What follows belongs to an exercise in optimizing a design on an open flow for small area, a short achievable clock period and few clock cycles; a production flow would make more cautious choices.
At most, simulation tests tie the RTL to the original design; equivalence was not proved.
Not every run is shown, and edits may drop behaviour that the tests do not exercise.
Only the layout flow was run in runs 2 to 7 and 13; the RTL was not checked for function there.

<file path="flow/config.mk">
export PLATFORM = sky130hd
export DESIGN_NAME = infix_calc
export DESIGN_NICKNAME = infix_calc
export VERILOG_FILES = /design/flow/design.v
export SDC_FILE = /design/flow/constraint.sdc
export NUM_CORES = 4
export LEC_CHECK = 0
export CAP_MARGIN = 20
export CORE_MARGIN = 2
export CORE_UTILIZATION = 40
export SLEW_MARGIN = 20
</file>
<file path="flow/constraint.sdc">
create_clock -name core_clock -period 13.0 [get_ports {CLK}]
set_input_delay 2.6000 -clock core_clock [delete_from_list [all_inputs] [get_ports {CLK}]]
set_output_delay 2.6000 -clock core_clock [all_outputs]
set_load 0.01 [all_outputs]
</file>
<file path="flow/design.v">
module stack
(
input  wire        CLK,
input  wire        RST,
input  wire        PUSH_STB,
input  wire [31:0] PUSH_DAT,
input  wire        POP_STB,
output wire [31:0] POP_DAT,
output wire        POP_ACK,
output wire        PUSH_ACK
);
reg    [3:0] push_ptr;
reg    [3:0] pop_ptr;
always@(posedge CLK)
if(RST)
	begin
		pop_ptr  <= 4'hF;
		push_ptr <= 4'h0;
end
else if(PUSH_STB)
	begin
		push_ptr <= push_ptr + 4'd1;
		pop_ptr  <= pop_ptr  + 4'd1;
end
	else if(POP_STB)
		begin
			push_ptr <= push_ptr - 4'd1;
			pop_ptr  <= pop_ptr  - 4'd1;
end
reg [31:0] RAM [0:15];
reg [31:0] O_BUF;
always@( posedge CLK)
if(PUSH_STB) RAM [ push_ptr ] <= PUSH_DAT;
always@( posedge CLK) O_BUF <= RAM[pop_ptr];
assign POP_DAT  = POP_STB  ? O_BUF : 0;
assign POP_ACK  = PUSH_STB ?     0 : 1;
assign PUSH_ACK = POP_STB  ?     0 : 1;
endmodule
module conv
(
    input  wire       RST,
    input  wire       CLK,
    output wire       BUSY,
    input  wire [7:0] INPUT_SIGN,
    input  wire       SIGN_STB,
    output wire [2:0] SIGN_OUT,
    output wire       SIGN_OUT_STB,
    input  wire [7:0] INPUT_NUMBER,
    input  wire       NUMBER_STB,
    output reg  [7:0] NUMBER_OUT,
    output wire       NUMBER_OUT_STB,
    output wire       END_STB
);
wire         push_stb;
wire [31:0]  push_dat;
wire [31:0]  pop_dat;
wire         pop_stb;
wire         pop_ack;
wire         push_ack;
stack stck
      (
          .CLK(CLK),
          .RST(RST),
          .PUSH_STB(push_stb),
          .PUSH_DAT(push_dat),
          .POP_STB(pop_stb),
          .POP_DAT(pop_dat),
          .POP_ACK(pop_ack),
          .PUSH_ACK(push_ack)
      );
localparam GET_DATA   = 4'd1,   
           CHECK_PREC = 4'd2,   
           PUSH_BACK  = 4'd3,   
           PUSH_DATA  = 4'd4,   
           POP_TOP    = 4'd5,   
           PRINT_NUM  = 4'd6,   
           END_CHECK  = 4'd7,   
           END_POP    = 4'd8,   
           END_PRINT  = 4'd9,   
           DECIDE     = 4'd10,  
           FINISHED   = 4'd11;  
reg  [3:0] state;
reg  [4:0] stack_counter;
reg  [2:0] sign;
reg  [2:0] top;
wire top_high  = (top  == 3'd3) || (top  == 3'd4);
wire sign_high = (sign == 3'd3) || (sign == 3'd4);
wire emit_top  = top_high || !sign_high;
always @(posedge CLK) begin
    if(RST) begin
        state <= GET_DATA;
        stack_counter <= 0;
        sign <= 0;
        top <= 0;
        NUMBER_OUT <= 0;
    end else begin
        case (state)
            GET_DATA: begin
                if (NUMBER_STB && SIGN_STB) begin
                    state <= END_CHECK;
                end else if (NUMBER_STB) begin
                    NUMBER_OUT <= INPUT_NUMBER;
                    state <= PRINT_NUM;
                end else if (SIGN_STB) begin
                    case (INPUT_SIGN)
                        "+": sign <= 3'd1;
                        "-": sign <= 3'd2;
                        "*": sign <= 3'd3;
                        "/": sign <= 3'd4;
                        default: sign <= 3'd1;
                    endcase
                    state <= CHECK_PREC;
                end
            end
            PRINT_NUM: state <= GET_DATA;
            CHECK_PREC: begin
                if (stack_counter == 0) state <= PUSH_DATA;
                else                    state <= POP_TOP;
            end
            POP_TOP: begin
                top <= pop_dat[2:0];
                stack_counter <= stack_counter - 5'd1;
                state <= DECIDE;
            end
            DECIDE: begin
                if (emit_top) state <= CHECK_PREC;
                else          state <= PUSH_BACK;
            end
            PUSH_BACK: begin
                stack_counter <= stack_counter + 5'd1;
                state <= PUSH_DATA;
            end
            PUSH_DATA: begin
                stack_counter <= stack_counter + 5'd1;
                state <= GET_DATA;
            end
            END_CHECK: begin
                if (stack_counter == 0) state <= FINISHED;
                else                    state <= END_POP;
            end
            END_POP: begin
                top <= pop_dat[2:0];
                stack_counter <= stack_counter - 5'd1;
                state <= END_PRINT;
            end
            END_PRINT: state <= END_CHECK;
            FINISHED: state <= GET_DATA;
            default: state <= GET_DATA;
        endcase
    end
end
assign push_stb = (state == PUSH_BACK) || (state == PUSH_DATA);
assign push_dat = {29'd0, (state == PUSH_BACK) ? top : sign};
assign pop_stb  = (state == POP_TOP) || (state == END_POP);
assign SIGN_OUT       = top;
assign SIGN_OUT_STB   = ((state == DECIDE) && emit_top) || (state == END_PRINT);
assign NUMBER_OUT_STB = (state == PRINT_NUM);
assign END_STB        = (state == FINISHED);
assign BUSY           = (state != GET_DATA);
endmodule
module man
(
    input  wire        RST,
    input  wire        CLK,
    output reg  [7:0]  OUT,
    output reg         OUT_STB,
    input  wire [2:0]  INPUT_SIGN,
    input  wire        SIGN_STB,
    input  wire [7:0]  INPUT_NUMBER,
    input  wire        NUMBER_STB,
    input  wire        END_STB
);
reg [7:0] num_stack [15:0];
reg [3:0] num_stack_ptr;
wire [7:0] ftmp = num_stack[num_stack_ptr - 4'd1];  
wire [7:0] stmp = num_stack[num_stack_ptr - 4'd2];  
reg  [7:0] tmp;
always @(*) begin
    case (INPUT_SIGN)
        3'd1:    tmp = stmp + ftmp;
        3'd2:    tmp = stmp - ftmp;
        3'd3:    tmp = stmp * ftmp;
        default: tmp = (ftmp == 8'd0) ? 8'hFF : (stmp / ftmp);
    endcase
end
always @(posedge CLK) begin
    if (NUMBER_STB)
        num_stack[num_stack_ptr] <= INPUT_NUMBER;
    else if (SIGN_STB)
        num_stack[num_stack_ptr - 4'd2] <= tmp;
end
always @(posedge CLK) begin
    if(RST) begin
        num_stack_ptr <= 0;
        OUT <= 0;
        OUT_STB <= 0;
    end else begin
        OUT_STB <= 0;
        if (END_STB) begin
            OUT <= ftmp;
            OUT_STB <= 1;
            num_stack_ptr <= 0;
        end else if (NUMBER_STB) begin
            num_stack_ptr <= num_stack_ptr + 4'd1;
        end else if (SIGN_STB) begin
            num_stack_ptr <= num_stack_ptr - 4'd1;
        end
    end
end
endmodule
module infix_calc
(
    input  wire       CLK,
    input  wire       RST,
    output wire       BUSY,
    input  wire [7:0] INPUT_SIGN,
    input  wire       SIGN_STB,
    input  wire [7:0] INPUT_NUMBER,
    input  wire       NUMBER_STB,
    output wire [7:0] OUT,
    output wire       OUT_STB
);
wire [2:0] pf_sign;
wire       pf_sign_stb;
wire [7:0] pf_number;
wire       pf_number_stb;
wire       pf_end;
conv converter
     (
         .RST(RST),
         .CLK(CLK),
         .BUSY(BUSY),
         .INPUT_SIGN(INPUT_SIGN),
         .SIGN_STB(SIGN_STB),
         .SIGN_OUT(pf_sign),
         .SIGN_OUT_STB(pf_sign_stb),
         .INPUT_NUMBER(INPUT_NUMBER),
         .NUMBER_STB(NUMBER_STB),
         .NUMBER_OUT(pf_number),
         .NUMBER_OUT_STB(pf_number_stb),
         .END_STB(pf_end)
     );
man evaluator
    (
        .RST(RST),
        .CLK(CLK),
        .OUT(OUT),
        .OUT_STB(OUT_STB),
        .INPUT_SIGN(pf_sign),
        .SIGN_STB(pf_sign_stb),
        .INPUT_NUMBER(pf_number),
        .NUMBER_STB(pf_number_stb),
        .END_STB(pf_end)
    );
endmodule
</file>
<file path="flow/run.sh">
#!/bin/bash
# synth_recipe.tcl (not shown) runs the flow's synth.tcl, then flattens the netlist and writes it again
# the make line also repeats each setting of config.mk as NAME=value (left out here)
make -C /OpenROAD-flow-scripts/flow DESIGN_CONFIG=/design/flow/config.mk WORK_HOME=/design/flow/orfs CLKGATE_MAP_FILE= SYNTH_SCRIPT=/design/flow/synth_recipe.tcl finish
</file>
Figure 1. Metal layers overlaid (run 1).
The bar under the picture is 50 um long.
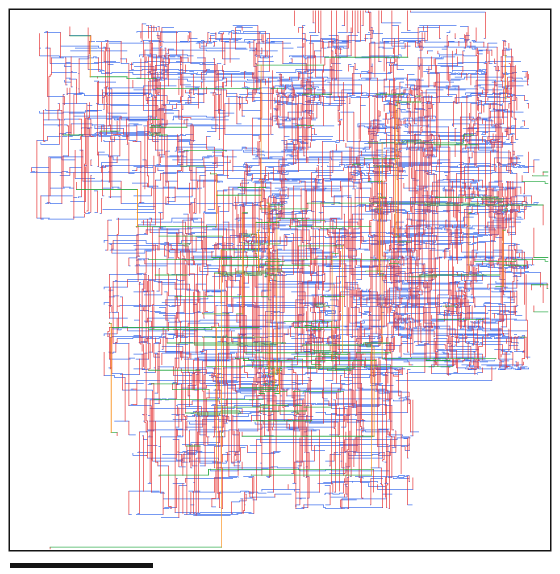
layer	color	wire length
metal 1	blue	14,900 um
metal 2	red	16,600 um
metal 3	green	2,120 um
metal 4	orange	894 um

Figure 2. Clock tree after CTS (run 1).
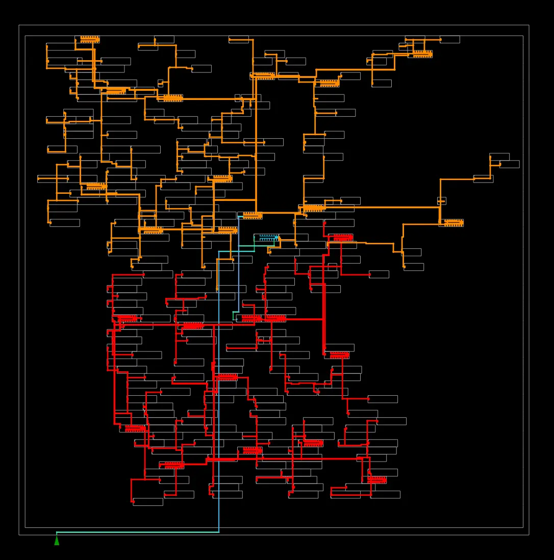
Clock Root Buffer: clkbuf_16
FFs & Latches: 223
CTS Sinks: 223
CTS buffer count: 26
CTS H-Tree Depth: 1

Figure 3. Port wiring (run 1).
The bar under the picture is 50 um long.
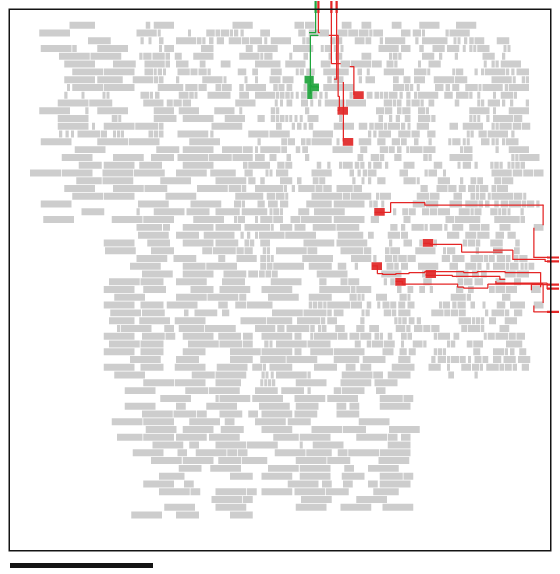
port	color	bits	direction	edge	end cells	buffers	wire
SIGN_STB	green	1	input	top	4	1	37.2 um
INPUT_NUMBER	red	8	input	5 right, 3 top	8	8	452 um

Figure 4. Floorplan with the power grid (run 1).
Pins as bars on the die edge. Tap cells in gray.
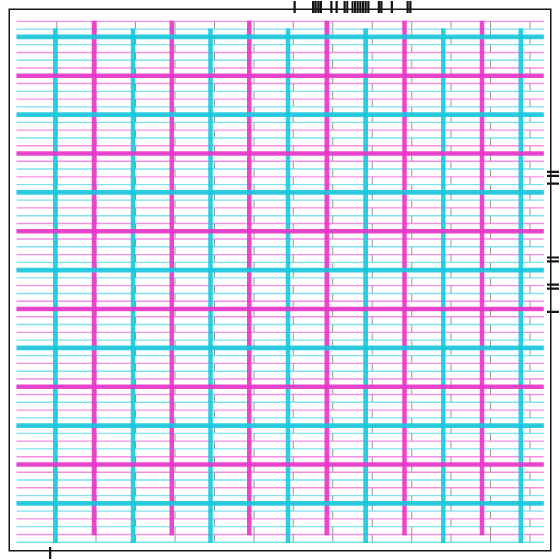
net	color
VDD	magenta
VSS	cyan
tap cells	448
met4 straps	13
met1 rails	68

## run 1: through the flow
stage               utilization [%]  hold WS (ns)  instances
floorplan                         -         0.441       1116
global placement               43.0         0.444       1567
detailed placement             43.1         0.446       1568
CTS                            45.9         0.455       1616
global route                   46.5         0.482       1628
finish                         46.5         0.454       1628
## run 1: worst max-delay path by stage
| stage | cells past startpoint | slack [ns] | start | end |
|---|---|---|---|---|
| after floorplan | 65 | 0.1 | evaluator.num_stack_ptr[0] | evaluator.num_stack[0][0] |
| after global placement | 60 | 0.33 | evaluator.num_stack_ptr[0] | evaluator.num_stack[3][0] |
| after detailed placement | 59 | 0.06 | evaluator.num_stack_ptr[1] | evaluator.num_stack[13][0] |
| after CTS | 60 | 0.1 | evaluator.num_stack_ptr[1] | evaluator.num_stack[10][0] |
| after global routing | 60 | -0.02 | evaluator.num_stack_ptr[0] | evaluator.num_stack[10][0] |
| final | 61 | 0.72 | evaluator.num_stack_ptr[0] | evaluator.num_stack[10][0] |
## run 1: cell families after synthesis
family	Yosys count	synth area share [%]
fa+ha+maj	84	8.56
mux	169	20.1
compound gates	175	8.40
simple gates	302	9.91
xor+xnor	59	3.99
flops	223	45.5
buf+inv	104	3.57
## run 1: worst reg2reg max path: cells and delay by family (launching register included)
| family | cells | cell delay, ns |
|---|---|---|
| buffers and inverters | 5 | 0.77 |
| AOI/OAI and AO/OA | 33 | 5.28 |
| xor gates and xnor gates | 1 | 0.16 |
| adders and majority gates | 8 | 2.23 |
| and+or+nand+nor | 10 | 1.77 |
| DFF | 1 | 0.36 |
| muxes | 4 | 1.40 |
## run 1: layout make-up
type                       count  area (um2)  share of cell area [%]
timing repair buffer          68         651                    4.16
inverter                      52         196                    1.26
clock buffer                  28         679                    4.34
clock inverter                20         258                    1.65
multi-input combinational    789        7070                    45.2
tap                          448         561                    3.58
sequential                   223        6230                    39.8
## run 1: state kept, by name, summed over array words and instances (netlist names)
name	count
converter.stck.pop_ptr	4
converter.stack_counter	5
converter.NUMBER_OUT	8
converter.top	3
evaluator.OUT_STB	1
converter.stck.RAM	48
evaluator.OUT	8
converter.state	4
evaluator.num_stack_ptr	4
converter.stck.push_ptr	4
converter.sign	3
converter.stck.O_BUF	3
evaluator.num_stack	128
## run 1: metal layers
layer	global-route usage [%]	up-vias
li1	-	4289
met1	25.9	4593
met2	32.2	327
met3	2.72	59
met4	5.50	0
met5	0	-
==> impl_metrics.csv, run 1 <==
group,metric,value,unit
finish,n_fill_cell,2980,
synthesis,post_synth.cell_area_avg,12.3,um2
placement,gp_congestion,0.882,
finish,layout.nets,1264,
drt,routed_wl,34.6,mm
floorplanning,ioPinCount,30,
synthesis,synth.distinct_cells,79,
grt,grt_max_degree,84,
hold_path,hold_depth,2,
finish,layout.cells.most_common_list,"176 x edfxtp_1, 138 x nor2_1, 81 x mux4_2, 66 x ha_1, 65 x nand2_1",
floorplanning,start_util,40.7,%
drt,top_layer,"met4",
setup_path,startpoint_type,"register",
setup_path,worst-path-buf-inv,5,
setup_path,r2r_setup_slack,0.72,ns
floorplanning,placementRows,67,
synthesis,synth_top_area_cell,"edfxtp_1",
synthesis,synth_cells,1116,
sta,final.setup.worst_slack,0.723,ns
setup_path,r2r-start,"evaluator.num_stack_ptr[0]",
setup_path,cpLargestDelayFamily,"compound AO/OA/AOI/OAI gates",
sta,worst_pin_slew,1.12,ns
setup_path,crit_top_cell,"o21a_1",
synthesis,synth_edf_count,176,
setup_path,worst-setup-path-type,"register to register",
grt,first_global_vias,9025,
sta,setup_viol,0,
drt,drt-met1-wl,14.9,mm
cts,clk_latency,0.53,ns
synthesis,post-synth-top-area-fraction,38.6,%
sta,clock-skew-final,0.0180,ns
hold_path,min-delay-start,"evaluator.OUT[6]",
sta,fmax,81.5,MHz
synthesis,synth_area,13700,um2
drt,post-route-drc-count,0,
setup_path,max_stage_delay,0.51,ns
run_status,outcome,"complete, no violations",
drt,vias,9268,
finish,fin_area,15600,um2
finish,syn2layout_area_growth,14.4,%
drt,dr.pass1.iters,5,
drt,drtIter0Drc,798,
cts,hold_buffers,0,
synthesis,syn-num-nets,1220,
grt,grt.overflow.total,0,
drt,wl_met2,16.6,mm
grt,grt_usage,19.1,%
finish,layout_commonest_cell,"edfxtp_1",
cts,cts_resized,1,
setup_path,cpMaxStageDelayCell,"mux4_2",
Testbench counts for the RTL of run 1, summed over its fixed seeds: cycles 56,301.
Figure 5. Cell density map (run 1).
19 x 19 tiles, from dark blue (low) to red (high), 0 to 100% covered.
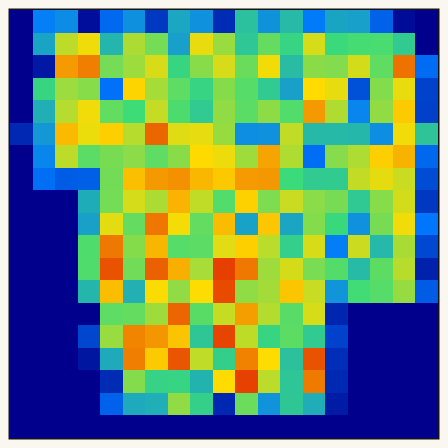

==> run 2: a larger rewrite; changed files in full <==
removed: flow/run.sh
==> flow/design.v <==
module infix_calc
(
    input  wire       CLK,
    input  wire       RST,
    output reg        BUSY,
    input  wire [7:0] INPUT_SIGN,
    input  wire       SIGN_STB,
    input  wire [7:0] INPUT_NUMBER,
    input  wire       NUMBER_STB,
    output wire [7:0] OUT,
    output reg        OUT_STB
);
wire in_mul = (INPUT_SIGN == "*");
wire in_div = (INPUT_SIGN == "/");
wire in_sub = (INPUT_SIGN == "-");
wire take_num = NUMBER_STB & ~SIGN_STB & ~BUSY;
wire take_op  = SIGN_STB & ~NUMBER_STB & ~BUSY;
wire take_end = SIGN_STB & NUMBER_STB & ~BUSY;
reg       r_num;     
reg       r_lo;      
reg       r_end;     
reg       r_sub;     
reg [7:0] r_val;     
reg       m_mul;     
reg       m_div;     
always @(posedge CLK) begin
    if (RST) begin
        r_num <= 1'b0;
        r_lo  <= 1'b0;
        r_end <= 1'b0;
        m_mul <= 1'b0;
        m_div <= 1'b0;
        BUSY  <= 1'b0;
    end else begin
        r_num <= take_num;
        r_lo  <= take_op & ~in_mul & ~in_div;
        r_end <= take_end;
        if (take_op | take_end) begin
            m_mul <= in_mul & take_op;
            m_div <= in_div & take_op;
        end
        BUSY  <= r_num & m_div & take_op & (in_mul | in_div);
    end
    r_sub <= in_sub;
    if (take_num)
        r_val <= INPUT_NUMBER;
end
reg  [7:0]    term;
reg           a_num;      
reg           a_mul;
reg           a_div;
reg  [7:0]    a_val;      
reg  [K1-1:0] a_rem;      
reg  [K1-1:0] a_q;        
reg           b_div;      
reg  [K2-1:0] b_rem;      
reg  [K2-1:0] b_q;        
localparam K1 = 3;
localparam K2 = 6;
wire [0:0] dv0 = term[7];
wire [1:0] ds0 = {1'b0, dv0} - {1'b0, r_val[0:0]};
wire dq0 = ~ds0[1] & (r_val[7:1] == 7'd0);
wire [0:0] dr0 = dq0 ? ds0[0:0] : dv0;
wire [1:0] dv1 = {dr0, term[6]};
wire [2:0] ds1 = {1'b0, dv1} - {1'b0, r_val[1:0]};
wire dq1 = ~ds1[2] & (r_val[7:2] == 6'd0);
wire [1:0] dr1 = dq1 ? ds1[1:0] : dv1;
wire [2:0] dv2 = {dr1, term[5]};
wire [3:0] ds2 = {1'b0, dv2} - {1'b0, r_val[2:0]};
wire dq2 = ~ds2[3] & (r_val[7:3] == 5'd0);
wire [2:0] dr2 = dq2 ? ds2[2:0] : dv2;
wire [3:0] dv3 = {a_rem, term[4]};
wire [4:0] ds3 = {1'b0, dv3} - {1'b0, a_val[3:0]};
wire dq3 = ~ds3[4] & (a_val[7:4] == 4'd0);
wire [3:0] dr3 = dq3 ? ds3[3:0] : dv3;
wire [4:0] dv4 = {dr3, term[3]};
wire [5:0] ds4 = {1'b0, dv4} - {1'b0, a_val[4:0]};
wire dq4 = ~ds4[5] & (a_val[7:5] == 3'd0);
wire [4:0] dr4 = dq4 ? ds4[4:0] : dv4;
wire [5:0] dv5 = {dr4, term[2]};
wire [6:0] ds5 = {1'b0, dv5} - {1'b0, a_val[5:0]};
wire dq5 = ~ds5[6] & (a_val[7:6] == 2'd0);
wire [5:0] dr5 = dq5 ? ds5[5:0] : dv5;
wire [6:0] dv6 = {b_rem, term[1]};
wire [7:0] ds6 = {1'b0, dv6} - {1'b0, a_val[6:0]};
wire dq6 = ~ds6[7] & (a_val[7:7] == 1'd0);
wire [6:0] dr6 = dq6 ? ds6[6:0] : dv6;
wire [7:0] dv7 = {dr6, term[0]};
wire [8:0] ds7 = {1'b0, dv7} - {1'b0, a_val[7:0]};
wire dq7 = ~ds7[8];
wire [7:0] dr7 = dq7 ? ds7[7:0] : dv7;
wire [K1-1:0] q1 = {dq0, dq1, dq2};
wire [K2-1:0] q2 = {a_q, dq3, dq4, dq5};
wire [7:0]    q3 = {b_q, dq6, dq7};
wire [7:0] prod = term * a_val;
always @(posedge CLK) begin
    if (RST) begin
        a_num <= 1'b0;
        b_div <= 1'b0;
    end else begin
        a_num <= r_num;
        b_div <= a_num & a_div;
    end
    if (r_num) begin
        a_mul <= m_mul;
        a_div <= m_div;
    end
    a_val <= r_val;
    a_rem <= dr2;
    a_q   <= q1;
    b_rem <= dr5;
    b_q   <= q2;
    if (b_div)
        term <= q3;
    else if (a_num & ~a_div)
        term <= a_mul ? prod : a_val;
end
reg [7:0] sum;
reg       first;     
reg       sop_sub;   
reg       lo1, lo2, end1, end2, sub1, sub2;
wire [7:0] base  = first ? 8'd0 : sum;
wire [7:0] total = sop_sub ? (base - term) : (base + term);
always @(posedge CLK) begin
    if (RST) begin
        lo1     <= 1'b0;
        lo2     <= 1'b0;
        end1    <= 1'b0;
        end2    <= 1'b0;
        first   <= 1'b1;
        sop_sub <= 1'b0;
        OUT_STB <= 1'b0;
    end else begin
        lo1     <= r_lo;
        lo2     <= lo1;
        end1    <= r_end;
        end2    <= end1;
        OUT_STB <= end2;
        if (lo2) begin
            first   <= 1'b0;
            sop_sub <= sub2;
        end else if (end2) begin
            first   <= 1'b1;
            sop_sub <= 1'b0;
        end
    end
    sub1 <= r_sub;
    sub2 <= sub1;
    if (lo2 | end2)
        sum <= total;
end
assign OUT = sum;
endmodule
==> flow/flow/run.sh <==
#!/bin/bash
# Standard ORFS layout at the design's clock and constraints, with a larger setup
# target for the timing repair and a faster ABC mapping target.
set -euo pipefail
source flow/params.sh
bash standard.sh SETUP_SLACK_MARGIN=$SETUP_MARGIN ABC_CLOCK_PERIOD_IN_PS=$ABC_PS finish > make.log 2>&1
==> flow/flow/params.sh <==
SETUP_MARGIN=9.3
ABC_PS=4000
==> flow/standard.sh <==
#!/bin/bash
# synth_recipe.tcl (not shown) runs the flow's synth.tcl, then flattens the netlist and writes it again
# the make line also repeats each setting of config.mk as NAME=value (left out here)
make -C /OpenROAD-flow-scripts/flow DESIGN_CONFIG=/design/flow/config.mk WORK_HOME=/design/flow/orfs CLKGATE_MAP_FILE= SYNTH_SCRIPT=/design/flow/synth_recipe.tcl "${@:-finish}"
Figure 6. Cell density map (run 2).
11 x 11 tiles, from dark blue (low) to red (high), 0 to 100% covered.
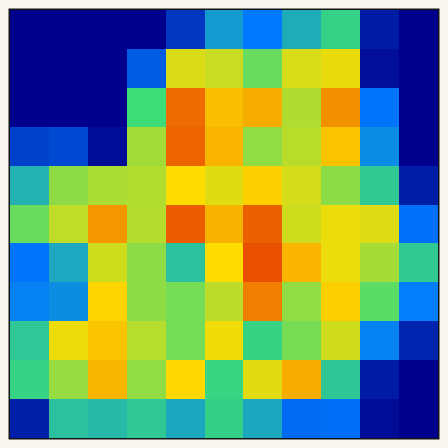
emptiest ninth of the die	upper left
nearly empty tiles	13%
fullest tile	91%
Finished Core Util: 52.6%
initial core utilization: 40.8%
Core ar.: 12,000 um2

Figure 7. Floorplan with the power grid (run 2).
Pins as bars on the die edge. Tap cells in gray.
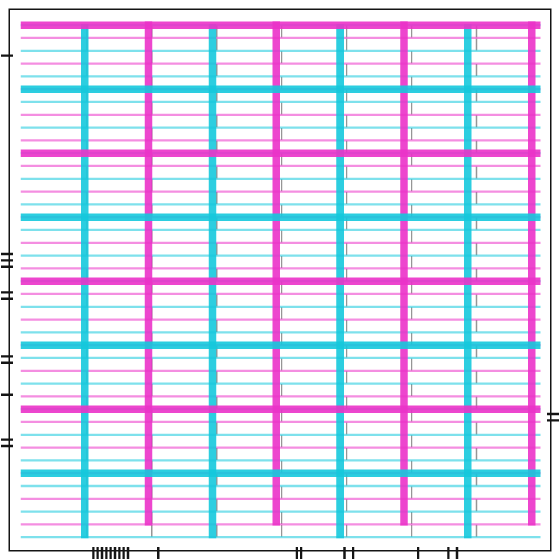
net	color
VDD	magenta
VSS	cyan
met1 rails	41
met5 straps	8

==> impl_metrics.csv, run 2 <==
group,metric,value,unit
run_status,outcome,"complete, no violations",
floorplanning,placementRows,40,
finish,n_fill_cell,1082,
grt,first_global_vias,3619,
cts,cts_max_level,3,
sta,clock-skew-final,0.00849,ns
cts,cts_buffers,9,
synthesis,syn-num-nets,592,
synthesis,synth_cells,491,
synthesis,muxShareOfSynthArea,6.48,%
finish,layout.nets,671,
synthesis,post_synth.cell_area_avg,9.99,um2
cts,cts_sinks,70,
grt,grt_max_degree,18,
synthesis,synth_edf_count,26,
sta,worst_pin_slew,0.519,ns
synthesis,synth-simple-area-share,13.3,%
synthesis,synth-xor-area-share,7.09,%
setup_path,startpoint_type,"register",
synthesis,synth_top_family_by_area,"adder cells",
drt,drtIter0Drc,140,
drt,post-route-drc-count,0,
cts,hold_buffers,0,
finish,layout.cells.most_common_list,"54 x ha_1, 45 x inv_1, 39 x dfxtp_1, 39 x nor2_1, 39 x buf_4",
drt,routed_wl,10.7,mm
finish,syn2layout_area_growth,28.9,%
cts,cts-root-buf,"clkbuf_16",
synthesis,synth-compound-area-share,10.5,%
floorplanning,ioPinCount,30,
synthesis,synth_top_area_cell,"dfxtp_1",
synthesis,synth_area,4910,um2
run 2: cell count changes after synthesis, moves of 11 or more:
cell / delta
a21oi_1: -39
clkbuf_1: -20
edfxtp_1: -150
mux2_2: -13
mux2i_1: -47
mux4_2: -81
nand2_1: -33
nand3_1: -20
nor2_1: -91
o21a_1: -13
xnor2_1: -13
xor2_1: -11
run 2: per-layer routing:
layer / wire length [um] / global-route usage (%) / up-vias
li1: - / - / 1832
met1: 5000 / 22.7 / 1715
met2: 5160 / 27.8 / 59
met3: 309 / 2.42 / 19
met4: 267 / 8.27 / 0
met5: 0 / 0 / -
run 2: final timing paths:
path	from	to	cells after the start
max	term[4]	b_rem[1]	21
min	a_q[0]	b_q[3]	0
max reg2reg	term[4]	b_rem[1]	21
min reg2reg	a_q[0]	b_q[3]	0
run 2: cell type report:
class	count	area, um2	area share (%)
Clock buffer	11	233	3.68
Multi-Input combinational cell	357	3270	51.8
Clock inverter	5	60.1	0.950
Tap cell	147	184	2.91
Inverter	57	235	3.72
Sequential cell	70	1680	26.6
Timing Repair Buffer	75	658	10.4
run 2: critical path, stage by stage, from the launching register on:
cell      delay [ns]
edfxtp_1        0.40
inv_2           0.09
ha_4            0.13
inv_2           0.04
fa_2            0.36
a21o_1          0.16
a21o_1          0.19
and2_4          0.17
mux2_4          0.32
ha_4            0.27
o21a_1          0.14
o21ai_2         0.07
a211oi_4        0.21
buf_6           0.16
mux2_4          0.33
ha_4            0.22
a21o_1          0.16
a21oi_2         0.16
o21bai_1        0.09
a32oi_2         0.22
buf_4           0.17
mux2_4          0.28
run 2: repair_timing:
action,4_1_cts,5_1_grt
pin swaps,11,17
buffers inserted,28,17
setup endpoints to repair,31,16
resized for setup,37,39
cloned,0,0
run 2: per-stage QoR:
stage               utilization, %  cells  worst slack (ns)
finish                        52.6    722              8.53
CTS                           50.3    705              8.59
detailed placement            45.3    661              8.15
global route                  52.6    722              8.32
global placement              45.3    661              8.28
floorplan                        -    491              8.43
Figure 8. Clock tree after CTS (run 2).
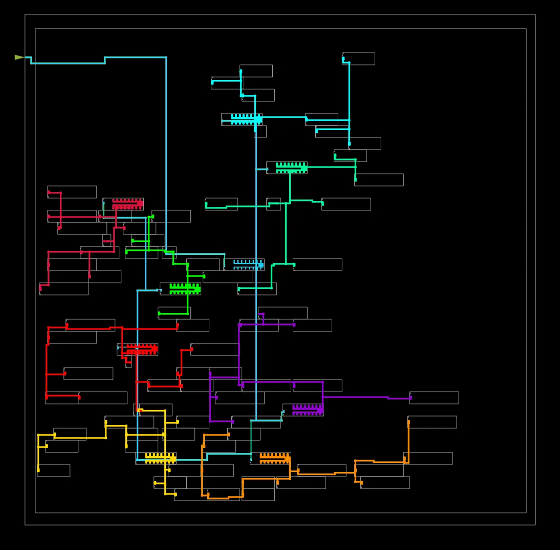

==> run 3, diff against run 2 <==
--- a/flow/design.v
+++ b/flow/design.v
@@ -58,3 +58,3 @@
 localparam K1 = 3;
-localparam K2 = 6;
+localparam K2 = 5;
 wire [0:0] dv0 = term[7];
@@ -79,3 +79,3 @@
 wire [4:0] dr4 = dq4 ? ds4[4:0] : dv4;
-wire [5:0] dv5 = {dr4, term[2]};
+wire [5:0] dv5 = {b_rem, term[2]};
 wire [6:0] ds5 = {1'b0, dv5} - {1'b0, a_val[5:0]};
@@ -83,3 +83,3 @@
 wire [5:0] dr5 = dq5 ? ds5[5:0] : dv5;
-wire [6:0] dv6 = {b_rem, term[1]};
+wire [6:0] dv6 = {dr5, term[1]};
 wire [7:0] ds6 = {1'b0, dv6} - {1'b0, a_val[6:0]};
@@ -92,4 +92,4 @@
 wire [K1-1:0] q1 = {dq0, dq1, dq2};
-wire [K2-1:0] q2 = {a_q, dq3, dq4, dq5};
-wire [7:0]    q3 = {b_q, dq6, dq7};
+wire [K2-1:0] q2 = {a_q, dq3, dq4};
+wire [7:0]    q3 = {b_q, dq5, dq6, dq7};
 wire [7:0] prod = term * a_val;
@@ -110,3 +110,3 @@
     a_q   <= q1;
-    b_rem <= dr5;
+    b_rem <= dr4;
     b_q   <= q2;
Figure 9. Clock tree after CTS (run 3).
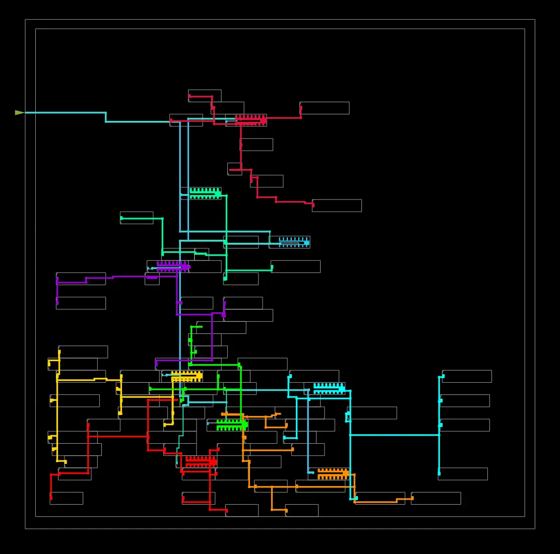
CTS buffer count: 9
CTS Sinks: 68
CTS H-Tree Depth: 3
FFs & Latches: 68

Figure 10. Metal layers overlaid (run 3).
The bar under the picture is 20 um long.
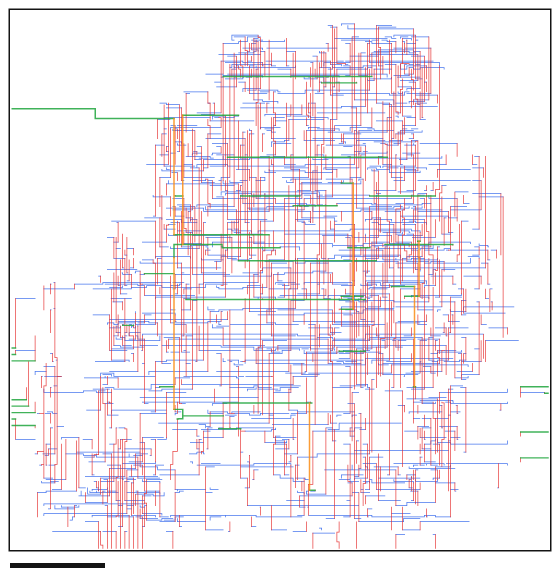
final wirelength: 10.9 mm
WL per Instance: 15.2 um
GRT Overall Usage: 17.7%
routed vias: 3,634

==> impl_metrics.csv, run 3 <==
group,metric,value,unit
synthesis,synth_edf_count,26,
drt,dr.pass1.iters,4,
placement,gp_congestion,0.827,
finish,layout.nets,664,
finish,utilization,52.3,%
placement,post-place-ws,8.28,ns
sta,slew_viol_final,0,
grt,grt.overflow.total,0,
grt,use_met1,23.0,%
synthesis,synth.distinct_cells,47,
sta,fmax,237,MHz
setup_path,r2r-end,"term[0]",
sta,final.setup.worst_slack,8.78,ns
placement,dpl-instance-area,5310,um2
finish,n_fill_cell,1021,
finish,fin_area,6210,um2
setup_path,r2r_setup_slack,8.78,ns
setup_path,worst-setup-path-type,"register to register",
synthesis,syn-num-nets,593,
synthesis,synth_cells,492,
sta,worst_pin_slew,0.590,ns
setup_path,r2r-start,"term[2]",
cts,clkSlewWorstSetupHoldPaths,0.06,ns
grt,met3_usage,3.35,%
drt,drtIter0Drc,144,
run_status,outcome,"complete, no violations",
hold_path,whs_endpoint,"sub1",
grt,use_met2,29.7,%
floorplanning,coreArea,11900,um2
setup_path,startpoint_type,"register",
floorplanning,start_util,40.5,%
finish,syn2layout_area_growth,29.2,%
sta,timing.hold.ws,0.326,ns
floorplanning,ioPinCount,30,
placement,dp_cells,661,
synthesis,post-synth-top-area-fraction,17.5,%
grt,first_global_vias,3778,
cts,clk_latency,0.33,ns
synthesis,synth_area,4800,um2
hold_path,hold_depth,0,
finish,layout.cells.most_common_list,"54 x ha_1, 43 x inv_1, 37 x dfxtp_1, 37 x nor2_1, 35 x nand2_1",
sta,clock-skew-final,0.00650,ns
cts,cts-root-buf,"clkbuf_16",
synthesis,post_synth.cell_area_avg,9.77,um2
drt,post-route-drc-count,0,
run 3: cell types whose count changed after synthesis, moves of 3 or more:
cell      before  now
o21ai_1        0   12
inv_2          0    6
a21boi_0       4    1
a21oi_1       19   26
o21a_1         3    6
nand2_1       32   36
o21ai_0       18   11
nor2_1        48   45
a21o_1        14   10
inv_1         56   53
run 3: worst max path at each step:
| stage | depth (start not counted) | startpoint | to |
|---|---|---|---|
| floorplan | 24 | term[2] | term[0] |
| global placement | 23 | term[2] | term[0] |
| detailed placement | 23 | term[2] | term[0] |
| CTS | 23 | term[2] | term[0] |
| global route | 23 | term[2] | term[0] |
| finish | 20 | term[2] | term[0] |
run 3: timing repair:
| item | CTS | global route |
|---|---|---|
| buffers inserted | 28 | 10 |
| resized for setup | 47 | 32 |
| pin swaps | 22 | 21 |
| cloned | 0 | 0 |
| endpoints found under the setup margin | 29 | 22 |
run 3: worst max-delay path, cell delays in order, from the launching register on:
cell      delay (ns)
edfxtp_1        0.43
inv_4           0.09
ha_4            0.13
inv_2           0.03
fa_2            0.33
a21o_1          0.17
a21oi_2         0.14
nand2b_4        0.15
a21oi_4         0.08
mux2_2          0.32
ha_1            0.21
or4_4           0.55
o21ai_4         0.29
nand2_1         0.09
o21ai_1         0.08
ha_1            0.24
a21o_1          0.15
a21o_1          0.14
a21o_1          0.16
a21oi_2         0.12
o21ai_1         0.07
run 3: final cells by class:
class,instances,area [um2],share of cell area [%]
Timing Repair Buffer,67,599,9.66
Multi-Input combinational cell,358,3230,52.0
Tap cell,147,184,2.96
Sequential cell,68,1640,26.3
Clock buffer,9,225,3.63
Clock inverter,7,98.8,1.59
Inverter,59,238,3.83
run 3: metal layers:
metal,up-vias,part of all wire [%]
li1,1817,-
met1,1739,47
met2,61,48
met3,17,3.7
met4,0,1.5
met5,-,0
run 3: cells by family after synthesis:
group	share of synthesized area [%]
AO/OA/AOI/OAI	11.0
XOR/XNOR	7.21
adder cells (fa/ha/maj)	24.1
buffers and inverters	5.21
flip-flops	33.8
multiplexers	5.78
AND/OR/NAND/NOR	13.0
Figure 11. Port wiring (run 3).
The bar under the picture is 20 um long.
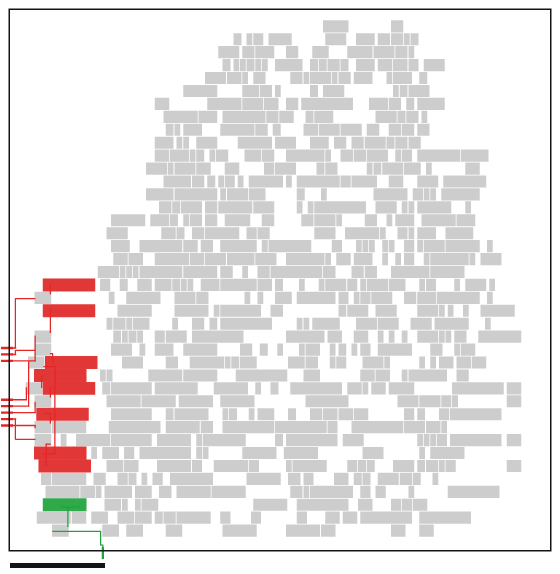

==> run 4, diff against run 3 <==
==> flow/flow/run.sh (replaced) <==
#!/bin/bash
# Standard ORFS layout at the design's clock and constraints, with a larger setup
# target for the timing repair (see params.sh).
set -euo pipefail
source flow/params.sh
bash standard.sh SETUP_SLACK_MARGIN=$SETUP_MARGIN $EXTRA finish > make.log 2>&1
==> flow/flow/params.sh (replaced) <==
SETUP_MARGIN=9.3
EXTRA="ABC_AREA=1"
Figure 12. Port wiring (run 4).
The bar under the picture is 20 um long.
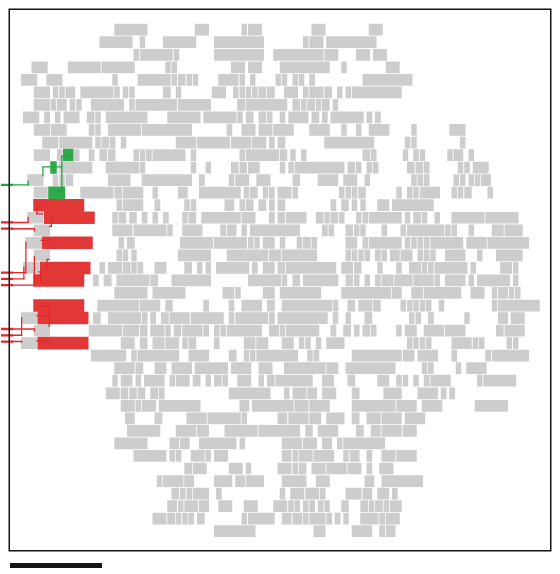
port	color	bits	direction	edge	end cells	buffers	wire
SIGN_STB	green	1	input	left	3	1	21.1 um
INPUT_NUMBER	red	8	input	left	8	8	73.1 um

==> impl_metrics.csv, run 4 <==
group,metric,value,unit
run_status,outcome,"complete, no violations",
setup_path,worst-path-buf-inv,3,
finish,fin_area,6390,um2
cts,cts_buffers,9,
drt,routed_wl,11.6,mm
setup_path,crit_top_cell,"o21ai_1",
synthesis,post_synth.cell_area_avg,7.84,um2
grt,grt_max_degree,15,
finish,multi_input_area,3250,um2
placement,dpl-instance-area,5650,um2
sta,slew_viol_final,0,
setup_path,r2r_cells,21,
sta,fmax,256,MHz
cts,hold_buffers,0,
setup_path,path_cells,"clkinvlp_4 > ha_4 > a21oi_2 > or2_1 > nand3_2 > nand2_4 > nand2_1 > o21ai_2 > ha_1 > inv_1 > o311ai_4 > buf_4 > nand2_4 > nand2_2 > o21ai_2 > ha_1 > nand2_1 > o21ai_1 > nor3b_2 > o21ai_1 > o21ai_1",
finish,layout_commonest_cell,"nand2_1",
finish,n_fill_cell,1197,
cts,cts_sinks,68,
synthesis,synth_cells,653,
sta,worst_pin_slew,0.550,ns
drt,vias,4290,
synthesis,post-synth-top-area-fraction,16.4,%
grt,grt.overflow.total,0,
setup_path,r2r-start,"a_val[3]",
synthesis,synth_area,5120,um2
setup_path,cpMaxStageDelayCell,"dfxtp_2",
cts,cts_max_level,3,
floorplanning,placementRows,41,
grt,grt_usage,17.3,%
finish,syn2layout_area_growth,24.7,%
setup_path,cpLargestDelayFamily,"adder cells",
synthesis,synth_top_area_cell,"dfxtp_1",
setup_path,worst-setup-path-type,"register to register",
placement,gp_congestion,0.834,
setup_path,r2r-end,"term[0]",
synthesis,synth.distinct_cells,35,
finish,layout.nets,811,
Figure 13. Cell density map (run 4).
12 x 12 tiles, from dark blue (low) to red (high), 0 to 100% covered.
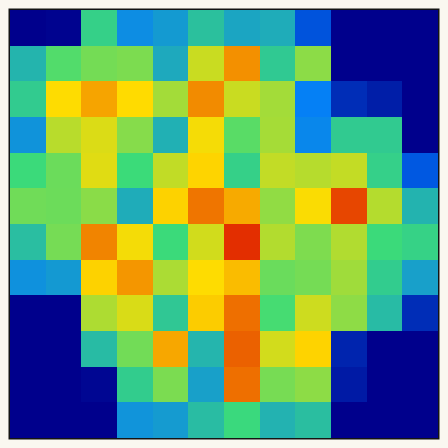
Core ar.: 12,600 um2
Finished Core Util: 50.8%
initial core utilization: 40.7%

==> run 4: final cells by class <==
| class | count | share of cell area [%] |
|---|---|---|
| inverter | 132 | 8.03 |
| clock inverter | 6 | 0.607 |
| tap | 172 | 3.37 |
| multi-input combinational | 443 | 51.0 |
| timing repair buffer | 56 | 7.70 |
| clock buffer | 10 | 3.74 |
| sequential | 68 | 25.6 |
==> run 4: worst max path at each step <==
stage / startpoint / slack [ns] / to / cells past startpoint
final: a_val[3] / 9.09 / term[0] / 21
after global routing: term[2] / 8.84 / term[0] / 25
after CTS: term[2] / 9.09 / term[0] / 22
after detailed placement: a_val[3] / 8.70 / term[0] / 22
after global placement: NUMBER_STB / 8.76 / r_val[5] / 3
after floorplan: term[2] / 9.29 / term[0] / 27
==> run 4: kinds of logic after synthesis <==
family / count (synthesis) / share of synthesized area (%)
AOI/OAI and AO/OA: 90 / 10.3
and+or+nand+nor: 242 / 19.6
xor gates and xnor gates: 28 / 4.79
adders and majority gates: 81 / 22.6
buffers and inverters: 144 / 11.1
DFF: 68 / 31.7
==> run 4: metrics by stage <==
stage | setup WS (ns) | cells
2_1_floorplan | 9.29 | 653
3_3_place_gp | 8.76 | 843
3_5_place_dp | 8.70 | 843
4_1_cts | 9.09 | 873
5_1_grt | 8.84 | 887
6_report | 9.09 | 887
==> run 4: timing repair <==
| item | in CTS | in global routing |
|---|---|---|
| buffers inserted | 13 | 13 |
| endpoints found under the hold margin | 0 | 0 |
| endpoints found under the setup margin | 21 | 6 |
| gates resized for setup | 33 | 44 |
| pin swaps | 15 | 32 |
| gates cloned | 1 | 1 |
==> run 4: routing by layer <==
layer  global-route usage (%)  part of all wire, %
met2                     30.4                   49
met3                     2.52                  3.4
met1                     22.4                   46
met5                        0                    0
met4                     4.31                  1.8
Figure 14. Metal layers overlaid (run 4).
The bar under the picture is 20 um long.
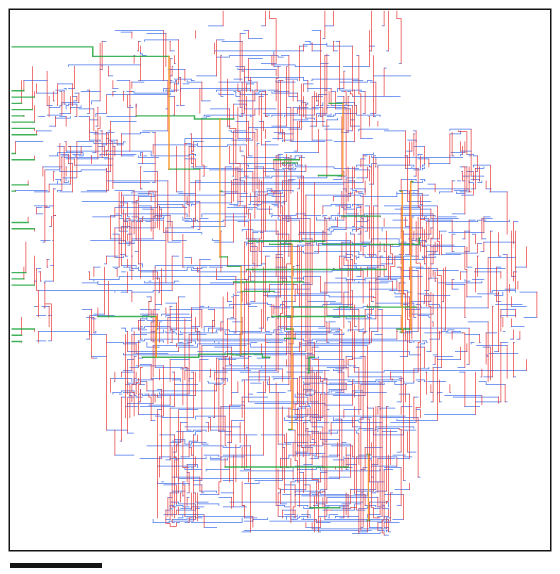

==> run 5, diff against run 4 <==
--- a/flow/design.v
+++ b/flow/design.v
@@ -57,4 +57,4 @@
 reg  [K2-1:0] b_q;        
-localparam K1 = 3;
-localparam K2 = 5;
+localparam K1 = 4;
+localparam K2 = 6;
 wire [0:0] dv0 = term[7];
@@ -71,7 +71,7 @@
 wire [2:0] dr2 = dq2 ? ds2[2:0] : dv2;
-wire [3:0] dv3 = {a_rem, term[4]};
-wire [4:0] ds3 = {1'b0, dv3} - {1'b0, a_val[3:0]};
-wire dq3 = ~ds3[4] & (a_val[7:4] == 4'd0);
+wire [3:0] dv3 = {dr2, term[4]};
+wire [4:0] ds3 = {1'b0, dv3} - {1'b0, r_val[3:0]};
+wire dq3 = ~ds3[4] & (r_val[7:4] == 4'd0);
 wire [3:0] dr3 = dq3 ? ds3[3:0] : dv3;
-wire [4:0] dv4 = {dr3, term[3]};
+wire [4:0] dv4 = {a_rem, term[3]};
 wire [5:0] ds4 = {1'b0, dv4} - {1'b0, a_val[4:0]};
@@ -79,3 +79,3 @@
 wire [4:0] dr4 = dq4 ? ds4[4:0] : dv4;
-wire [5:0] dv5 = {b_rem, term[2]};
+wire [5:0] dv5 = {dr4, term[2]};
 wire [6:0] ds5 = {1'b0, dv5} - {1'b0, a_val[5:0]};
@@ -83,3 +83,3 @@
 wire [5:0] dr5 = dq5 ? ds5[5:0] : dv5;
-wire [6:0] dv6 = {dr5, term[1]};
+wire [6:0] dv6 = {b_rem, term[1]};
 wire [7:0] ds6 = {1'b0, dv6} - {1'b0, a_val[6:0]};
@@ -91,5 +91,5 @@
 wire [7:0] dr7 = dq7 ? ds7[7:0] : dv7;
-wire [K1-1:0] q1 = {dq0, dq1, dq2};
-wire [K2-1:0] q2 = {a_q, dq3, dq4};
-wire [7:0]    q3 = {b_q, dq5, dq6, dq7};
+wire [K1-1:0] q1 = {dq0, dq1, dq2, dq3};
+wire [K2-1:0] q2 = {a_q, dq4, dq5};
+wire [7:0]    q3 = {b_q, dq6, dq7};
 wire [7:0] prod = term * a_val;
@@ -108,5 +108,5 @@
     a_val <= r_val;
-    a_rem <= dr2;
+    a_rem <= dr3;
     a_q   <= q1;
-    b_rem <= dr4;
+    b_rem <= dr5;
     b_q   <= q2;
==> flow/flow/params.sh (replaced) <==
SETUP_MARGIN=9.3
EXTRA=""
Figure 15. Metal layers overlaid (run 5).
The bar under the picture is 20 um long.
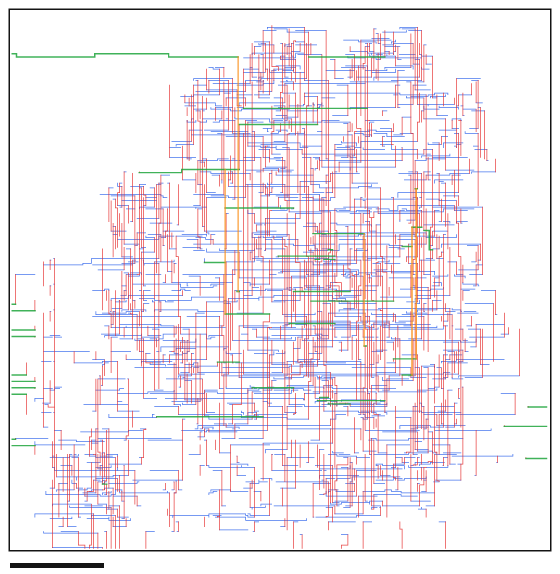
layer	color	wire length
metal 4	orange	171 um
metal 3	green	354 um
metal 2	red	5,550 um
metal 1	blue	4,960 um

==> impl_metrics.csv, run 5 <==
group,metric,value,unit
finish,layout.nets,671,
sta,setup_viol,0,
hold_path,min-delay-start,"a_q[3]",
finish,syn2layout_area_growth,31.4,%
drt,drtIter0Drc,162,
cts,cts_buffers,9,
grt,grt_usage,17.6,%
run_status,outcome,"complete, no violations",
sta,period_minus_slack,4.51,ns
placement,gp_congestion,0.816,
drt,post-route-drc-count,0,
drt,routed_wl,11.0,mm
synthesis,synth_area,4870,um2
grt,antenna_found_initial,0,
setup_path,cp-startpoint,"r_val[4]",
finish,layout_commonest_cell,"ha_1",
finish,utilization,53.5,%
cts,cts-root-buf,"clkbuf_16",
cts,cts_sinks,72,
hold_path,whs_endpoint,"b_q[5]",
cts,clockBufferDepth,2,
setup_path,r2r-start,"r_val[4]",
cts,clkSlewWorstSetupHoldPaths,0.06,ns
finish,layout.cells.most_common_list,"51 x ha_1, 43 x inv_1, 43 x buf_4, 42 x dfxtp_1, 42 x nor2_1",
synthesis,synth.distinct_cells,46,
setup_path,r2r_cells,19,
placement,dpl-instance-area,5400,um2
synthesis,syn-num-nets,589,
floorplanning,coreArea,12000,um2
setup_path,arrival,4.72,ns
synthesis,synth_top_area_cell,"dfxtp_1",
setup_path,worst-setup-path-type,"register to register",
grt,grt_max_degree,18,
synthesis,post-synth-top-area-fraction,18.9,%
synthesis,synth_edf_count,26,
sta,worst_pin_slew,0.504,ns
synthesis,synth_cells,489,
setup_path,r2r-end,"a_rem[3]",
floorplanning,start_util,40.7,%
sta,slew_viol_final,0,
sta,clock-skew-final,0.0100,ns
cts,hold_buffers,0,
drt,vias,3724,
grt,grt.overflow.total,0,
setup_path,startpoint_type,"register",
floorplanning,placementRows,40,
grt,first_global_vias,3708,
drt,dr.pass1.iters,4,
setup_path,r2r_setup_slack,8.49,ns
finish,fin_area,6400,um2
finish,multi_input_area,3290,um2
cts,cts_max_level,3,
sta,fmax,222,MHz
drt,wire_per_inst,15.3,um
hold_path,hold_depth,0,
cts,clk_latency,0.34,ns
synthesis,post_synth.cell_area_avg,9.96,um2
Figure 16. Port wiring (run 5).
The bar under the picture is 20 um long.
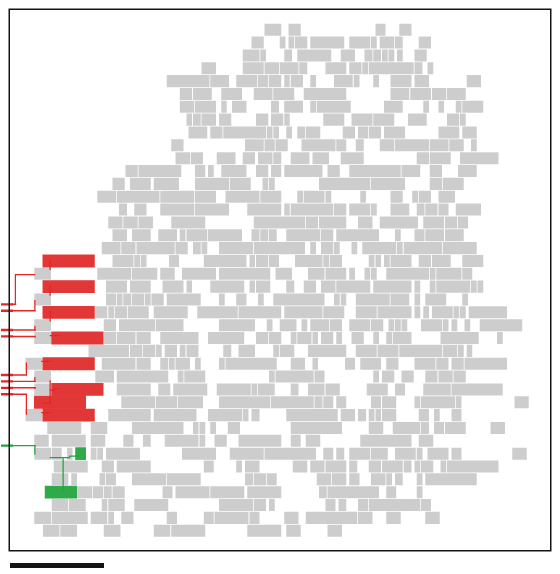
I/O pins: 30
IO Port Bufs: 29

-- run 5: worst max path at each step --
stage                    end  slack, ns  cells after the start
CTS                 a_rem[3]       8.42                     19
global placement    a_rem[1]       8.43                     19
floorplan           a_rem[1]       8.60                     17
finish              a_rem[3]       8.49                     19
global route        a_rem[3]       8.25                     19
detailed placement  a_rem[3]       8.20                     19
-- run 5: through the flow --
stage / setup WS (ns) / cells / hold WS (ns)
final: 8.49 / 723 / 0.324
after floorplan: 8.60 / 489 / 0.310
after detailed placement: 8.20 / 660 / 0.312
after CTS: 8.42 / 709 / 0.327
after global routing: 8.25 / 723 / 0.339
after global placement: 8.43 / 660 / 0.313
-- run 5: layout make-up --
class	count	share of cell area, %
Clock buffer	9	3.52
Clock inverter	7	1.60
Inverter	57	3.66
Multi-Input combinational cell	354	51.3
Sequential cell	72	26.7
Tap cell	147	2.87
Timing Repair Buffer	77	10.3
-- run 5: cell families after synthesis --
group,share of synthesized area (%)
AO/OA/AOI/OAI,10.3
XOR/XNOR,7.14
adder cells (fa/ha/maj),23.5
buffers and inverters,4.86
flip-flops,34.9
multiplexers,5.78
AND/OR/NAND/NOR,13.5
-- run 5: metal layers --
metal  GRT usage (%)  share of wire, %  up-vias
li1                -                 -     1834
met1            21.9                45     1815
met2            30.2                50       62
met3            3.76               3.2       13
met4            6.34               1.5        0
met5               0                 0        -
-- run 5: critical path, cell delays in order, from the launching register on --
cell      delay [ns]
edfxtp_1        0.38
or4_4           0.54
or3_4           0.36
nor3_4          0.15
o21ai_2         0.08
fa_2            0.39
nor4_4          0.22
nor2_1          0.09
a21oi_2         0.14
ha_1            0.24
nor2b_1         0.12
o21ai_1         0.14
a211oi_2        0.08
buf_4           0.16
mux2_4          0.32
ha_4            0.28
a21o_1          0.12
a21oi_2         0.07
nor2_4          0.14
mux2_2          0.35
-- run 5: repair_timing --
item | CTS | global route
gates resized for setup | 45 | 50
gates cloned | 0 | 0
pin swaps | 15 | 33
endpoints found under the hold margin | 0 | 0
buffers inserted | 33 | 14
setup endpoints to repair | 34 | 16
Figure 17. Cell density map (run 5).
11 x 11 tiles, from dark blue (low) to red (high), 0 to 100% covered.
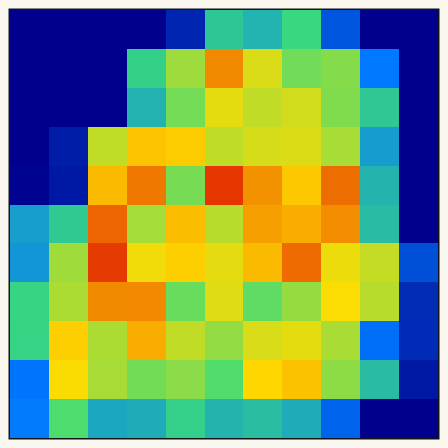

==> run 6: a larger rewrite; changed files in full <==
==> flow/design.v <==
module infix_calc
(
    input  wire       CLK,
    input  wire       RST,
    output reg        BUSY,
    input  wire [7:0] INPUT_SIGN,
    input  wire       SIGN_STB,
    input  wire [7:0] INPUT_NUMBER,
    input  wire       NUMBER_STB,
    output wire [7:0] OUT,
    output reg        OUT_STB
);
wire in_mul = ~INPUT_SIGN[0];
wire in_div = INPUT_SIGN[2] & INPUT_SIGN[1];
wire in_sub = ~INPUT_SIGN[1];
wire take_num = NUMBER_STB & ~SIGN_STB & ~BUSY;
wire take_op  = SIGN_STB & ~NUMBER_STB & ~BUSY;
wire take_end = SIGN_STB & NUMBER_STB & ~BUSY;
reg       r_num;     
reg       r_lo;      
reg       r_end;     
reg [7:0] r_val;     
reg       m_mul;     
reg       m_div;     
reg       n_sub;     
always @(posedge CLK) begin
    if (RST) begin
        r_num <= 1'b0;
        r_lo  <= 1'b0;
        r_end <= 1'b0;
        m_mul <= 1'b0;
        m_div <= 1'b0;
        BUSY  <= 1'b0;
    end else begin
        r_num <= take_num;
        r_lo  <= take_op & ~in_mul & ~in_div;
        r_end <= take_end;
        if (take_op | take_end) begin
            m_mul <= in_mul & take_op;
            m_div <= in_div & take_op;
        end
        BUSY  <= r_num & m_mul & take_op & (in_mul | in_div);
    end
    r_val <= INPUT_NUMBER;
    if (take_op & ~in_mul & ~in_div)
        n_sub <= in_sub;
end
reg  [7:0]    term;
reg           a_num;      
reg           a_mul;
reg           a_div;
reg  [7:0]    a_val;      
reg  [K1-1:0] a_rem;      
reg           b_div;      
reg           b_mul;      
reg  [K2-1:0] b_rem;      
localparam K1 = 3;
localparam K2 = 5;
wire [7:0] x1 = r_val ^ {8{m_div}};    
wire [0:0] dv0 = m_div & term[7];
wire [1:0] ds0 = {1'b0, dv0} + {1'b0, x1[0:0]} + {1'd0, m_div};
wire dq0 = m_div ? (ds0[1] & (x1[7:1] == {7{m_div}})) : term[7];
wire [0:0] dr0 = dq0 ? ds0[0:0] : dv0;
wire [1:0] dv1 = {dr0, m_div & term[6]};
wire [2:0] ds1 = {1'b0, dv1} + {1'b0, x1[1:0]} + {2'd0, m_div};
wire dq1 = m_div ? (ds1[2] & (x1[7:2] == {6{m_div}})) : term[6];
wire [1:0] dr1 = dq1 ? ds1[1:0] : dv1;
wire [2:0] dv2 = {dr1, m_div & term[5]};
wire [3:0] ds2 = {1'b0, dv2} + {1'b0, x1[2:0]} + {3'd0, m_div};
wire dq2 = m_div ? (ds2[3] & (x1[7:3] == {5{m_div}})) : term[5];
wire [2:0] dr2 = dq2 ? ds2[2:0] : dv2;
wire [3:0] dv3 = {a_rem, a_div & term[4]};
wire [4:0] ds3 = {1'b0, dv3} + {1'b0, a_val[3:0]} + {4'd0, a_div};
wire dq3 = a_div ? (ds3[4] & (a_val[7:4] == {4{a_div}})) : term[4];
wire [3:0] dr3 = dq3 ? ds3[3:0] : dv3;
wire [4:0] dv4 = {dr3, a_div & term[3]};
wire [5:0] ds4 = {1'b0, dv4} + {1'b0, a_val[4:0]} + {5'd0, a_div};
wire dq4 = a_div ? (ds4[5] & (a_val[7:5] == {3{a_div}})) : term[3];
wire [4:0] dr4 = dq4 ? ds4[4:0] : dv4;
wire [5:0] dv5 = {b_rem, a_div & term[2]};
wire [6:0] ds5 = {1'b0, dv5} + {1'b0, a_val[5:0]} + {6'd0, a_div};
wire dq5 = a_div ? (ds5[6] & (a_val[7:6] == {2{a_div}})) : term[2];
wire [5:0] dr5 = dq5 ? ds5[5:0] : dv5;
wire [6:0] dv6 = {dr5, a_div & term[1]};
wire [7:0] ds6 = {1'b0, dv6} + {1'b0, a_val[6:0]} + {7'd0, a_div};
wire dq6 = a_div ? (ds6[7] & (a_val[7:7] == {1{a_div}})) : term[1];
wire [6:0] dr6 = dq6 ? ds6[6:0] : dv6;
wire [7:0] dv7 = {dr6, a_div & term[0]};
wire [8:0] ds7 = {1'b0, dv7} + {1'b0, a_val[7:0]} + {8'd0, a_div};
wire dq7 = a_div ? (ds7[8]) : term[0];
wire [7:0] dr7 = dq7 ? ds7[7:0] : dv7;
wire [K1-1:0]    q1 = {dq0, dq1, dq2};
wire [K2-K1-1:0] q2 = {dq3, dq4};
wire [7-K2:0]    q3 = {dq5, dq6, dq7};
wire [7:0]       r3 = dr7;    
always @(posedge CLK) begin
    if (RST) begin
        a_num <= 1'b0;
        b_div <= 1'b0;
        b_mul <= 1'b0;
    end else begin
        a_num <= r_num;
        b_div <= a_num & a_div;
        b_mul <= a_num & a_mul;
    end
    if (r_num) begin
        a_mul <= m_mul;
        a_div <= m_div;
        a_val <= x1;
    end
    a_rem <= dr2;
    b_rem <= dr4;
    if (a_num & ~a_div & ~a_mul)
        term <= a_val;
    else if (b_mul)
        term <= r3;
    else begin
        if (r_num & m_div)
            term[7:8-K1] <= q1;
        if (a_num & a_div)
            term[7-K1:8-K2] <= q2;
        if (b_div)
            term[7-K2:0] <= q3;
    end
end
reg [7:0] sum;
reg       first;     
reg       sop_sub;   
reg       p_sub;     
reg       lo1, lo2, end1, end2;
wire [7:0] base  = first ? 8'd0 : sum;
wire [7:0] total = base + (term ^ {8{sop_sub}}) + {7'd0, sop_sub};
always @(posedge CLK) begin
    if (RST) begin
        lo1     <= 1'b0;
        lo2     <= 1'b0;
        end1    <= 1'b0;
        end2    <= 1'b0;
        first   <= 1'b1;
        sop_sub <= 1'b0;
        OUT_STB <= 1'b0;
    end else begin
        lo1     <= r_lo;
        lo2     <= lo1;
        end1    <= r_end;
        end2    <= end1;
        OUT_STB <= end2;
        if (lo2) begin
            first   <= 1'b0;
            sop_sub <= p_sub;
        end else if (end2) begin
            first   <= 1'b1;
            sop_sub <= 1'b0;
        end
    end
    if (lo1)
        p_sub <= n_sub;
    if (lo2 | end2)
        sum <= total;
end
assign OUT = sum;
endmodule
==> flow/flow/params.sh <==
SETUP_MARGIN=9.3
EXTRA="ABC_AREA=1"
Figure 18. Cell density map (run 6).
11 x 11 tiles, from dark blue (low) to red (high), 0 to 100% covered.
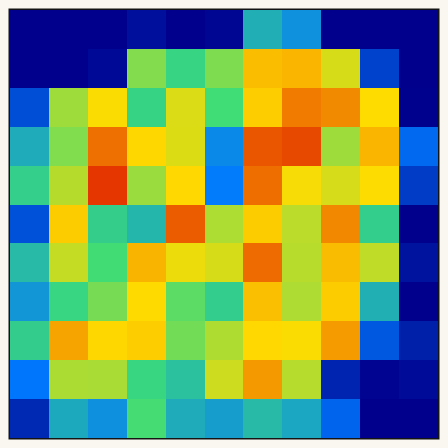
fullest tile	94%
densest ninth of the die	center
tiles over 75% full	24%
nearly empty tiles	15%
mean over tiles	48%
Finished Core Util: 54.5%
initial core utilization: 40.8%
Core ar.: 10,700 um2

==> impl_metrics.csv, run 6 <==
group,metric,value,unit
run_status,outcome,"complete, no violations",
cts,cts_tree,"done",
finish,syn2layout_area_growth,33.5,%
sta,setup_viol,0,
setup_path,critPathRequiredTime,13.09,ns
placement,gp_congestion,0.861,
drt,dr.pass1.iters,6,
synthesis,synth_area,4390,um2
setup_path,startpoint_type,"register",
grt,grt.overflow.total,0,
cts,cts_buffers,9,
sta,clock-skew-final,0.0141,ns
synthesis,syn-num-nets,641,
grt,antenna_found_initial,0,
synthesis,synth_top_area_cell,"edfxtp_1",
drt,wire_per_inst,13.8,um
finish,top_regs,"a_val (8), r_val (8), sum (8)",
synthesis,synth_cells,575,
cts,clkSlewWorstSetupHoldPaths,0.08,ns
synthesis,post-synth-top-area-fraction,19.2,%
setup_path,cpMaxStageDelayCell,"fa_2",
synthesis,post_synth.cell_area_avg,7.63,um2
synthesis,synth_edf_count,28,
finish,layout_commonest_cell,"nand2_1",
sta,rsz0062_at_grt,"true",
sta,period_minus_slack,4.45,ns
placement,portBuffers,24,
setup_path,crit_top_cell,"nand2_2",
finish,layout.cells.most_common_list,"117 x nand2_1, 81 x inv_1, 38 x buf_4",
cts,clk_latency,0.34,ns
grt,first_global_vias,3700,
setup_path,worst-setup-path-type,"register to register",
cts,cts-root-buf,"clkbuf_8",
grt,grt_max_degree,21,
sta,worst_pin_slew,0.547,ns
drt,post-route-drc-count,0,
sta,slew_viol_final,0,
finish,layout.nets,712,
drt,final_antenna_net_count,0,
sta,fmax,225,MHz
synthesis,synthArstFlopShare,0,%
drt,vias,3909,
floorplanning,placementRows,38,
setup_path,max_stage_delay,0.41,ns
cts,clockBufferDepth,2,
grt,grt_usage,19.0,%
cts,cts_max_level,3,
floorplanning,ioPinCount,30,
setup_path,arrival,4.54,ns
drt,drtIter0Drc,169,
synthesis,synth.distinct_cells,35,
drt,routed_wl,10.9,mm
Figure 19. Clock tree after CTS (run 6).
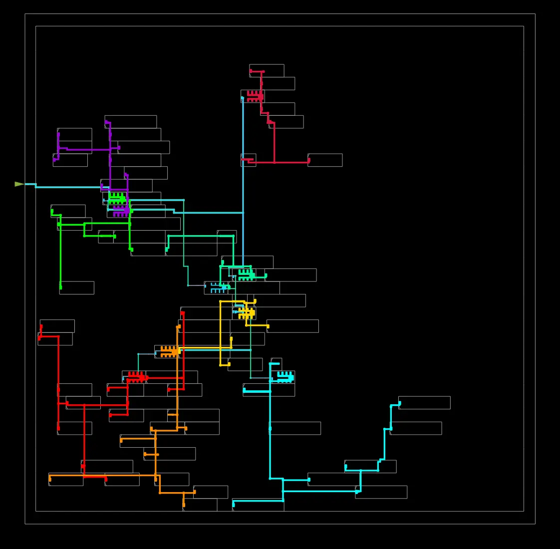
CTS Sinks: 60
FFs & Latches: 60

==> run 6: logic make-up (layout without fill, tap and decap cells) <==
group	Yosys count	count (layout)	share of synthesized area (%)
buffers and inverters	107	182	9.47
adder cells (fa/ha/maj)	46	46	15.3
AO/OA/AOI/OAI	67	67	8.84
XOR/XNOR	38	38	7.59
AND/OR/NAND/NOR	257	258	25.0
flip-flops	60	60	33.8
==> run 6: worst paths after layout <==
check / startpoint / end / slack [ns] / cells after the start
max: a_div / term[4] / 8.55 / 32
min: r_lo / lo1 / 0.40 / 2
max reg2reg: a_div / term[4] / 8.55 / 32
min reg2reg: r_lo / lo1 / 0.40 / 2
==> run 6: through the flow <==
step           hold slack, ns  util (%)  setup WS, ns  area (um2)  std cells
2_1_floorplan           0.388         -          8.70        4540        575
3_3_place_gp            0.394      45.7          7.69        4910        732
3_5_place_dp            0.394      45.7          7.68        4910        732
4_1_cts                 0.403      51.6          8.62        5550        776
5_1_grt                 0.434      54.5          8.28        5850        791
6_report                0.400      54.5          8.55        5850        791
==> run 6: layer usage <==
layer	global-route usage [%]	wire (um)
met5	0	0
met4	5.49	172
met3	2.45	312
met1	25.3	4960
met2	32.4	5440
==> run 6: layout make-up <==
type / instances / area [um2]
Clock inverter: 6 / 73.8
Clock buffer: 10 / 149
Multi-Input combinational cell: 409 / 3020
Inverter: 100 / 390
Sequential cell: 60 / 1480
Timing Repair Buffer: 66 / 567
Fill cell: 1028 / 4890
Tap cell: 140 / 175
==> run 6: what timing repair did <==
action,CTS,global route
cloned,1,0
gates resized for setup,62,54
pin swaps,27,35
hold buffers,0,0
buffers inserted,27,15
setup endpoints to repair,23,17
==> run 6: worst max-delay path, delay by kind of cell, from the launching register on <==
family,cells,cell delay [ns]
buffers and inverters,7,0.61
AOI/OAI and AO/OA,2,0.30
adders and majority gates,4,1.29
and+or+nand+nor,18,1.45
DFF,1,0.39
xor gates and xnor gates,1,0.15
Figure 20. Port wiring (run 6).
The bar under the picture is 20 um long.
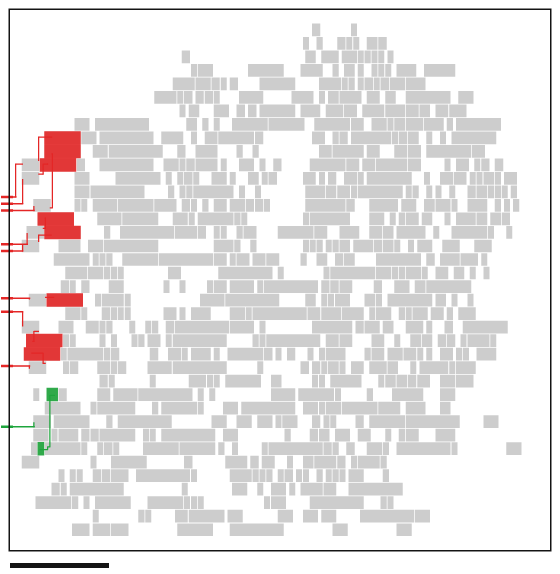

==> run 7, diff against run 6 <==
--- a/flow/design.v
+++ b/flow/design.v
@@ -57,3 +57,3 @@
 localparam K1 = 3;
-localparam K2 = 5;
+localparam K2 = 6;
 wire [7:0] x1 = r_val ^ {8{m_div}};    
@@ -61,3 +61,4 @@
 wire [1:0] ds0 = {1'b0, dv0} + {1'b0, x1[0:0]} + {1'd0, m_div};
-wire dq0 = m_div ? (ds0[1] & (x1[7:1] == {7{m_div}})) : term[7];
+wire qd0 = ds0[1] & (x1[7:1] == {7{m_div}});    
+wire dq0 = m_div ? qd0 : term[7];
 wire [0:0] dr0 = dq0 ? ds0[0:0] : dv0;
@@ -65,3 +66,4 @@
 wire [2:0] ds1 = {1'b0, dv1} + {1'b0, x1[1:0]} + {2'd0, m_div};
-wire dq1 = m_div ? (ds1[2] & (x1[7:2] == {6{m_div}})) : term[6];
+wire qd1 = ds1[2] & (x1[7:2] == {6{m_div}});    
+wire dq1 = m_div ? qd1 : term[6];
 wire [1:0] dr1 = dq1 ? ds1[1:0] : dv1;
@@ -69,3 +71,4 @@
 wire [3:0] ds2 = {1'b0, dv2} + {1'b0, x1[2:0]} + {3'd0, m_div};
-wire dq2 = m_div ? (ds2[3] & (x1[7:3] == {5{m_div}})) : term[5];
+wire qd2 = ds2[3] & (x1[7:3] == {5{m_div}});    
+wire dq2 = m_div ? qd2 : term[5];
 wire [2:0] dr2 = dq2 ? ds2[2:0] : dv2;
@@ -73,3 +76,4 @@
 wire [4:0] ds3 = {1'b0, dv3} + {1'b0, a_val[3:0]} + {4'd0, a_div};
-wire dq3 = a_div ? (ds3[4] & (a_val[7:4] == {4{a_div}})) : term[4];
+wire qd3 = ds3[4] & (a_val[7:4] == {4{a_div}});    
+wire dq3 = a_div ? qd3 : term[4];
 wire [3:0] dr3 = dq3 ? ds3[3:0] : dv3;
@@ -77,11 +81,14 @@
 wire [5:0] ds4 = {1'b0, dv4} + {1'b0, a_val[4:0]} + {5'd0, a_div};
-wire dq4 = a_div ? (ds4[5] & (a_val[7:5] == {3{a_div}})) : term[3];
+wire qd4 = ds4[5] & (a_val[7:5] == {3{a_div}});    
+wire dq4 = a_div ? qd4 : term[3];
 wire [4:0] dr4 = dq4 ? ds4[4:0] : dv4;
-wire [5:0] dv5 = {b_rem, a_div & term[2]};
+wire [5:0] dv5 = {dr4, a_div & term[2]};
 wire [6:0] ds5 = {1'b0, dv5} + {1'b0, a_val[5:0]} + {6'd0, a_div};
-wire dq5 = a_div ? (ds5[6] & (a_val[7:6] == {2{a_div}})) : term[2];
+wire qd5 = ds5[6] & (a_val[7:6] == {2{a_div}});    
+wire dq5 = a_div ? qd5 : term[2];
 wire [5:0] dr5 = dq5 ? ds5[5:0] : dv5;
-wire [6:0] dv6 = {dr5, a_div & term[1]};
+wire [6:0] dv6 = {b_rem, a_div & term[1]};
 wire [7:0] ds6 = {1'b0, dv6} + {1'b0, a_val[6:0]} + {7'd0, a_div};
-wire dq6 = a_div ? (ds6[7] & (a_val[7:7] == {1{a_div}})) : term[1];
+wire qd6 = ds6[7] & (a_val[7:7] == {1{a_div}});    
+wire dq6 = a_div ? qd6 : term[1];
 wire [6:0] dr6 = dq6 ? ds6[6:0] : dv6;
@@ -89,7 +96,8 @@
 wire [8:0] ds7 = {1'b0, dv7} + {1'b0, a_val[7:0]} + {8'd0, a_div};
-wire dq7 = a_div ? (ds7[8]) : term[0];
+wire qd7 = ds7[8];    
+wire dq7 = a_div ? qd7 : term[0];
 wire [7:0] dr7 = dq7 ? ds7[7:0] : dv7;
-wire [K1-1:0]    q1 = {dq0, dq1, dq2};
-wire [K2-K1-1:0] q2 = {dq3, dq4};
-wire [7-K2:0]    q3 = {dq5, dq6, dq7};
+wire [K1-1:0]    q1 = {qd0, qd1, qd2};
+wire [K2-K1-1:0] q2 = {qd3, qd4, qd5};
+wire [7-K2:0]    q3 = {qd6, qd7};
 wire [7:0]       r3 = dr7;    
@@ -111,3 +119,3 @@
     a_rem <= dr2;
-    b_rem <= dr4;
+    b_rem <= dr5;
     if (a_num & ~a_div & ~a_mul)
Figure 21. Port wiring (run 7).
The bar under the picture is 20 um long.
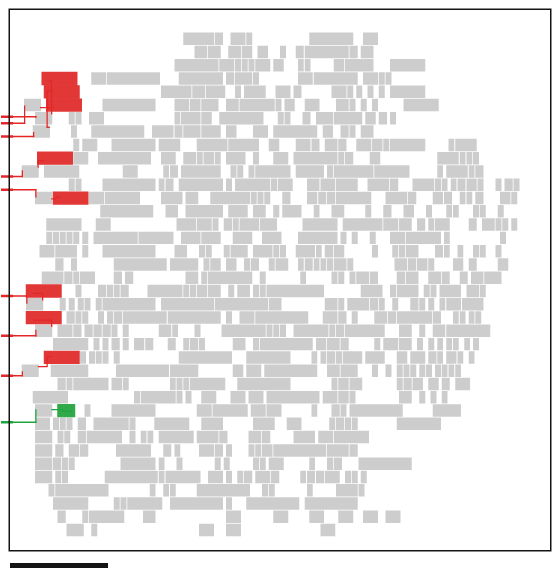
IO Port Bufs: 24

Figure 22. Clock tree after CTS (run 7).
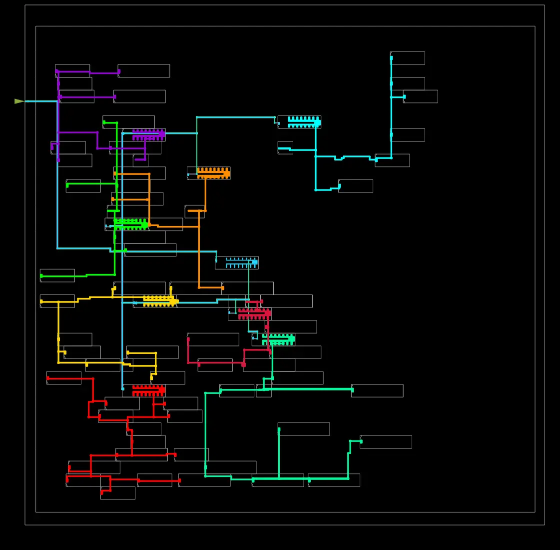
CTS Sinks: 61
FFs & Latches: 61

==> impl_metrics.csv, run 7 <==
group,metric,value,unit
grt,grt.overflow.total,0,
sta,rsz0062_at_grt,"true",
floorplanning,placementRows,38,
cts,hold_buffers,0,
grt,antenna_found_initial,0,
floorplanning,ioPinCount,30,
synthesis,post-synth-top-area-fraction,18.5,%
hold_path,hold_depth,2,
grt,first_global_vias,3796,
synthesis,synth.distinct_cells,38,
drt,drtIter0Drc,206,
drt,wire_per_inst,13.4,um
cts,cts_tree,"done",
cts,clockBufferDepth,2,
synthesis,post_synth.cell_area_avg,7.64,um2
sta,fmax,233,MHz
synthesis,synth_top_area_cell,"edfxtp_1",
hold_path,whs_endpoint,"end1",
cts,clk_latency,0.33,ns
sta,period_minus_slack,4.29,ns
run_status,outcome,"complete, no violations",
setup_path,worst-path-buf-inv,2,
sta,slew_viol_final,0,
cts,cts-root-buf,"clkbuf_16",
synthesis,synth_cells,595,
synthesis,synth_area,4540,um2
finish,layout.cells.most_common_list,"122 x nand2_1, 93 x inv_1, 43 x nor2_1, 33 x nand3_1, 32 x dfxtp_1",
sta,setup_viol,0,
drt,post-route-drc-count,0,
floorplanning,coreArea,11000,um2
setup_path,crit_top_cell,"nand2_2",
sta,clock-skew-final,0.00965,ns
drt,routed_wl,10.8,mm
setup_path,cpMaxStageDelayCell,"edfxtp_1",
synthesis,synth_edf_count,28,
drt,dr.pass1.iters,4,
run 7: worst register-to-register path: stages, from the launching register on:
cell        delay, ns
edfxtp_1         0.40
buf_12           0.14
clkinvlp_4       0.10
fa_2             0.36
fa_2             0.38
o21ai_4          0.20
nand4_4          0.21
nand2_4          0.15
nand2_2          0.09
nand2_2          0.09
ha_4             0.22
nand2_1          0.06
nand2_1          0.06
nand2_1          0.07
nand3_2          0.10
nand2_4          0.09
nand2_4          0.07
nand2_8          0.11
nand3_2          0.11
and2_4           0.16
ha_4             0.26
nand2_2          0.06
nor3_2           0.19
o21ai_2          0.10
nand2_2          0.09
o21ai_4          0.09
or2_0            0.21
o21ai_1          0.07
run 7: how the worst max path moves through the flow:
stage                           to  cells past startpoint
after detailed placement  b_rem[1]                     26
final                     b_rem[1]                     27
after CTS                 b_rem[1]                     27
after global routing      b_rem[5]                     28
after global placement    b_rem[1]                     26
after floorplan           b_rem[1]                     28
run 7: area by class of cell:
cell class / instances / area, um2
clock inverter: 7 / 61.3
tap: 140 / 175
fill: 1014 / 5050
multi-input combinational: 427 / 3060
sequential: 61 / 1500
inverter: 100 / 384
timing repair buffer: 58 / 524
clock buffer: 9 / 225
run 7: logic make-up after synthesis:
logic type | share of synthesized area, %
buffers and inverters | 9.36
flip-flops | 33.0
XOR/XNOR | 7.32
AND/OR/NAND/NOR | 26.5
adder cells (fa/ha/maj) | 14.8
AO/OA/AOI/OAI | 8.95
run 7: metal layers:
layer  up-vias  share of wire [%]  track usage, %  routed length (um)
met5         -                  0               0                   0
met4         0                1.4            4.67                 150
met3        13                4.5            2.74                 484
met2        79                 50            31.1                5360
met1      1866                 44            23.4                4790
li1       2042                  -               -                   -
run 7: through the flow:
step	std cells	utilization, %
global route	802	54.0
detailed placement	752	46.3
global placement	752	46.3
floorplan	595	-
CTS	788	51.4
finish	802	54.0
run 7: repair_timing:
item / in CTS / in global routing
setup buffers: 19 / 13
resized for setup: 34 / 46
endpoints found under the setup margin: 24 / 17
pin swaps: 25 / 11
gates cloned: 1 / 1
Figure 23. Floorplan with the power grid (run 7).
Pins as bars on the die edge. Tap cells in gray.
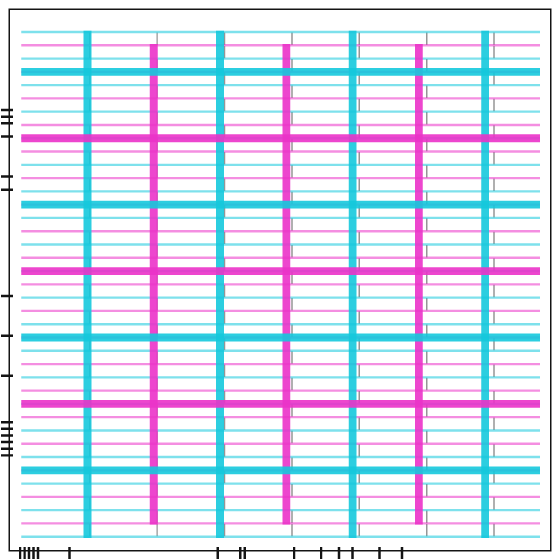

==> run 8, diff against run 7 <==
--- a/flow/design.v
+++ b/flow/design.v
@@ -56,3 +56,3 @@
 reg  [K2-1:0] b_rem;      
-localparam K1 = 3;
+localparam K1 = 4;
 localparam K2 = 6;
@@ -74,8 +74,8 @@
 wire [2:0] dr2 = dq2 ? ds2[2:0] : dv2;
-wire [3:0] dv3 = {a_rem, a_div & term[4]};
-wire [4:0] ds3 = {1'b0, dv3} + {1'b0, a_val[3:0]} + {4'd0, a_div};
-wire qd3 = ds3[4] & (a_val[7:4] == {4{a_div}});    
-wire dq3 = a_div ? qd3 : term[4];
+wire [3:0] dv3 = {dr2, m_div & term[4]};
+wire [4:0] ds3 = {1'b0, dv3} + {1'b0, x1[3:0]} + {4'd0, m_div};
+wire qd3 = ds3[4] & (x1[7:4] == {4{m_div}});    
+wire dq3 = m_div ? qd3 : term[4];
 wire [3:0] dr3 = dq3 ? ds3[3:0] : dv3;
-wire [4:0] dv4 = {dr3, a_div & term[3]};
+wire [4:0] dv4 = {a_rem, a_div & term[3]};
 wire [5:0] ds4 = {1'b0, dv4} + {1'b0, a_val[4:0]} + {5'd0, a_div};
@@ -99,4 +99,4 @@
 wire [7:0] dr7 = dq7 ? ds7[7:0] : dv7;
-wire [K1-1:0]    q1 = {qd0, qd1, qd2};
-wire [K2-K1-1:0] q2 = {qd3, qd4, qd5};
+wire [K1-1:0]    q1 = {qd0, qd1, qd2, qd3};
+wire [K2-K1-1:0] q2 = {qd4, qd5};
 wire [7-K2:0]    q3 = {qd6, qd7};
@@ -118,3 +118,3 @@
     end
-    a_rem <= dr2;
+    a_rem <= dr3;
     b_rem <= dr5;
==> flow/flow/run.sh (replaced) <==
#!/bin/bash
# Standard ORFS layout at the design's clock and constraints, with a larger setup
# target for the timing repair and plain buffers on the ports (see params.sh).
set -euo pipefail
source flow/params.sh
bash standard.sh SETUP_SLACK_MARGIN=$SETUP_MARGIN "BUFFER_PORTS_ARGS=-buffer_cell $PORT_BUF" $EXTRA finish > make.log 2>&1
==> flow/flow/params.sh (replaced) <==
SETUP_MARGIN=9.3
EXTRA="ABC_AREA=1"
PORT_BUF=sky130_fd_sc_hd__buf_2
Figure 24. Floorplan with the power grid (run 8).
Pins as bars on the die edge. Tap cells in gray.
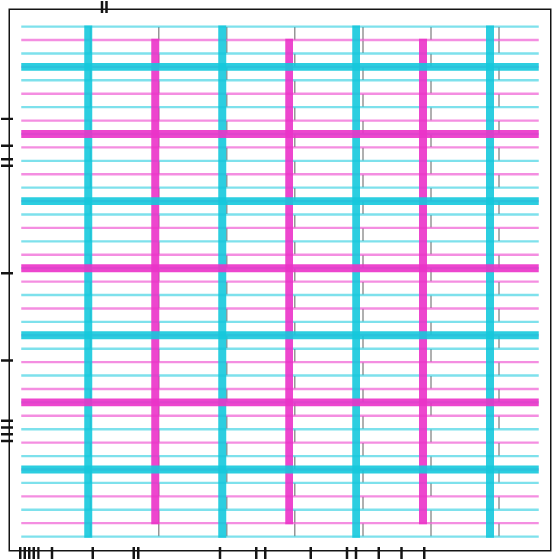
net	color
VDD	magenta
VSS	cyan
signal pins	30
met1 rails	39

Figure 25. Metal layers overlaid (run 8).
The bar under the picture is 20 um long.
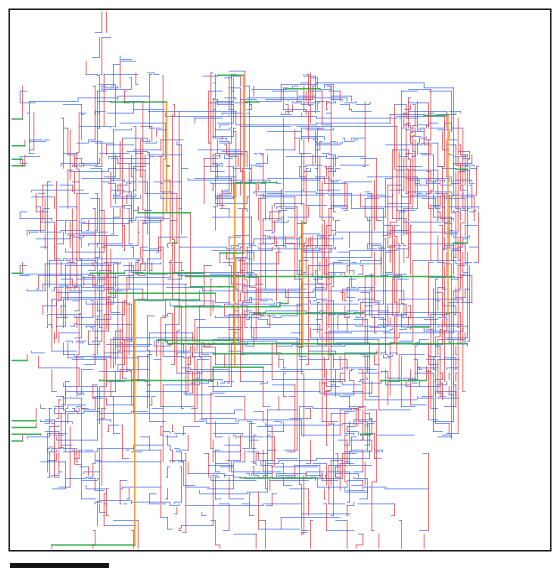
layer	color	wire length
metal 4	orange	211 um
metal 2	red	5,080 um
metal 1	blue	4,570 um
metal 3	green	453 um
final wirelength: 10.3 mm
WL per Instance: 13.1 um
GRT Overall Usage: 17.6%

==> impl_metrics.csv, run 8 <==
group,metric,value,unit
drt,wl_met3,452,um
synthesis,synth.distinct_cells,39,
placement,portBuffers,24,
grt,first_global_vias,3567,
grt,use_met2,29.7,%
sta,timing.hold.ws,0.406,ns
setup_path,cpLargestDelayFamily,"simple AND/OR/NAND/NOR gates",
setup_path,worst-path-buf-inv,4,
cts,cts_buffers,9,
cts,cts_sinks,62,
drt,final_antenna_net_count,0,
drt,wl_met2,5.08,mm
setup_path,r2r_cells,26,
grt,grt_max_degree,16,
placement,dp_cells,727,
setup_path,path_depth,26,
floorplanning,start_util,41.0,%
floorplanning,coreArea,10800,um2
setup_path,critPathRequiredTime,13.23,ns
grt,met3_usage,3.26,%
cts,clockBufferDepth,2,
sta,clock-skew-final,0.0111,ns
drt,post-route-drc-count,0,
run_status,outcome,"complete, no violations",
synthesis,synth_top_area_cell,"edfxtp_1",
cts,clkSlewWorstSetupHoldPaths,0.07,ns
finish,layout.nets,709,
floorplanning,ioPinCount,30,
sta,worst_pin_slew,0.587,ns
cts,cts_tree,"done",
synthesis,post-synth-top-area-fraction,18.9,%
synthesis,synth_edf_count,28,
sta,final.setup.worst_slack,9.32,ns
grt,antenna_found_initial,0,
setup_path,max_stage_delay,0.40,ns
Testbench counts for the RTL of run 8, summed over its fixed seeds: cycles 14,680.
==> run 8: cell count changes after synthesis, moves of 3 or more <==
cell / previous run / this run
inv_1: 96 / 89
and2_1: 3 / 0
o21ai_2: 3 / 6
nor2_4: 5 / 0
nor2_1: 45 / 39
a21oi_1: 32 / 29
nand3_1: 42 / 36
nand2_1: 146 / 143
==> run 8: what timing repair did <==
item	CTS	global route
hold endpoints to repair	0	0
hold buffers	0	0
setup buffers	13	33
pin swaps	6	35
endpoints found under the setup margin	18	18
resized for setup	19	62
==> run 8: worst register-to-register path: stages, from the launching register on <==
cell	delay (ns)
dfxtp_1	0.40
inv_1	0.12
nand3_2	0.09
nand3_2	0.09
fa_2	0.40
nor2_2	0.12
nand2_1	0.07
nand2_2	0.10
nand2_1	0.07
nand2_2	0.07
inv_1	0.06
ha_4	0.28
nand3_2	0.07
nand2_2	0.09
nand2_4	0.06
o21ai_4	0.21
inv_2	0.06
nand2_2	0.06
nand2_2	0.07
fa_2	0.33
inv_2	0.07
nand3_2	0.06
a21oi_2	0.18
nand2_1	0.08
nand2_2	0.12
nand2_2	0.07
xor2_1	0.14
==> run 8: final cells by class <==
type / instances / area, um2
clock buffers: 11 / 141
inverters: 92 / 354
multi-input cells: 409 / 2790
well taps: 140 / 175
repair buffers: 70 / 485
clock inverters: 5 / 35.0
flip-flops and latches: 62 / 1540
fillers: 1032 / 5330
==> run 8: per-stage QoR <==
step / instance area (um2) / util (%)
finish: 5520 / 50.9
global placement: 4700 / 43.4
detailed placement: 4700 / 43.4
floorplan: 4460 / -
CTS: 5030 / 46.4
global route: 5520 / 50.9
==> run 8: final timing paths <==
| check | startpoint | to | slack (ns) |
|---|---|---|---|
| worst max-delay path | r_val[1] | a_rem[0] | 9.32 |
| worst min-delay path | r_end | end1 | 0.41 |
| worst max register to register | r_val[1] | a_rem[0] | 9.32 |
| worst min register to register | r_end | end1 | 0.41 |
==> run 8: cells by family (layout without fill, tap and decap cells) <==
group,Yosys count,in the layout,synth area share (%)
adder cells (fa/ha/maj),45,45,14.7
AO/OA/AOI/OAI,82,82,11.1
flip-flops,62,62,34.2
AND/OR/NAND/NOR,243,243,23.3
buffers and inverters,100,178,9.03
multiplexers,1,1,0.225
XOR/XNOR,38,38,7.48
Figure 26. Clock tree after CTS (run 8).
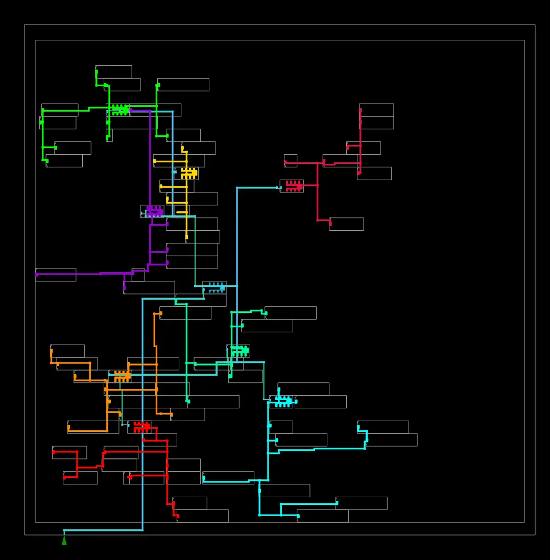

==> run 9, diff against run 8 <==
==> flow/flow/params.sh (replaced) <==
SETUP_MARGIN=9.3
EXTRA="ABC_AREA=1 PLACE_DENSITY=0.70"
PORT_BUF=sky130_fd_sc_hd__buf_2
Figure 27. Clock tree after CTS (run 9).
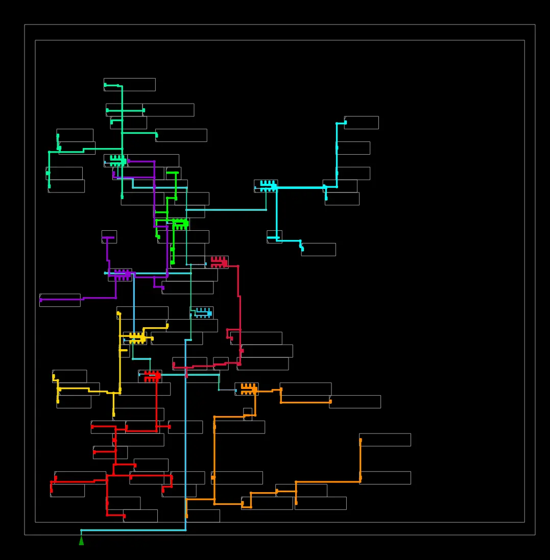
Clock Root Buffer: clkbuf_8
CTS Sinks: 62
FFs & Latches: 62

==> impl_metrics.csv, run 9 <==
group,metric,value,unit
run_status,outcome,"complete, no violations",
finish,layout.nets,701,
drt,post-route-drc-count,0,
sta,timing.hold.ws,0.407,ns
sta,worst_pin_slew,0.587,ns
sta,period_minus_slack,3.79,ns
setup_path,max_stage_delay,0.42,ns
drt,wire_per_inst,13.9,um
synthesis,post-synth-top-area-fraction,18.9,%
sta,setup_viol,0,
floorplanning,ioPinCount,30,
floorplanning,start_util,41.0,%
cts,cts_max_level,3,
setup_path,crit_top_cell,"nand2_2",
drt,drtIter0Drc,227,
cts,clkSlewWorstSetupHoldPaths,0.08,ns
grt,antenna_found_initial,0,
grt,first_global_vias,3630,
cts,clk_latency,0.34,ns
floorplanning,coreArea,10800,um2
placement,portBuffers,24,
cts,cts_tree,"done",
synthesis,synth_top_area_cell,"edfxtp_1",
finish,syn2layout_area_growth,23.7,%
synthesis,synth_edf_count,28,
sta,rsz0062_at_grt,"true",
finish,layout_commonest_cell,"nand2_1",
sta,fmax,264,MHz
placement,gp_congestion,0.881,
drt,vias,3921,
grt,grt_max_degree,16,
setup_path,worst-path-buf-inv,4,
Figure 28. Floorplan with the power grid (run 9).
Pins as bars on the die edge. Tap cells in gray.
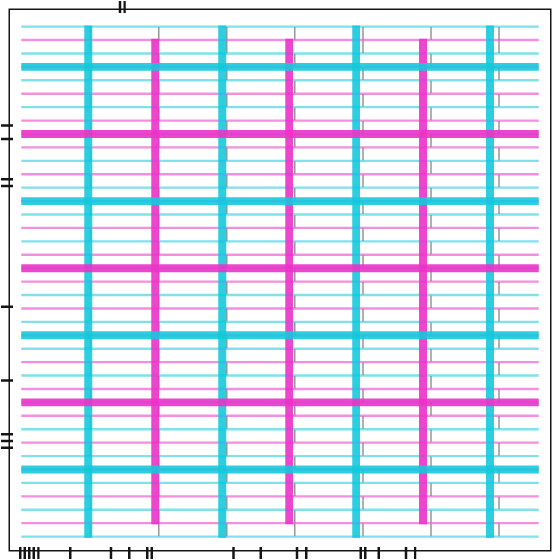
net	color
VSS	cyan
VDD	magenta
tap cells	140
met5 straps	7
met4 straps	7
signal pins	30

## run 9: cell counts after synthesis
No cell type changed its count.
## run 9: timing repair
action / 4_1_cts / 5_1_grt
hold buffers: 0 / 0
cloned: 0 / 2
gates resized for setup: 21 / 68
pin swaps: 8 / 38
setup buffers: 14 / 22
endpoints found under the setup margin: 18 / 18
## run 9: path summary, 6_finish.rpt
kind,slack [ns],cells past startpoint,startpoint,end
min,0.41,2,r_end,end1
max reg2reg,9.21,26,r_val[0],a_rem[0]
max,9.21,26,r_val[0],a_rem[0]
min reg2reg,0.41,2,r_end,end1
## run 9: layer usage
metal  vias up  track usage (%)  wire length [um]
li1       1982                -                 -
met1      1838             22.1              4440
met2        82             29.9              5590
met3        19             3.32               585
met4         0             6.33               206
met5         -                0                 0
## run 9: tightest hold or removal path: cells and delay by family (launching register included)
family | cells | cell delay, ns
flops | 1 | 0.30
buf+inv | 1 | 0.04
simple gates | 1 | 0.03
## run 9: area by class of cell
class	instances	area, um2	share of cell area, %
Clock buffer	10	149	2.71
Clock inverter	6	46.3	0.841
Inverter	92	354	6.43
Multi-Input combinational cell	411	2830	51.5
Sequential cell	62	1540	27.9
Tap cell	140	175	3.18
Timing Repair Buffer	60	409	7.43
## run 9: through the flow
step	instances	area, um2	setup WS, ns
2_1_floorplan	571	4460	9.30
3_3_place_gp	727	4700	8.48
3_5_place_dp	727	4700	8.35
4_1_cts	757	5060	9.29
5_1_grt	781	5500	8.97
6_report	781	5500	9.21
## run 9: cell families after synthesis
| logic type | count (synthesis) | synth area share [%] |
|---|---|---|
| buffers and inverters | 100 | 9.03 |
| XOR/XNOR | 38 | 7.48 |
| AND/OR/NAND/NOR | 243 | 23.3 |
| multiplexers | 1 | 0.225 |
| flip-flops | 62 | 34.2 |
| adder cells (fa/ha/maj) | 45 | 14.7 |
| AO/OA/AOI/OAI | 82 | 11.1 |
Figure 29. Cell density map (run 9).
11 x 11 tiles, from dark blue (low) to red (high), 0 to 100% covered.
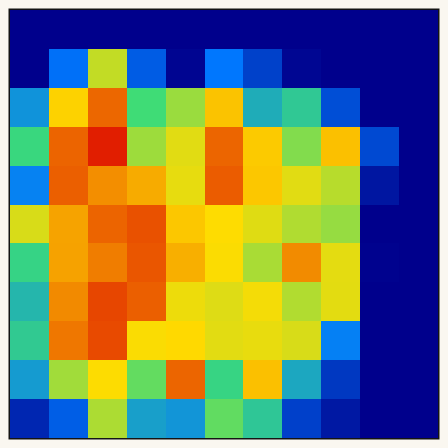

==> run 10, diff against run 9 <==
==> flow/flow/params.sh (replaced) <==
SETUP_MARGIN=9.3
EXTRA="ABC_AREA=1 CORE_UTILIZATION=50"
PORT_BUF=sky130_fd_sc_hd__buf_2
Figure 30. Cell density map (run 10).
10 x 10 tiles, from dark blue (low) to red (high), 0 to 100% covered.
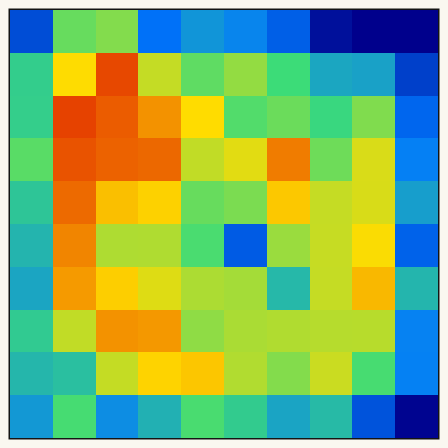
Core ar.: 8680 um2
initial core utilization: 51.3%
Finished Core Util: 62.4%

Figure 31. Clock tree after CTS (run 10).
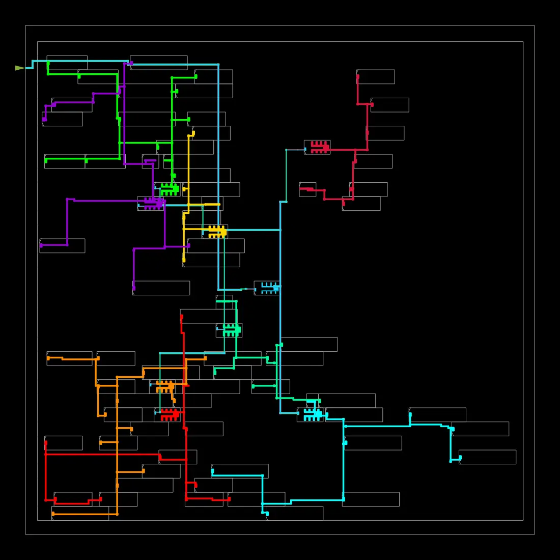

==> impl_metrics.csv, run 10 <==
group,metric,value,unit
cts,cts_buffers,9,
drt,routed_wl,10.5,mm
finish,layout.cells.most_common_list,"130 x nand2_1, 82 x inv_1, 34 x buf_4, 31 x nor2_1, 29 x ha_1",
synthesis,synth_area,4450,um2
synthesis,syn-num-nets,636,
cts,cts-root-buf,"clkbuf_8",
synthesis,synth_edf_count,28,
sta,worst_pin_slew,0.562,ns
sta,period_minus_slack,3.76,ns
finish,layout.nets,701,
run_status,outcome,"complete, no violations",
drt,post-route-drc-count,0,
hold_path,whs_endpoint,"lo1",
synthesis,synth_cells,571,
setup_path,r2r_cells,29,
setup_path,cpMaxStageDelayCell,"fa_2",
setup_path,arrival,3.99,ns
synthesis,synthArstFlopShare,0,%
synthesis,synth.distinct_cells,39,
drt,vias,3848,
floorplanning,ioPinCount,30,
synthesis,post_synth.cell_area_avg,7.79,um2
drt,final_antenna_net_count,0,
sta,rsz0062_at_grt,"true",
grt,first_global_vias,3550,
==> run 10: tightest hold or removal path, cell delays in order, from the launching register on <==
cell and delay [ns]:
dfxtp_1 0.30, inv_1 0.04, nor2_1 0.03
==> run 10: final cells by class <==
cell class                 instances  area share (%)
timing repair buffer              60            7.35
multi-input combinational        411            51.6
sequential                        62            28.4
inverter                          92            6.47
tap                              108            2.50
clock inverter                     7            1.46
clock buffer                       9            2.29
==> run 10: metal layers <==
metal | global-route usage [%] | vias up | part of all wire (%)
li1 | - | 1980 | -
met1 | 28.1 | 1788 | 45
met2 | 36.2 | 60 | 50
met3 | 3.65 | 20 | 2.6
met4 | 7.17 | 0 | 1.9
met5 | 0 | - | 0
==> run 10: kinds of logic (layout without fill, tap and decap cells) <==
kind of cell / count (synthesis) / count (layout) / synth area share [%]
muxes: 1 / 1 / 0.225
AOI/OAI and AO/OA: 82 / 82 / 11.1
xor gates and xnor gates: 38 / 38 / 7.48
adders and majority gates: 45 / 45 / 14.7
and+or+nand+nor: 243 / 245 / 23.3
DFF: 62 / 62 / 34.2
buffers and inverters: 100 / 168 / 9.03
==> run 10: repair_timing <==
action | 4_1_cts | 5_1_grt
pin swaps | 8 | 34
endpoints found under the setup margin | 18 | 18
buffers inserted | 12 | 24
hold buffers | 0 | 0
gates cloned | 0 | 2
gates resized for setup | 23 | 53
==> run 10: worst max-delay path by stage <==
stage          startpoint  slack [ns]  depth (start not counted)        to
6_report         r_val[5]        9.24                         29  a_rem[3]
5_1_grt          r_val[4]        9.03                         27  a_rem[1]
4_1_cts             a_div        9.31                         18   term[6]
2_1_floorplan       m_div        9.30                         27  a_rem[0]
3_3_place_gp        m_div        8.39                         26  a_rem[3]
3_5_place_dp        m_div        8.31                         27  a_rem[3]
==> run 10: through the flow <==
stage	cell area, um2
2_1_floorplan	4460
3_3_place_gp	4660
3_5_place_dp	4660
4_1_cts	5020
5_1_grt	5420
6_report	5420
Figure 32. Port wiring (run 10).
The bar under the picture is 20 um long.
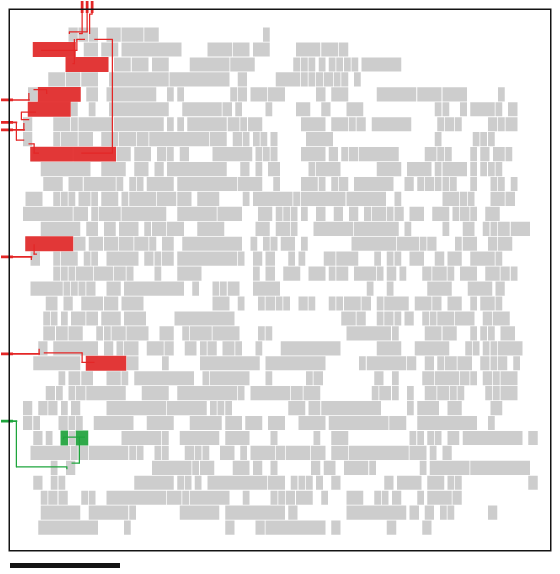

==> run 11, diff against run 10 <==
==> flow/flow/params.sh (replaced) <==
SETUP_MARGIN=9.3
EXTRA=""
PORT_BUF=sky130_fd_sc_hd__buf_2
Figure 33. Port wiring (run 11).
The bar under the picture is 20 um long.
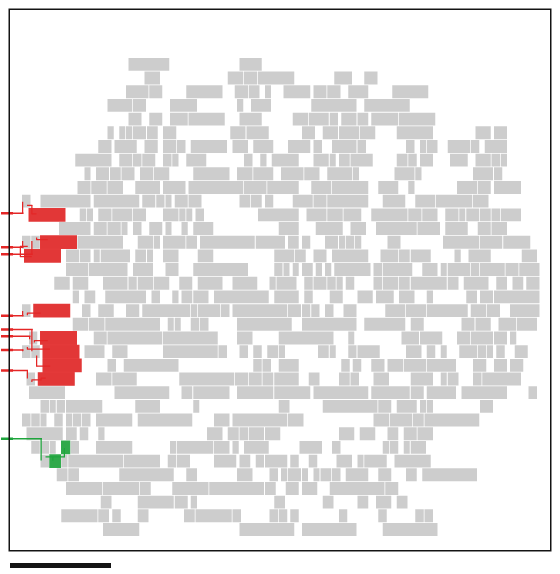

==> impl_metrics.csv, run 11 <==
group,metric,value,unit
synthesis,synthArstFlopShare,0,%
setup_path,cp-startpoint,"r_val[7]",
sta,period_minus_slack,4.44,ns
finish,layout_commonest_cell,"buf_4",
placement,portBuffers,24,
floorplanning,placementRows,37,
sta,rsz0062_at_grt,"true",
synthesis,post_synth.cell_area_avg,9.69,um2
synthesis,synth_area,4270,um2
grt,grt.overflow.total,0,
grt,grt_usage,18.4,%
synthesis,post-synth-top-area-fraction,19.7,%
grt,grt_max_degree,27,
setup_path,startpoint_type,"register",
setup_path,crit_end,"a_rem[3]",
setup_path,path_cells,"or4_4 > or3_4 > o221ai_4 > fa_2 > nor4_4 > a21oi_2 > mux2i_2 > ha_4 > a21oi_4 > nor4_2 > mux2_2 > fa_2 > nor2b_1 > o21ai_1 > a21oi_2 > nand2_1 > nand2_2 > mux2_4",
drt,drtIter0Drc,140,
setup_path,worst-path-buf-inv,0,
drt,drt-met1-wl,4.58,mm
synthesis,synth_cells,441,
cts,clkSlewWorstSetupHoldPaths,0.08,ns
drt,dr.pass1.iters,4,
setup_path,max_stage_delay,0.54,ns
cts,cts_tree,"done",
cts,cts_buffers,9,
setup_path,worst-setup-path-type,"register to register",
floorplanning,ioPinCount,30,
setup_path,cpLargestDelayFamily,"simple AND/OR/NAND/NOR gates",
floorplanning,coreArea,10400,um2
drt,post-route-drc-count,0,
setup_path,r2r-start,"r_val[7]",
cts,cts_sinks,62,
floorplanning,start_util,41.2,%
finish,n_fill_cell,921,
synthesis,syn-num-nets,506,
sta,clock-skew-final,0.0110,ns
cts,clockBufferDepth,2,
setup_path,arrival,4.67,ns
cts,cts_max_level,3,
sta,setup_viol,0,
cts,clk_latency,0.34,ns
setup_path,cpMaxStageDelayCell,"or4_4",
run_status,outcome,"complete, no violations",
setup_path,critPathRequiredTime,13.23,ns
finish,layout.cells.most_common_list,"47 x buf_4, 33 x dfxtp_1, 29 x nor2_1, 28 x edfxtp_1, 27 x ha_1",
setup_path,path_depth,18,
Figure 34. Metal layers overlaid (run 11).
The bar under the picture is 20 um long.
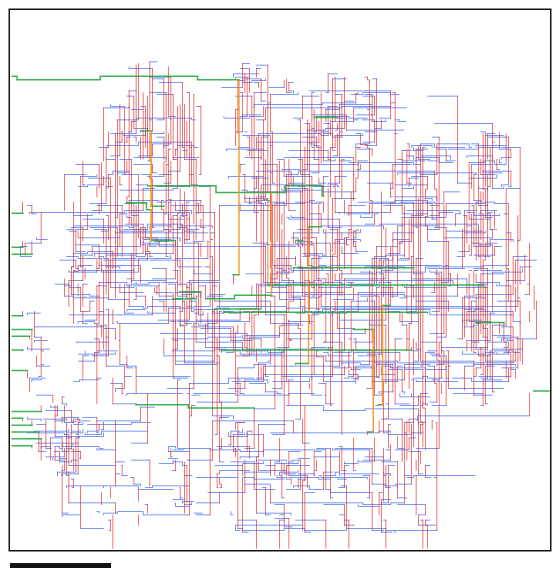
layer	color	wire length
metal 3	green	381 um
metal 2	red	5,180 um
metal 4	orange	148 um
metal 1	blue	4,580 um

-- run 11: logic make-up (layout without fill, tap and decap cells) --
logic type / Yosys count / in the layout / share of synthesized area [%]
AOI/OAI and AO/OA: 114 / 114 / 17.0
DFF: 62 / 62 / 35.6
muxes: 25 / 25 / 6.41
and+or+nand+nor: 128 / 128 / 15.6
adders and majority gates: 45 / 45 / 15.3
xor gates and xnor gates: 36 / 36 / 7.38
buffers and inverters: 31 / 123 / 2.78
-- run 11: final cells by class --
| type | instances | area (um2) | area share, % |
|---|---|---|---|
| Clock inverter | 7 | 56.3 | 0.995 |
| Timing Repair Buffer | 87 | 662 | 11.7 |
| Inverter | 20 | 77.6 | 1.37 |
| Multi-Input combinational cell | 348 | 3050 | 53.8 |
| Clock buffer | 9 | 124 | 2.19 |
| Sequential cell | 62 | 1520 | 26.9 |
| Tap cell | 136 | 170 | 3.01 |
-- run 11: metal layers --
layer,track usage (%),up-vias
li1,-,1763
met1,24.0,1695
met2,31.0,55
met3,3.69,14
met4,5.22,0
met5,0,-
-- run 11: through the flow --
step / instance area [um2] / util (%) / instances
4_1_cts: 5450 / 52.5 / 656
3_3_place_gp: 4710 / 45.5 / 591
3_5_place_dp: 4710 / 45.5 / 591
6_report: 5660 / 54.6 / 669
2_1_floorplan: 4490 / - / 441
5_1_grt: 5660 / 54.6 / 669
-- run 11: worst min path at each step --
stage	start	end	slack [ns]	cells past startpoint
floorplan	n_sub	p_sub	0.40	0
global placement	n_sub	p_sub	0.40	0
detailed placement	n_sub	p_sub	0.41	0
CTS	n_sub	p_sub	0.43	0
global route	n_sub	p_sub	0.43	0
finish	n_sub	p_sub	0.42	0
-- run 11: repair_timing --
| action | in CTS | in global routing |
|---|---|---|
| gates cloned | 0 | 0 |
| setup buffers | 49 | 13 |
| resized for setup | 47 | 23 |
| pin swaps | 28 | 12 |
| endpoints found under the setup margin | 18 | 18 |
| hold buffers | 0 | 0 |
Figure 35. Clock tree after CTS (run 11).
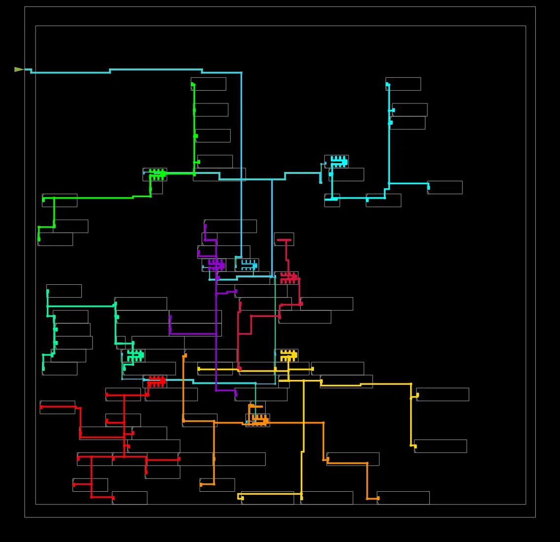

==> run 12, diff against run 11 <==
==> flow/flow/params.sh (replaced) <==
SETUP_MARGIN=9.3
EXTRA="ABC_AREA=1 CTS_CLUSTER_SIZE=30 CTS_CLUSTER_DIAMETER=100 CTS_BUF_LIST=sky130_fd_sc_hd__clkbuf_8"
PORT_BUF=sky130_fd_sc_hd__buf_2
Figure 36. Clock tree after CTS (run 12).
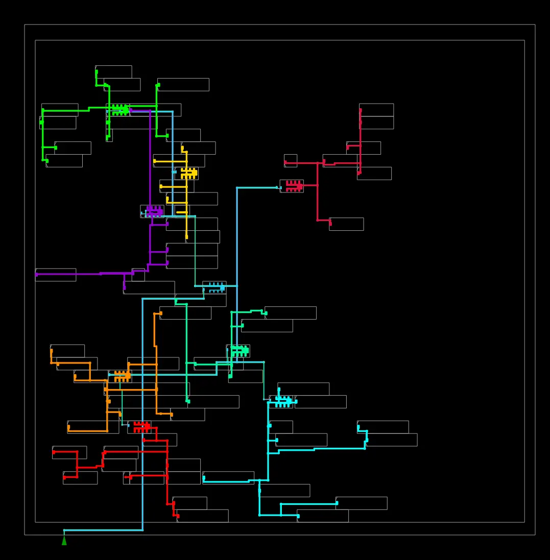

==> impl_metrics.csv, run 12 <==
group,metric,value,unit
sta,slew_viol_final,0,
setup_path,worst-setup-path-type,"register to register",
sta,setup_viol,0,
placement,portBuffers,24,
placement,gp_congestion,0.855,
sta,fmax,272,MHz
drt,wire_per_inst,13.1,um
placement,dp_cells,727,
drt,post-route-drc-count,0,
finish,layout.cells.most_common_list,"125 x nand2_1, 82 x inv_1, 43 x buf_4, 32 x nor2_1",
synthesis,synth-compound-area-share,11.1,%
drt,drtIter0Drc,155,
synthesis,synth_top_area_cell,"edfxtp_1",
synthesis,synth_adder_area_share,14.7,%
grt,use_met2,29.7,%
cts,cts_max_level,3,
grt,first_global_vias,3567,
setup_path,startpoint_type,"register",
grt,use_met1,22.6,%
grt,grt_max_degree,16,
synthesis,synth_top_family_by_area,"simple AND/OR/NAND/NOR gates",
placement,dpl-instance-area,4700,um2
run_status,outcome,"complete, no violations",
synthesis,post_synth.cell_area_avg,7.79,um2
cts,clk_latency,0.35,ns
synthesis,synth.distinct_cells,39,
synthesis,synth_area,4450,um2
setup_path,critPathRequiredTime,13.23,ns
sta,worst_pin_slew,0.587,ns
floorplanning,start_util,41.0,%
sta,timing.hold.ws,0.406,ns
grt,grt_usage,17.6,%
synthesis,synth_edf_count,28,
cts,clockBufferDepth,2,
finish,final_cells,789,
cts,cts_buffers,9,
synthesis,synthArstFlopShare,0,%
placement,post-place-ws,8.42,ns
floorplanning,ioPinCount,30,
synthesis,muxShareOfSynthArea,0.225,%
grt,grt.overflow.total,0,
Figure 37. Cell density map (run 12).
11 x 11 tiles, from dark blue (low) to red (high), 0 to 100% covered.
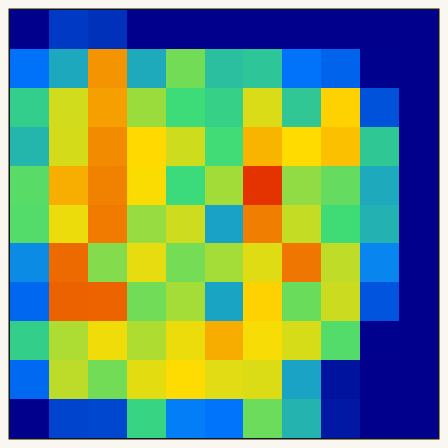
emptiest ninth of the die	lower right
nearly empty tiles	20%
tiles over 75% full	16%
fullest tile	94%

==> run 12: cell types whose count changed after synthesis, moves of 8 or more <==
| cell | delta |
|---|---|
| inv_1 | +70 |
| mux2_2 | -16 |
| nand2_1 | +122 |
| nand2_2 | +8 |
| nand2b_1 | -12 |
| nand3_1 | +29 |
| nor2b_1 | -23 |
| nor3_1 | -8 |
| o21ai_0 | -10 |
==> run 12: cell type report <==
cell class	count	area, um2
sequential	62	1540
multi-input combinational	409	2790
fill	1032	5330
timing repair buffer	70	485
tap	140	175
inverter	92	354
clock buffer	10	138
clock inverter	6	38.8
==> run 12: layer usage <==
| metal | up-vias | share of wire, % | wire (um) |
|---|---|---|---|
| met4 | 0 | 2.0 | 210 |
| met3 | 15 | 4.4 | 452 |
| li1 | 2001 | - | - |
| met2 | 66 | 49 | 5080 |
| met1 | 1787 | 44 | 4570 |
| met5 | - | 0 | 0 |
==> run 12: worst max-delay path, stage by stage (launching register included) <==
cell     delay [ns]
dfxtp_1        0.40
inv_1          0.12
nand3_2        0.09
nand3_2        0.09
fa_2           0.40
nor2_2         0.12
nand2_1        0.07
nand2_2        0.10
nand2_1        0.07
nand2_2        0.07
inv_1          0.06
ha_4           0.28
nand3_2        0.07
nand2_2        0.09
nand2_4        0.06
o21ai_4        0.21
inv_2          0.06
nand2_2        0.06
nand2_2        0.07
fa_2           0.33
inv_2          0.07
nand3_2        0.06
a21oi_2        0.18
nand2_1        0.08
nand2_2        0.12
nand2_2        0.07
xor2_1         0.14
==> run 12: final timing paths <==
check	startpoint	end	slack, ns	cells past startpoint
max reg2reg	r_val[1]	a_rem[0]	9.32	26
min	r_end	end1	0.41	2
min reg2reg	r_end	end1	0.41	2
max	r_val[1]	a_rem[0]	9.32	26
==> run 12: timing repair <==
action / CTS / global route
hold buffers: 0 / 0
pin swaps: 6 / 35
gates cloned: 0 / 0
gates resized for setup: 19 / 62
setup buffers: 13 / 33
setup endpoints to repair: 18 / 18
Figure 38. Metal layers overlaid (run 12).
The bar under the picture is 20 um long.
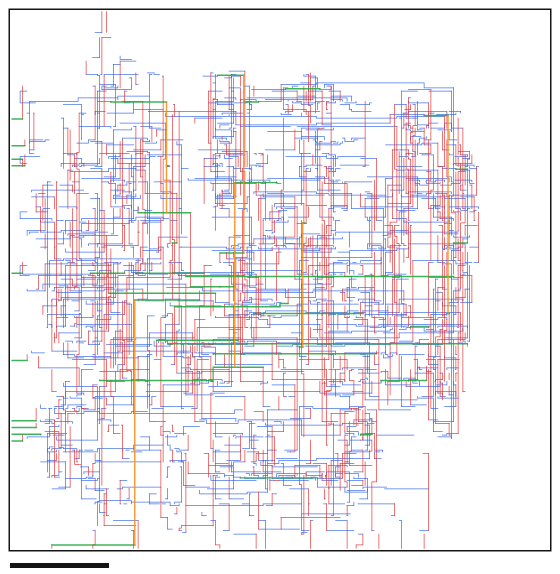

==> run 13, diff against run 12 <==
--- a/flow/design.v
+++ b/flow/design.v
@@ -43,3 +43,3 @@
     end
-    r_val <= INPUT_NUMBER;
+    r_val <= INPUT_NUMBER ^ {8{m_div}};
     if (take_op & ~in_mul & ~in_div)
@@ -53,4 +53,3 @@
 reg  [K1-1:0] a_rem;      
-reg           b_div;      
-reg           b_mul;      
+reg           b_num;      
 reg  [K2-1:0] b_rem;      
@@ -58,3 +57,3 @@
 localparam K2 = 6;
-wire [7:0] x1 = r_val ^ {8{m_div}};    
+wire [7:0] x1 = r_val;    
 wire [0:0] dv0 = m_div & term[7];
@@ -106,8 +105,6 @@
         a_num <= 1'b0;
-        b_div <= 1'b0;
-        b_mul <= 1'b0;
+        b_num <= 1'b0;
     end else begin
         a_num <= r_num;
-        b_div <= a_num & a_div;
-        b_mul <= a_num & a_mul;
+        b_num <= a_num;
     end
@@ -116,3 +113,3 @@
         a_div <= m_div;
-        a_val <= x1;
+        a_val <= r_val;
     end
@@ -122,3 +119,3 @@
         term <= a_val;
-    else if (b_mul)
+    else if (b_num & a_mul)
         term <= r3;
@@ -129,3 +126,3 @@
             term[7-K1:8-K2] <= q2;
-        if (b_div)
+        if (b_num & a_div)
             term[7-K2:0] <= q3;
==> flow/flow/params.sh (replaced) <==
SETUP_MARGIN=9.3
EXTRA="ABC_AREA=1"
PORT_BUF=sky130_fd_sc_hd__buf_2
Figure 39. Metal layers overlaid (run 13).
The bar under the picture is 20 um long.
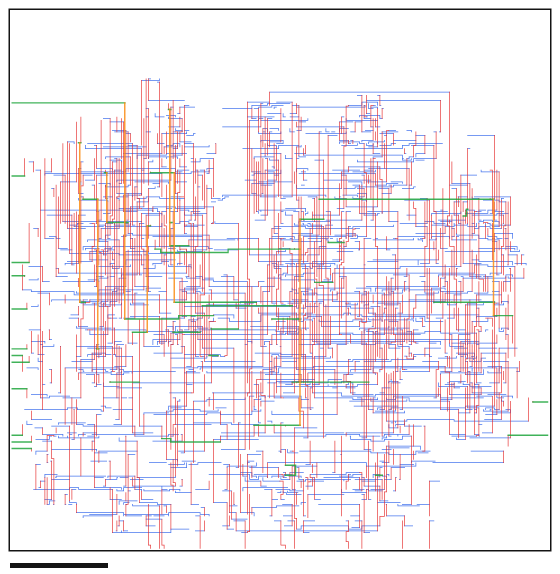
layer	color	wire length
metal 4	orange	260 um
metal 2	red	5,530 um
metal 1	blue	4,900 um
metal 3	green	310 um
routed vias: 3,966
GRT Overall Usage: 17.9%
WL per Instance: 13.8 um
final wirelength: 11.0 mm

==> impl_metrics.csv, run 13 <==
group,metric,value,unit
grt,top_usage_layer,"met2",
grt,use_met2,29.9,%
floorplanning,ioPinCount,30,
finish,layout_commonest_cell,"nand2_1",
setup_path,cpMaxStageDelayCell,"edfxtp_1",
sta,worst_pin_slew,0.627,ns
placement,post-place-ws,8.44,ns
floorplanning,start_util,41.5,%
cts,cts_tree,"done",
synthesis,synth_top_area_cell,"edfxtp_1",
placement,portBuffers,24,
setup_path,worst-setup-path-type,"register to register",
drt,final_antenna_net_count,0,
floorplanning,placementRows,38,
grt,first_global_vias,3794,
finish,layout.cells.most_common_list,"134 x nand2_1, 81 x inv_1, 43 x buf_4, 33 x nor2_1, 29 x dfxtp_1",
run_status,outcome,"complete, no violations",
synthesis,post-synth-top-area-fraction,18.5,%
finish,syn2layout_area_growth,28.1,%
synthesis,synth_area,4530,um2
grt,grt.overflow.total,0,
sta,setup_viol,0,
cts,clkSlewWorstSetupHoldPaths,0.06,ns
grt,antenna_found_initial,0,
drt,drtIter0Drc,165,
cts,cts_sinks,61,
cts,cts-root-buf,"clkbuf_16",
Figure 40. Port wiring (run 13).
The bar under the picture is 20 um long.
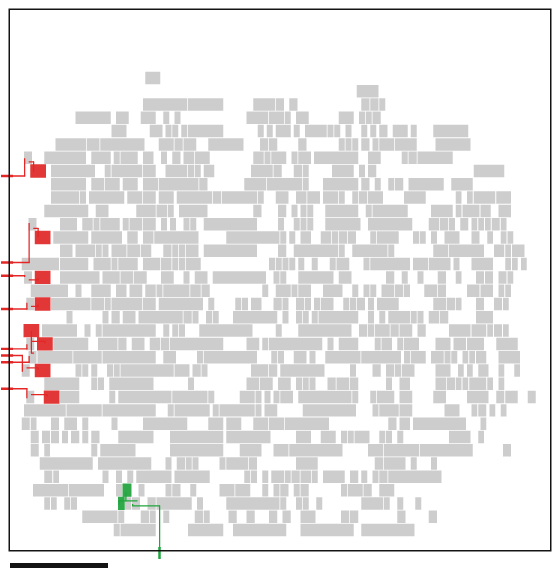

[run 13: cell count changes in the layout (fill, tap and decap cells not counted), sizes merged, moves of 2 or more]
cell	delta
nor2	-2
o211ai	-2
xor2	+2
o21ai	+5
o21bai	-2
clkinvlp	-3
nand3	+7
nand3b	+2
nand2	+3
clkinv	+2
inv	-4
fa	+3
clkbuf	+2
[run 13: logic make-up after synthesis]
logic type	share of synthesized area (%)
flops	33.1
simple gates	24.3
xor+xnor	7.54
buf+inv	8.78
compound gates	10.2
fa+ha+maj	16.0
[run 13: what timing repair did]
| action | CTS | global route |
|---|---|---|
| buffers inserted | 28 | 17 |
| resized for setup | 34 | 37 |
| pin swaps | 31 | 25 |
| gates cloned | 0 | 1 |
| hold endpoints to repair | 0 | 0 |
| endpoints found under the setup margin | 18 | 18 |
[run 13: worst paths after layout]
path / start / end / slack [ns] / depth (start not counted)
max reg2reg: term[7] / a_rem[3] / 8.91 / 32
max: term[7] / a_rem[3] / 8.91 / 32
min reg2reg: r_lo / lo1 / 0.40 / 2
min: r_lo / lo1 / 0.40 / 2
[run 13: final cells by class]
class	count	area, um2
tap	140	175
inverter	89	348
timing repair buffer	69	465
sequential	61	1510
multi-input combinational	422	2990
fill	1040	5130
clock inverter	4	35.0
clock buffer	12	279
[run 13: critical path: cells and delay by family (launching register included)]
family                     cells  cell delay, ns
AOI/OAI and AO/OA              4            0.56
adders and majority gates      3            0.84
buffers and inverters          4            0.41
DFF                            1            0.43
and+or+nand+nor               21            1.72
[run 13: layer usage]
layer / routed length (um) / up-vias
met2: 5530 / 66
met4: 259 / 0
met1: 4900 / 1852
met5: 0 / -
li1: - / 2027
met3: 309 / 21
[run 13: stage by stage]
step | hold slack, ns | util [%] | instances
after floorplan | 0.388 | - | 580
after global placement | 0.390 | 44.3 | 735
after detailed placement | 0.395 | 44.3 | 735
after CTS | 0.404 | 50.4 | 779
after global routing | 0.420 | 53.1 | 797
final | 0.402 | 53.1 | 797

==> screenshots <==
Port wiring.
The bar under the picture is 20 um long.
picture 1
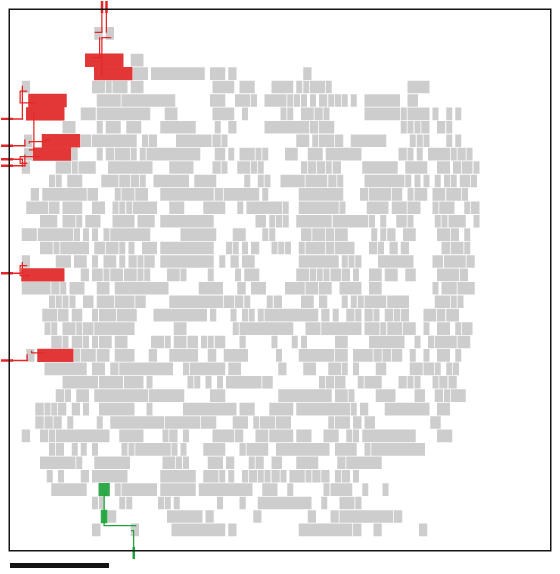
picture 2
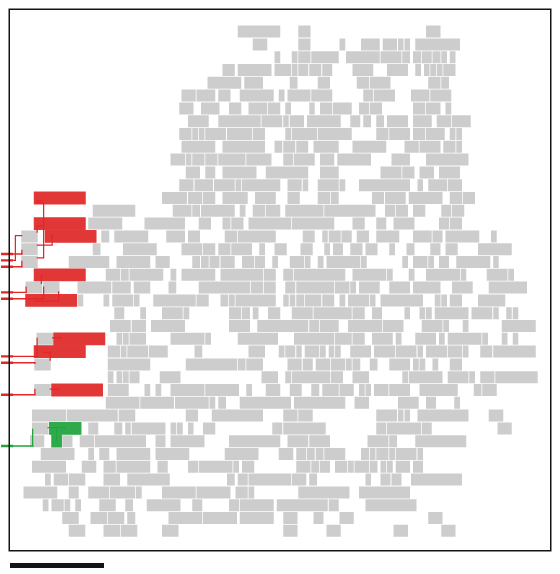
Picture 2 comes from run 2.
Picture 1 comes from run 12.


==> gallery <==
Clock tree after CTS.
shot_01.png
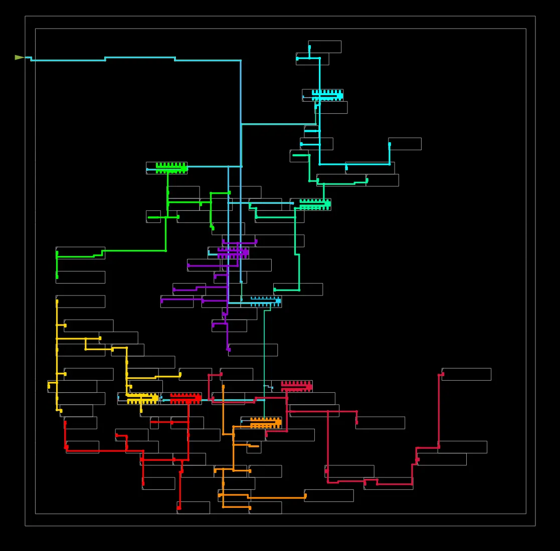
shot_02.png
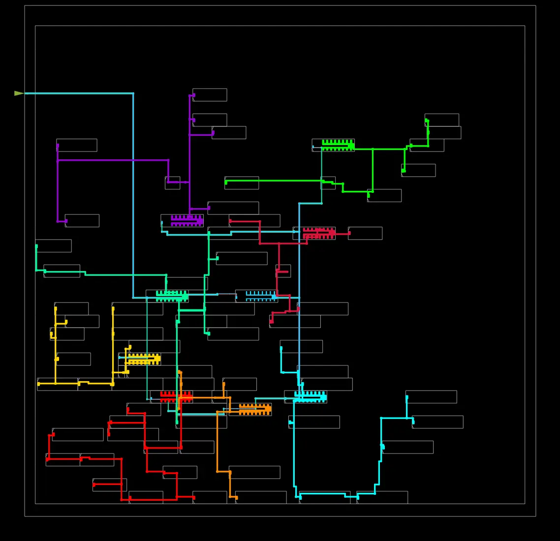
shot_03.png
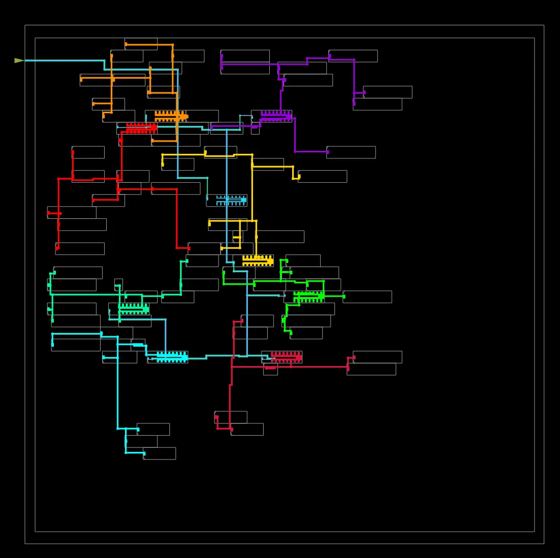
- shot_01.png = run 5
- shot_02.png = run 13
- shot_03.png = run 4

[port drivers added, routing unchanged]
The flow's constraints put no driver on any port. The routed layouts listed below were extracted and timed again, unchanged, in two steps. Step 1, drivers: a clkbuf_16 drives CLK and a buf_2 each remaining input, both assumed. Step 2 moves the port delays by t, midway between the first and last clock arrival at a register: inputs arrive t later, outputs are due t later. That takes back most of the time a late clock gives input paths. a / b / c = ideal / step 1 / step 2; a / b = the first two.
run | shift t [ns] | setup slack, ns | clock arrival spread, ns
run 1 | 0.575 | 0.723 / 0.723 / 0.723 | 0.018 / 0.018
run 2 | 0.366 | 8.532 / 8.532 / 8.532 | 0.009 / 0.008
run 3 | 0.365 | 8.778 / 8.778 / 8.778 | 0.007 / 0.006
run 4 | 0.356 | 9.094 / 9.094 / 9.028 | 0.006 / 0.006
run 5 | 0.368 | 8.494 / 8.494 / 8.494 | 0.011 / 0.011
run 6 | 0.359 | 8.546 / 8.546 / 8.546 | 0.015 / 0.015
run 7 | 0.359 | 8.715 / 8.715 / 8.715 | 0.009 / 0.010
run 8 | 0.370 | 9.319 / 9.319 / 9.319 | 0.012 / 0.012
run 9 | 0.364 | 9.213 / 9.213 / 9.213 | 0.018 / 0.017
run 10 | 0.367 | 9.236 / 9.236 / 9.236 | 0.015 / 0.015
run 11 | 0.370 | 8.562 / 8.562 / 8.562 | 0.012 / 0.012
run 12 | 0.370 | 9.319 / 9.319 / 9.319 | 0.012 / 0.012
run 13 | 0.363 | 8.913 / 8.913 / 8.913 | 0.009 / 0.009
After both steps every run listed still meets setup and hold. For run 4, which loses most, drivers alone change the setup slack by 0.000 ns; drivers and shift together by -0.066 ns.
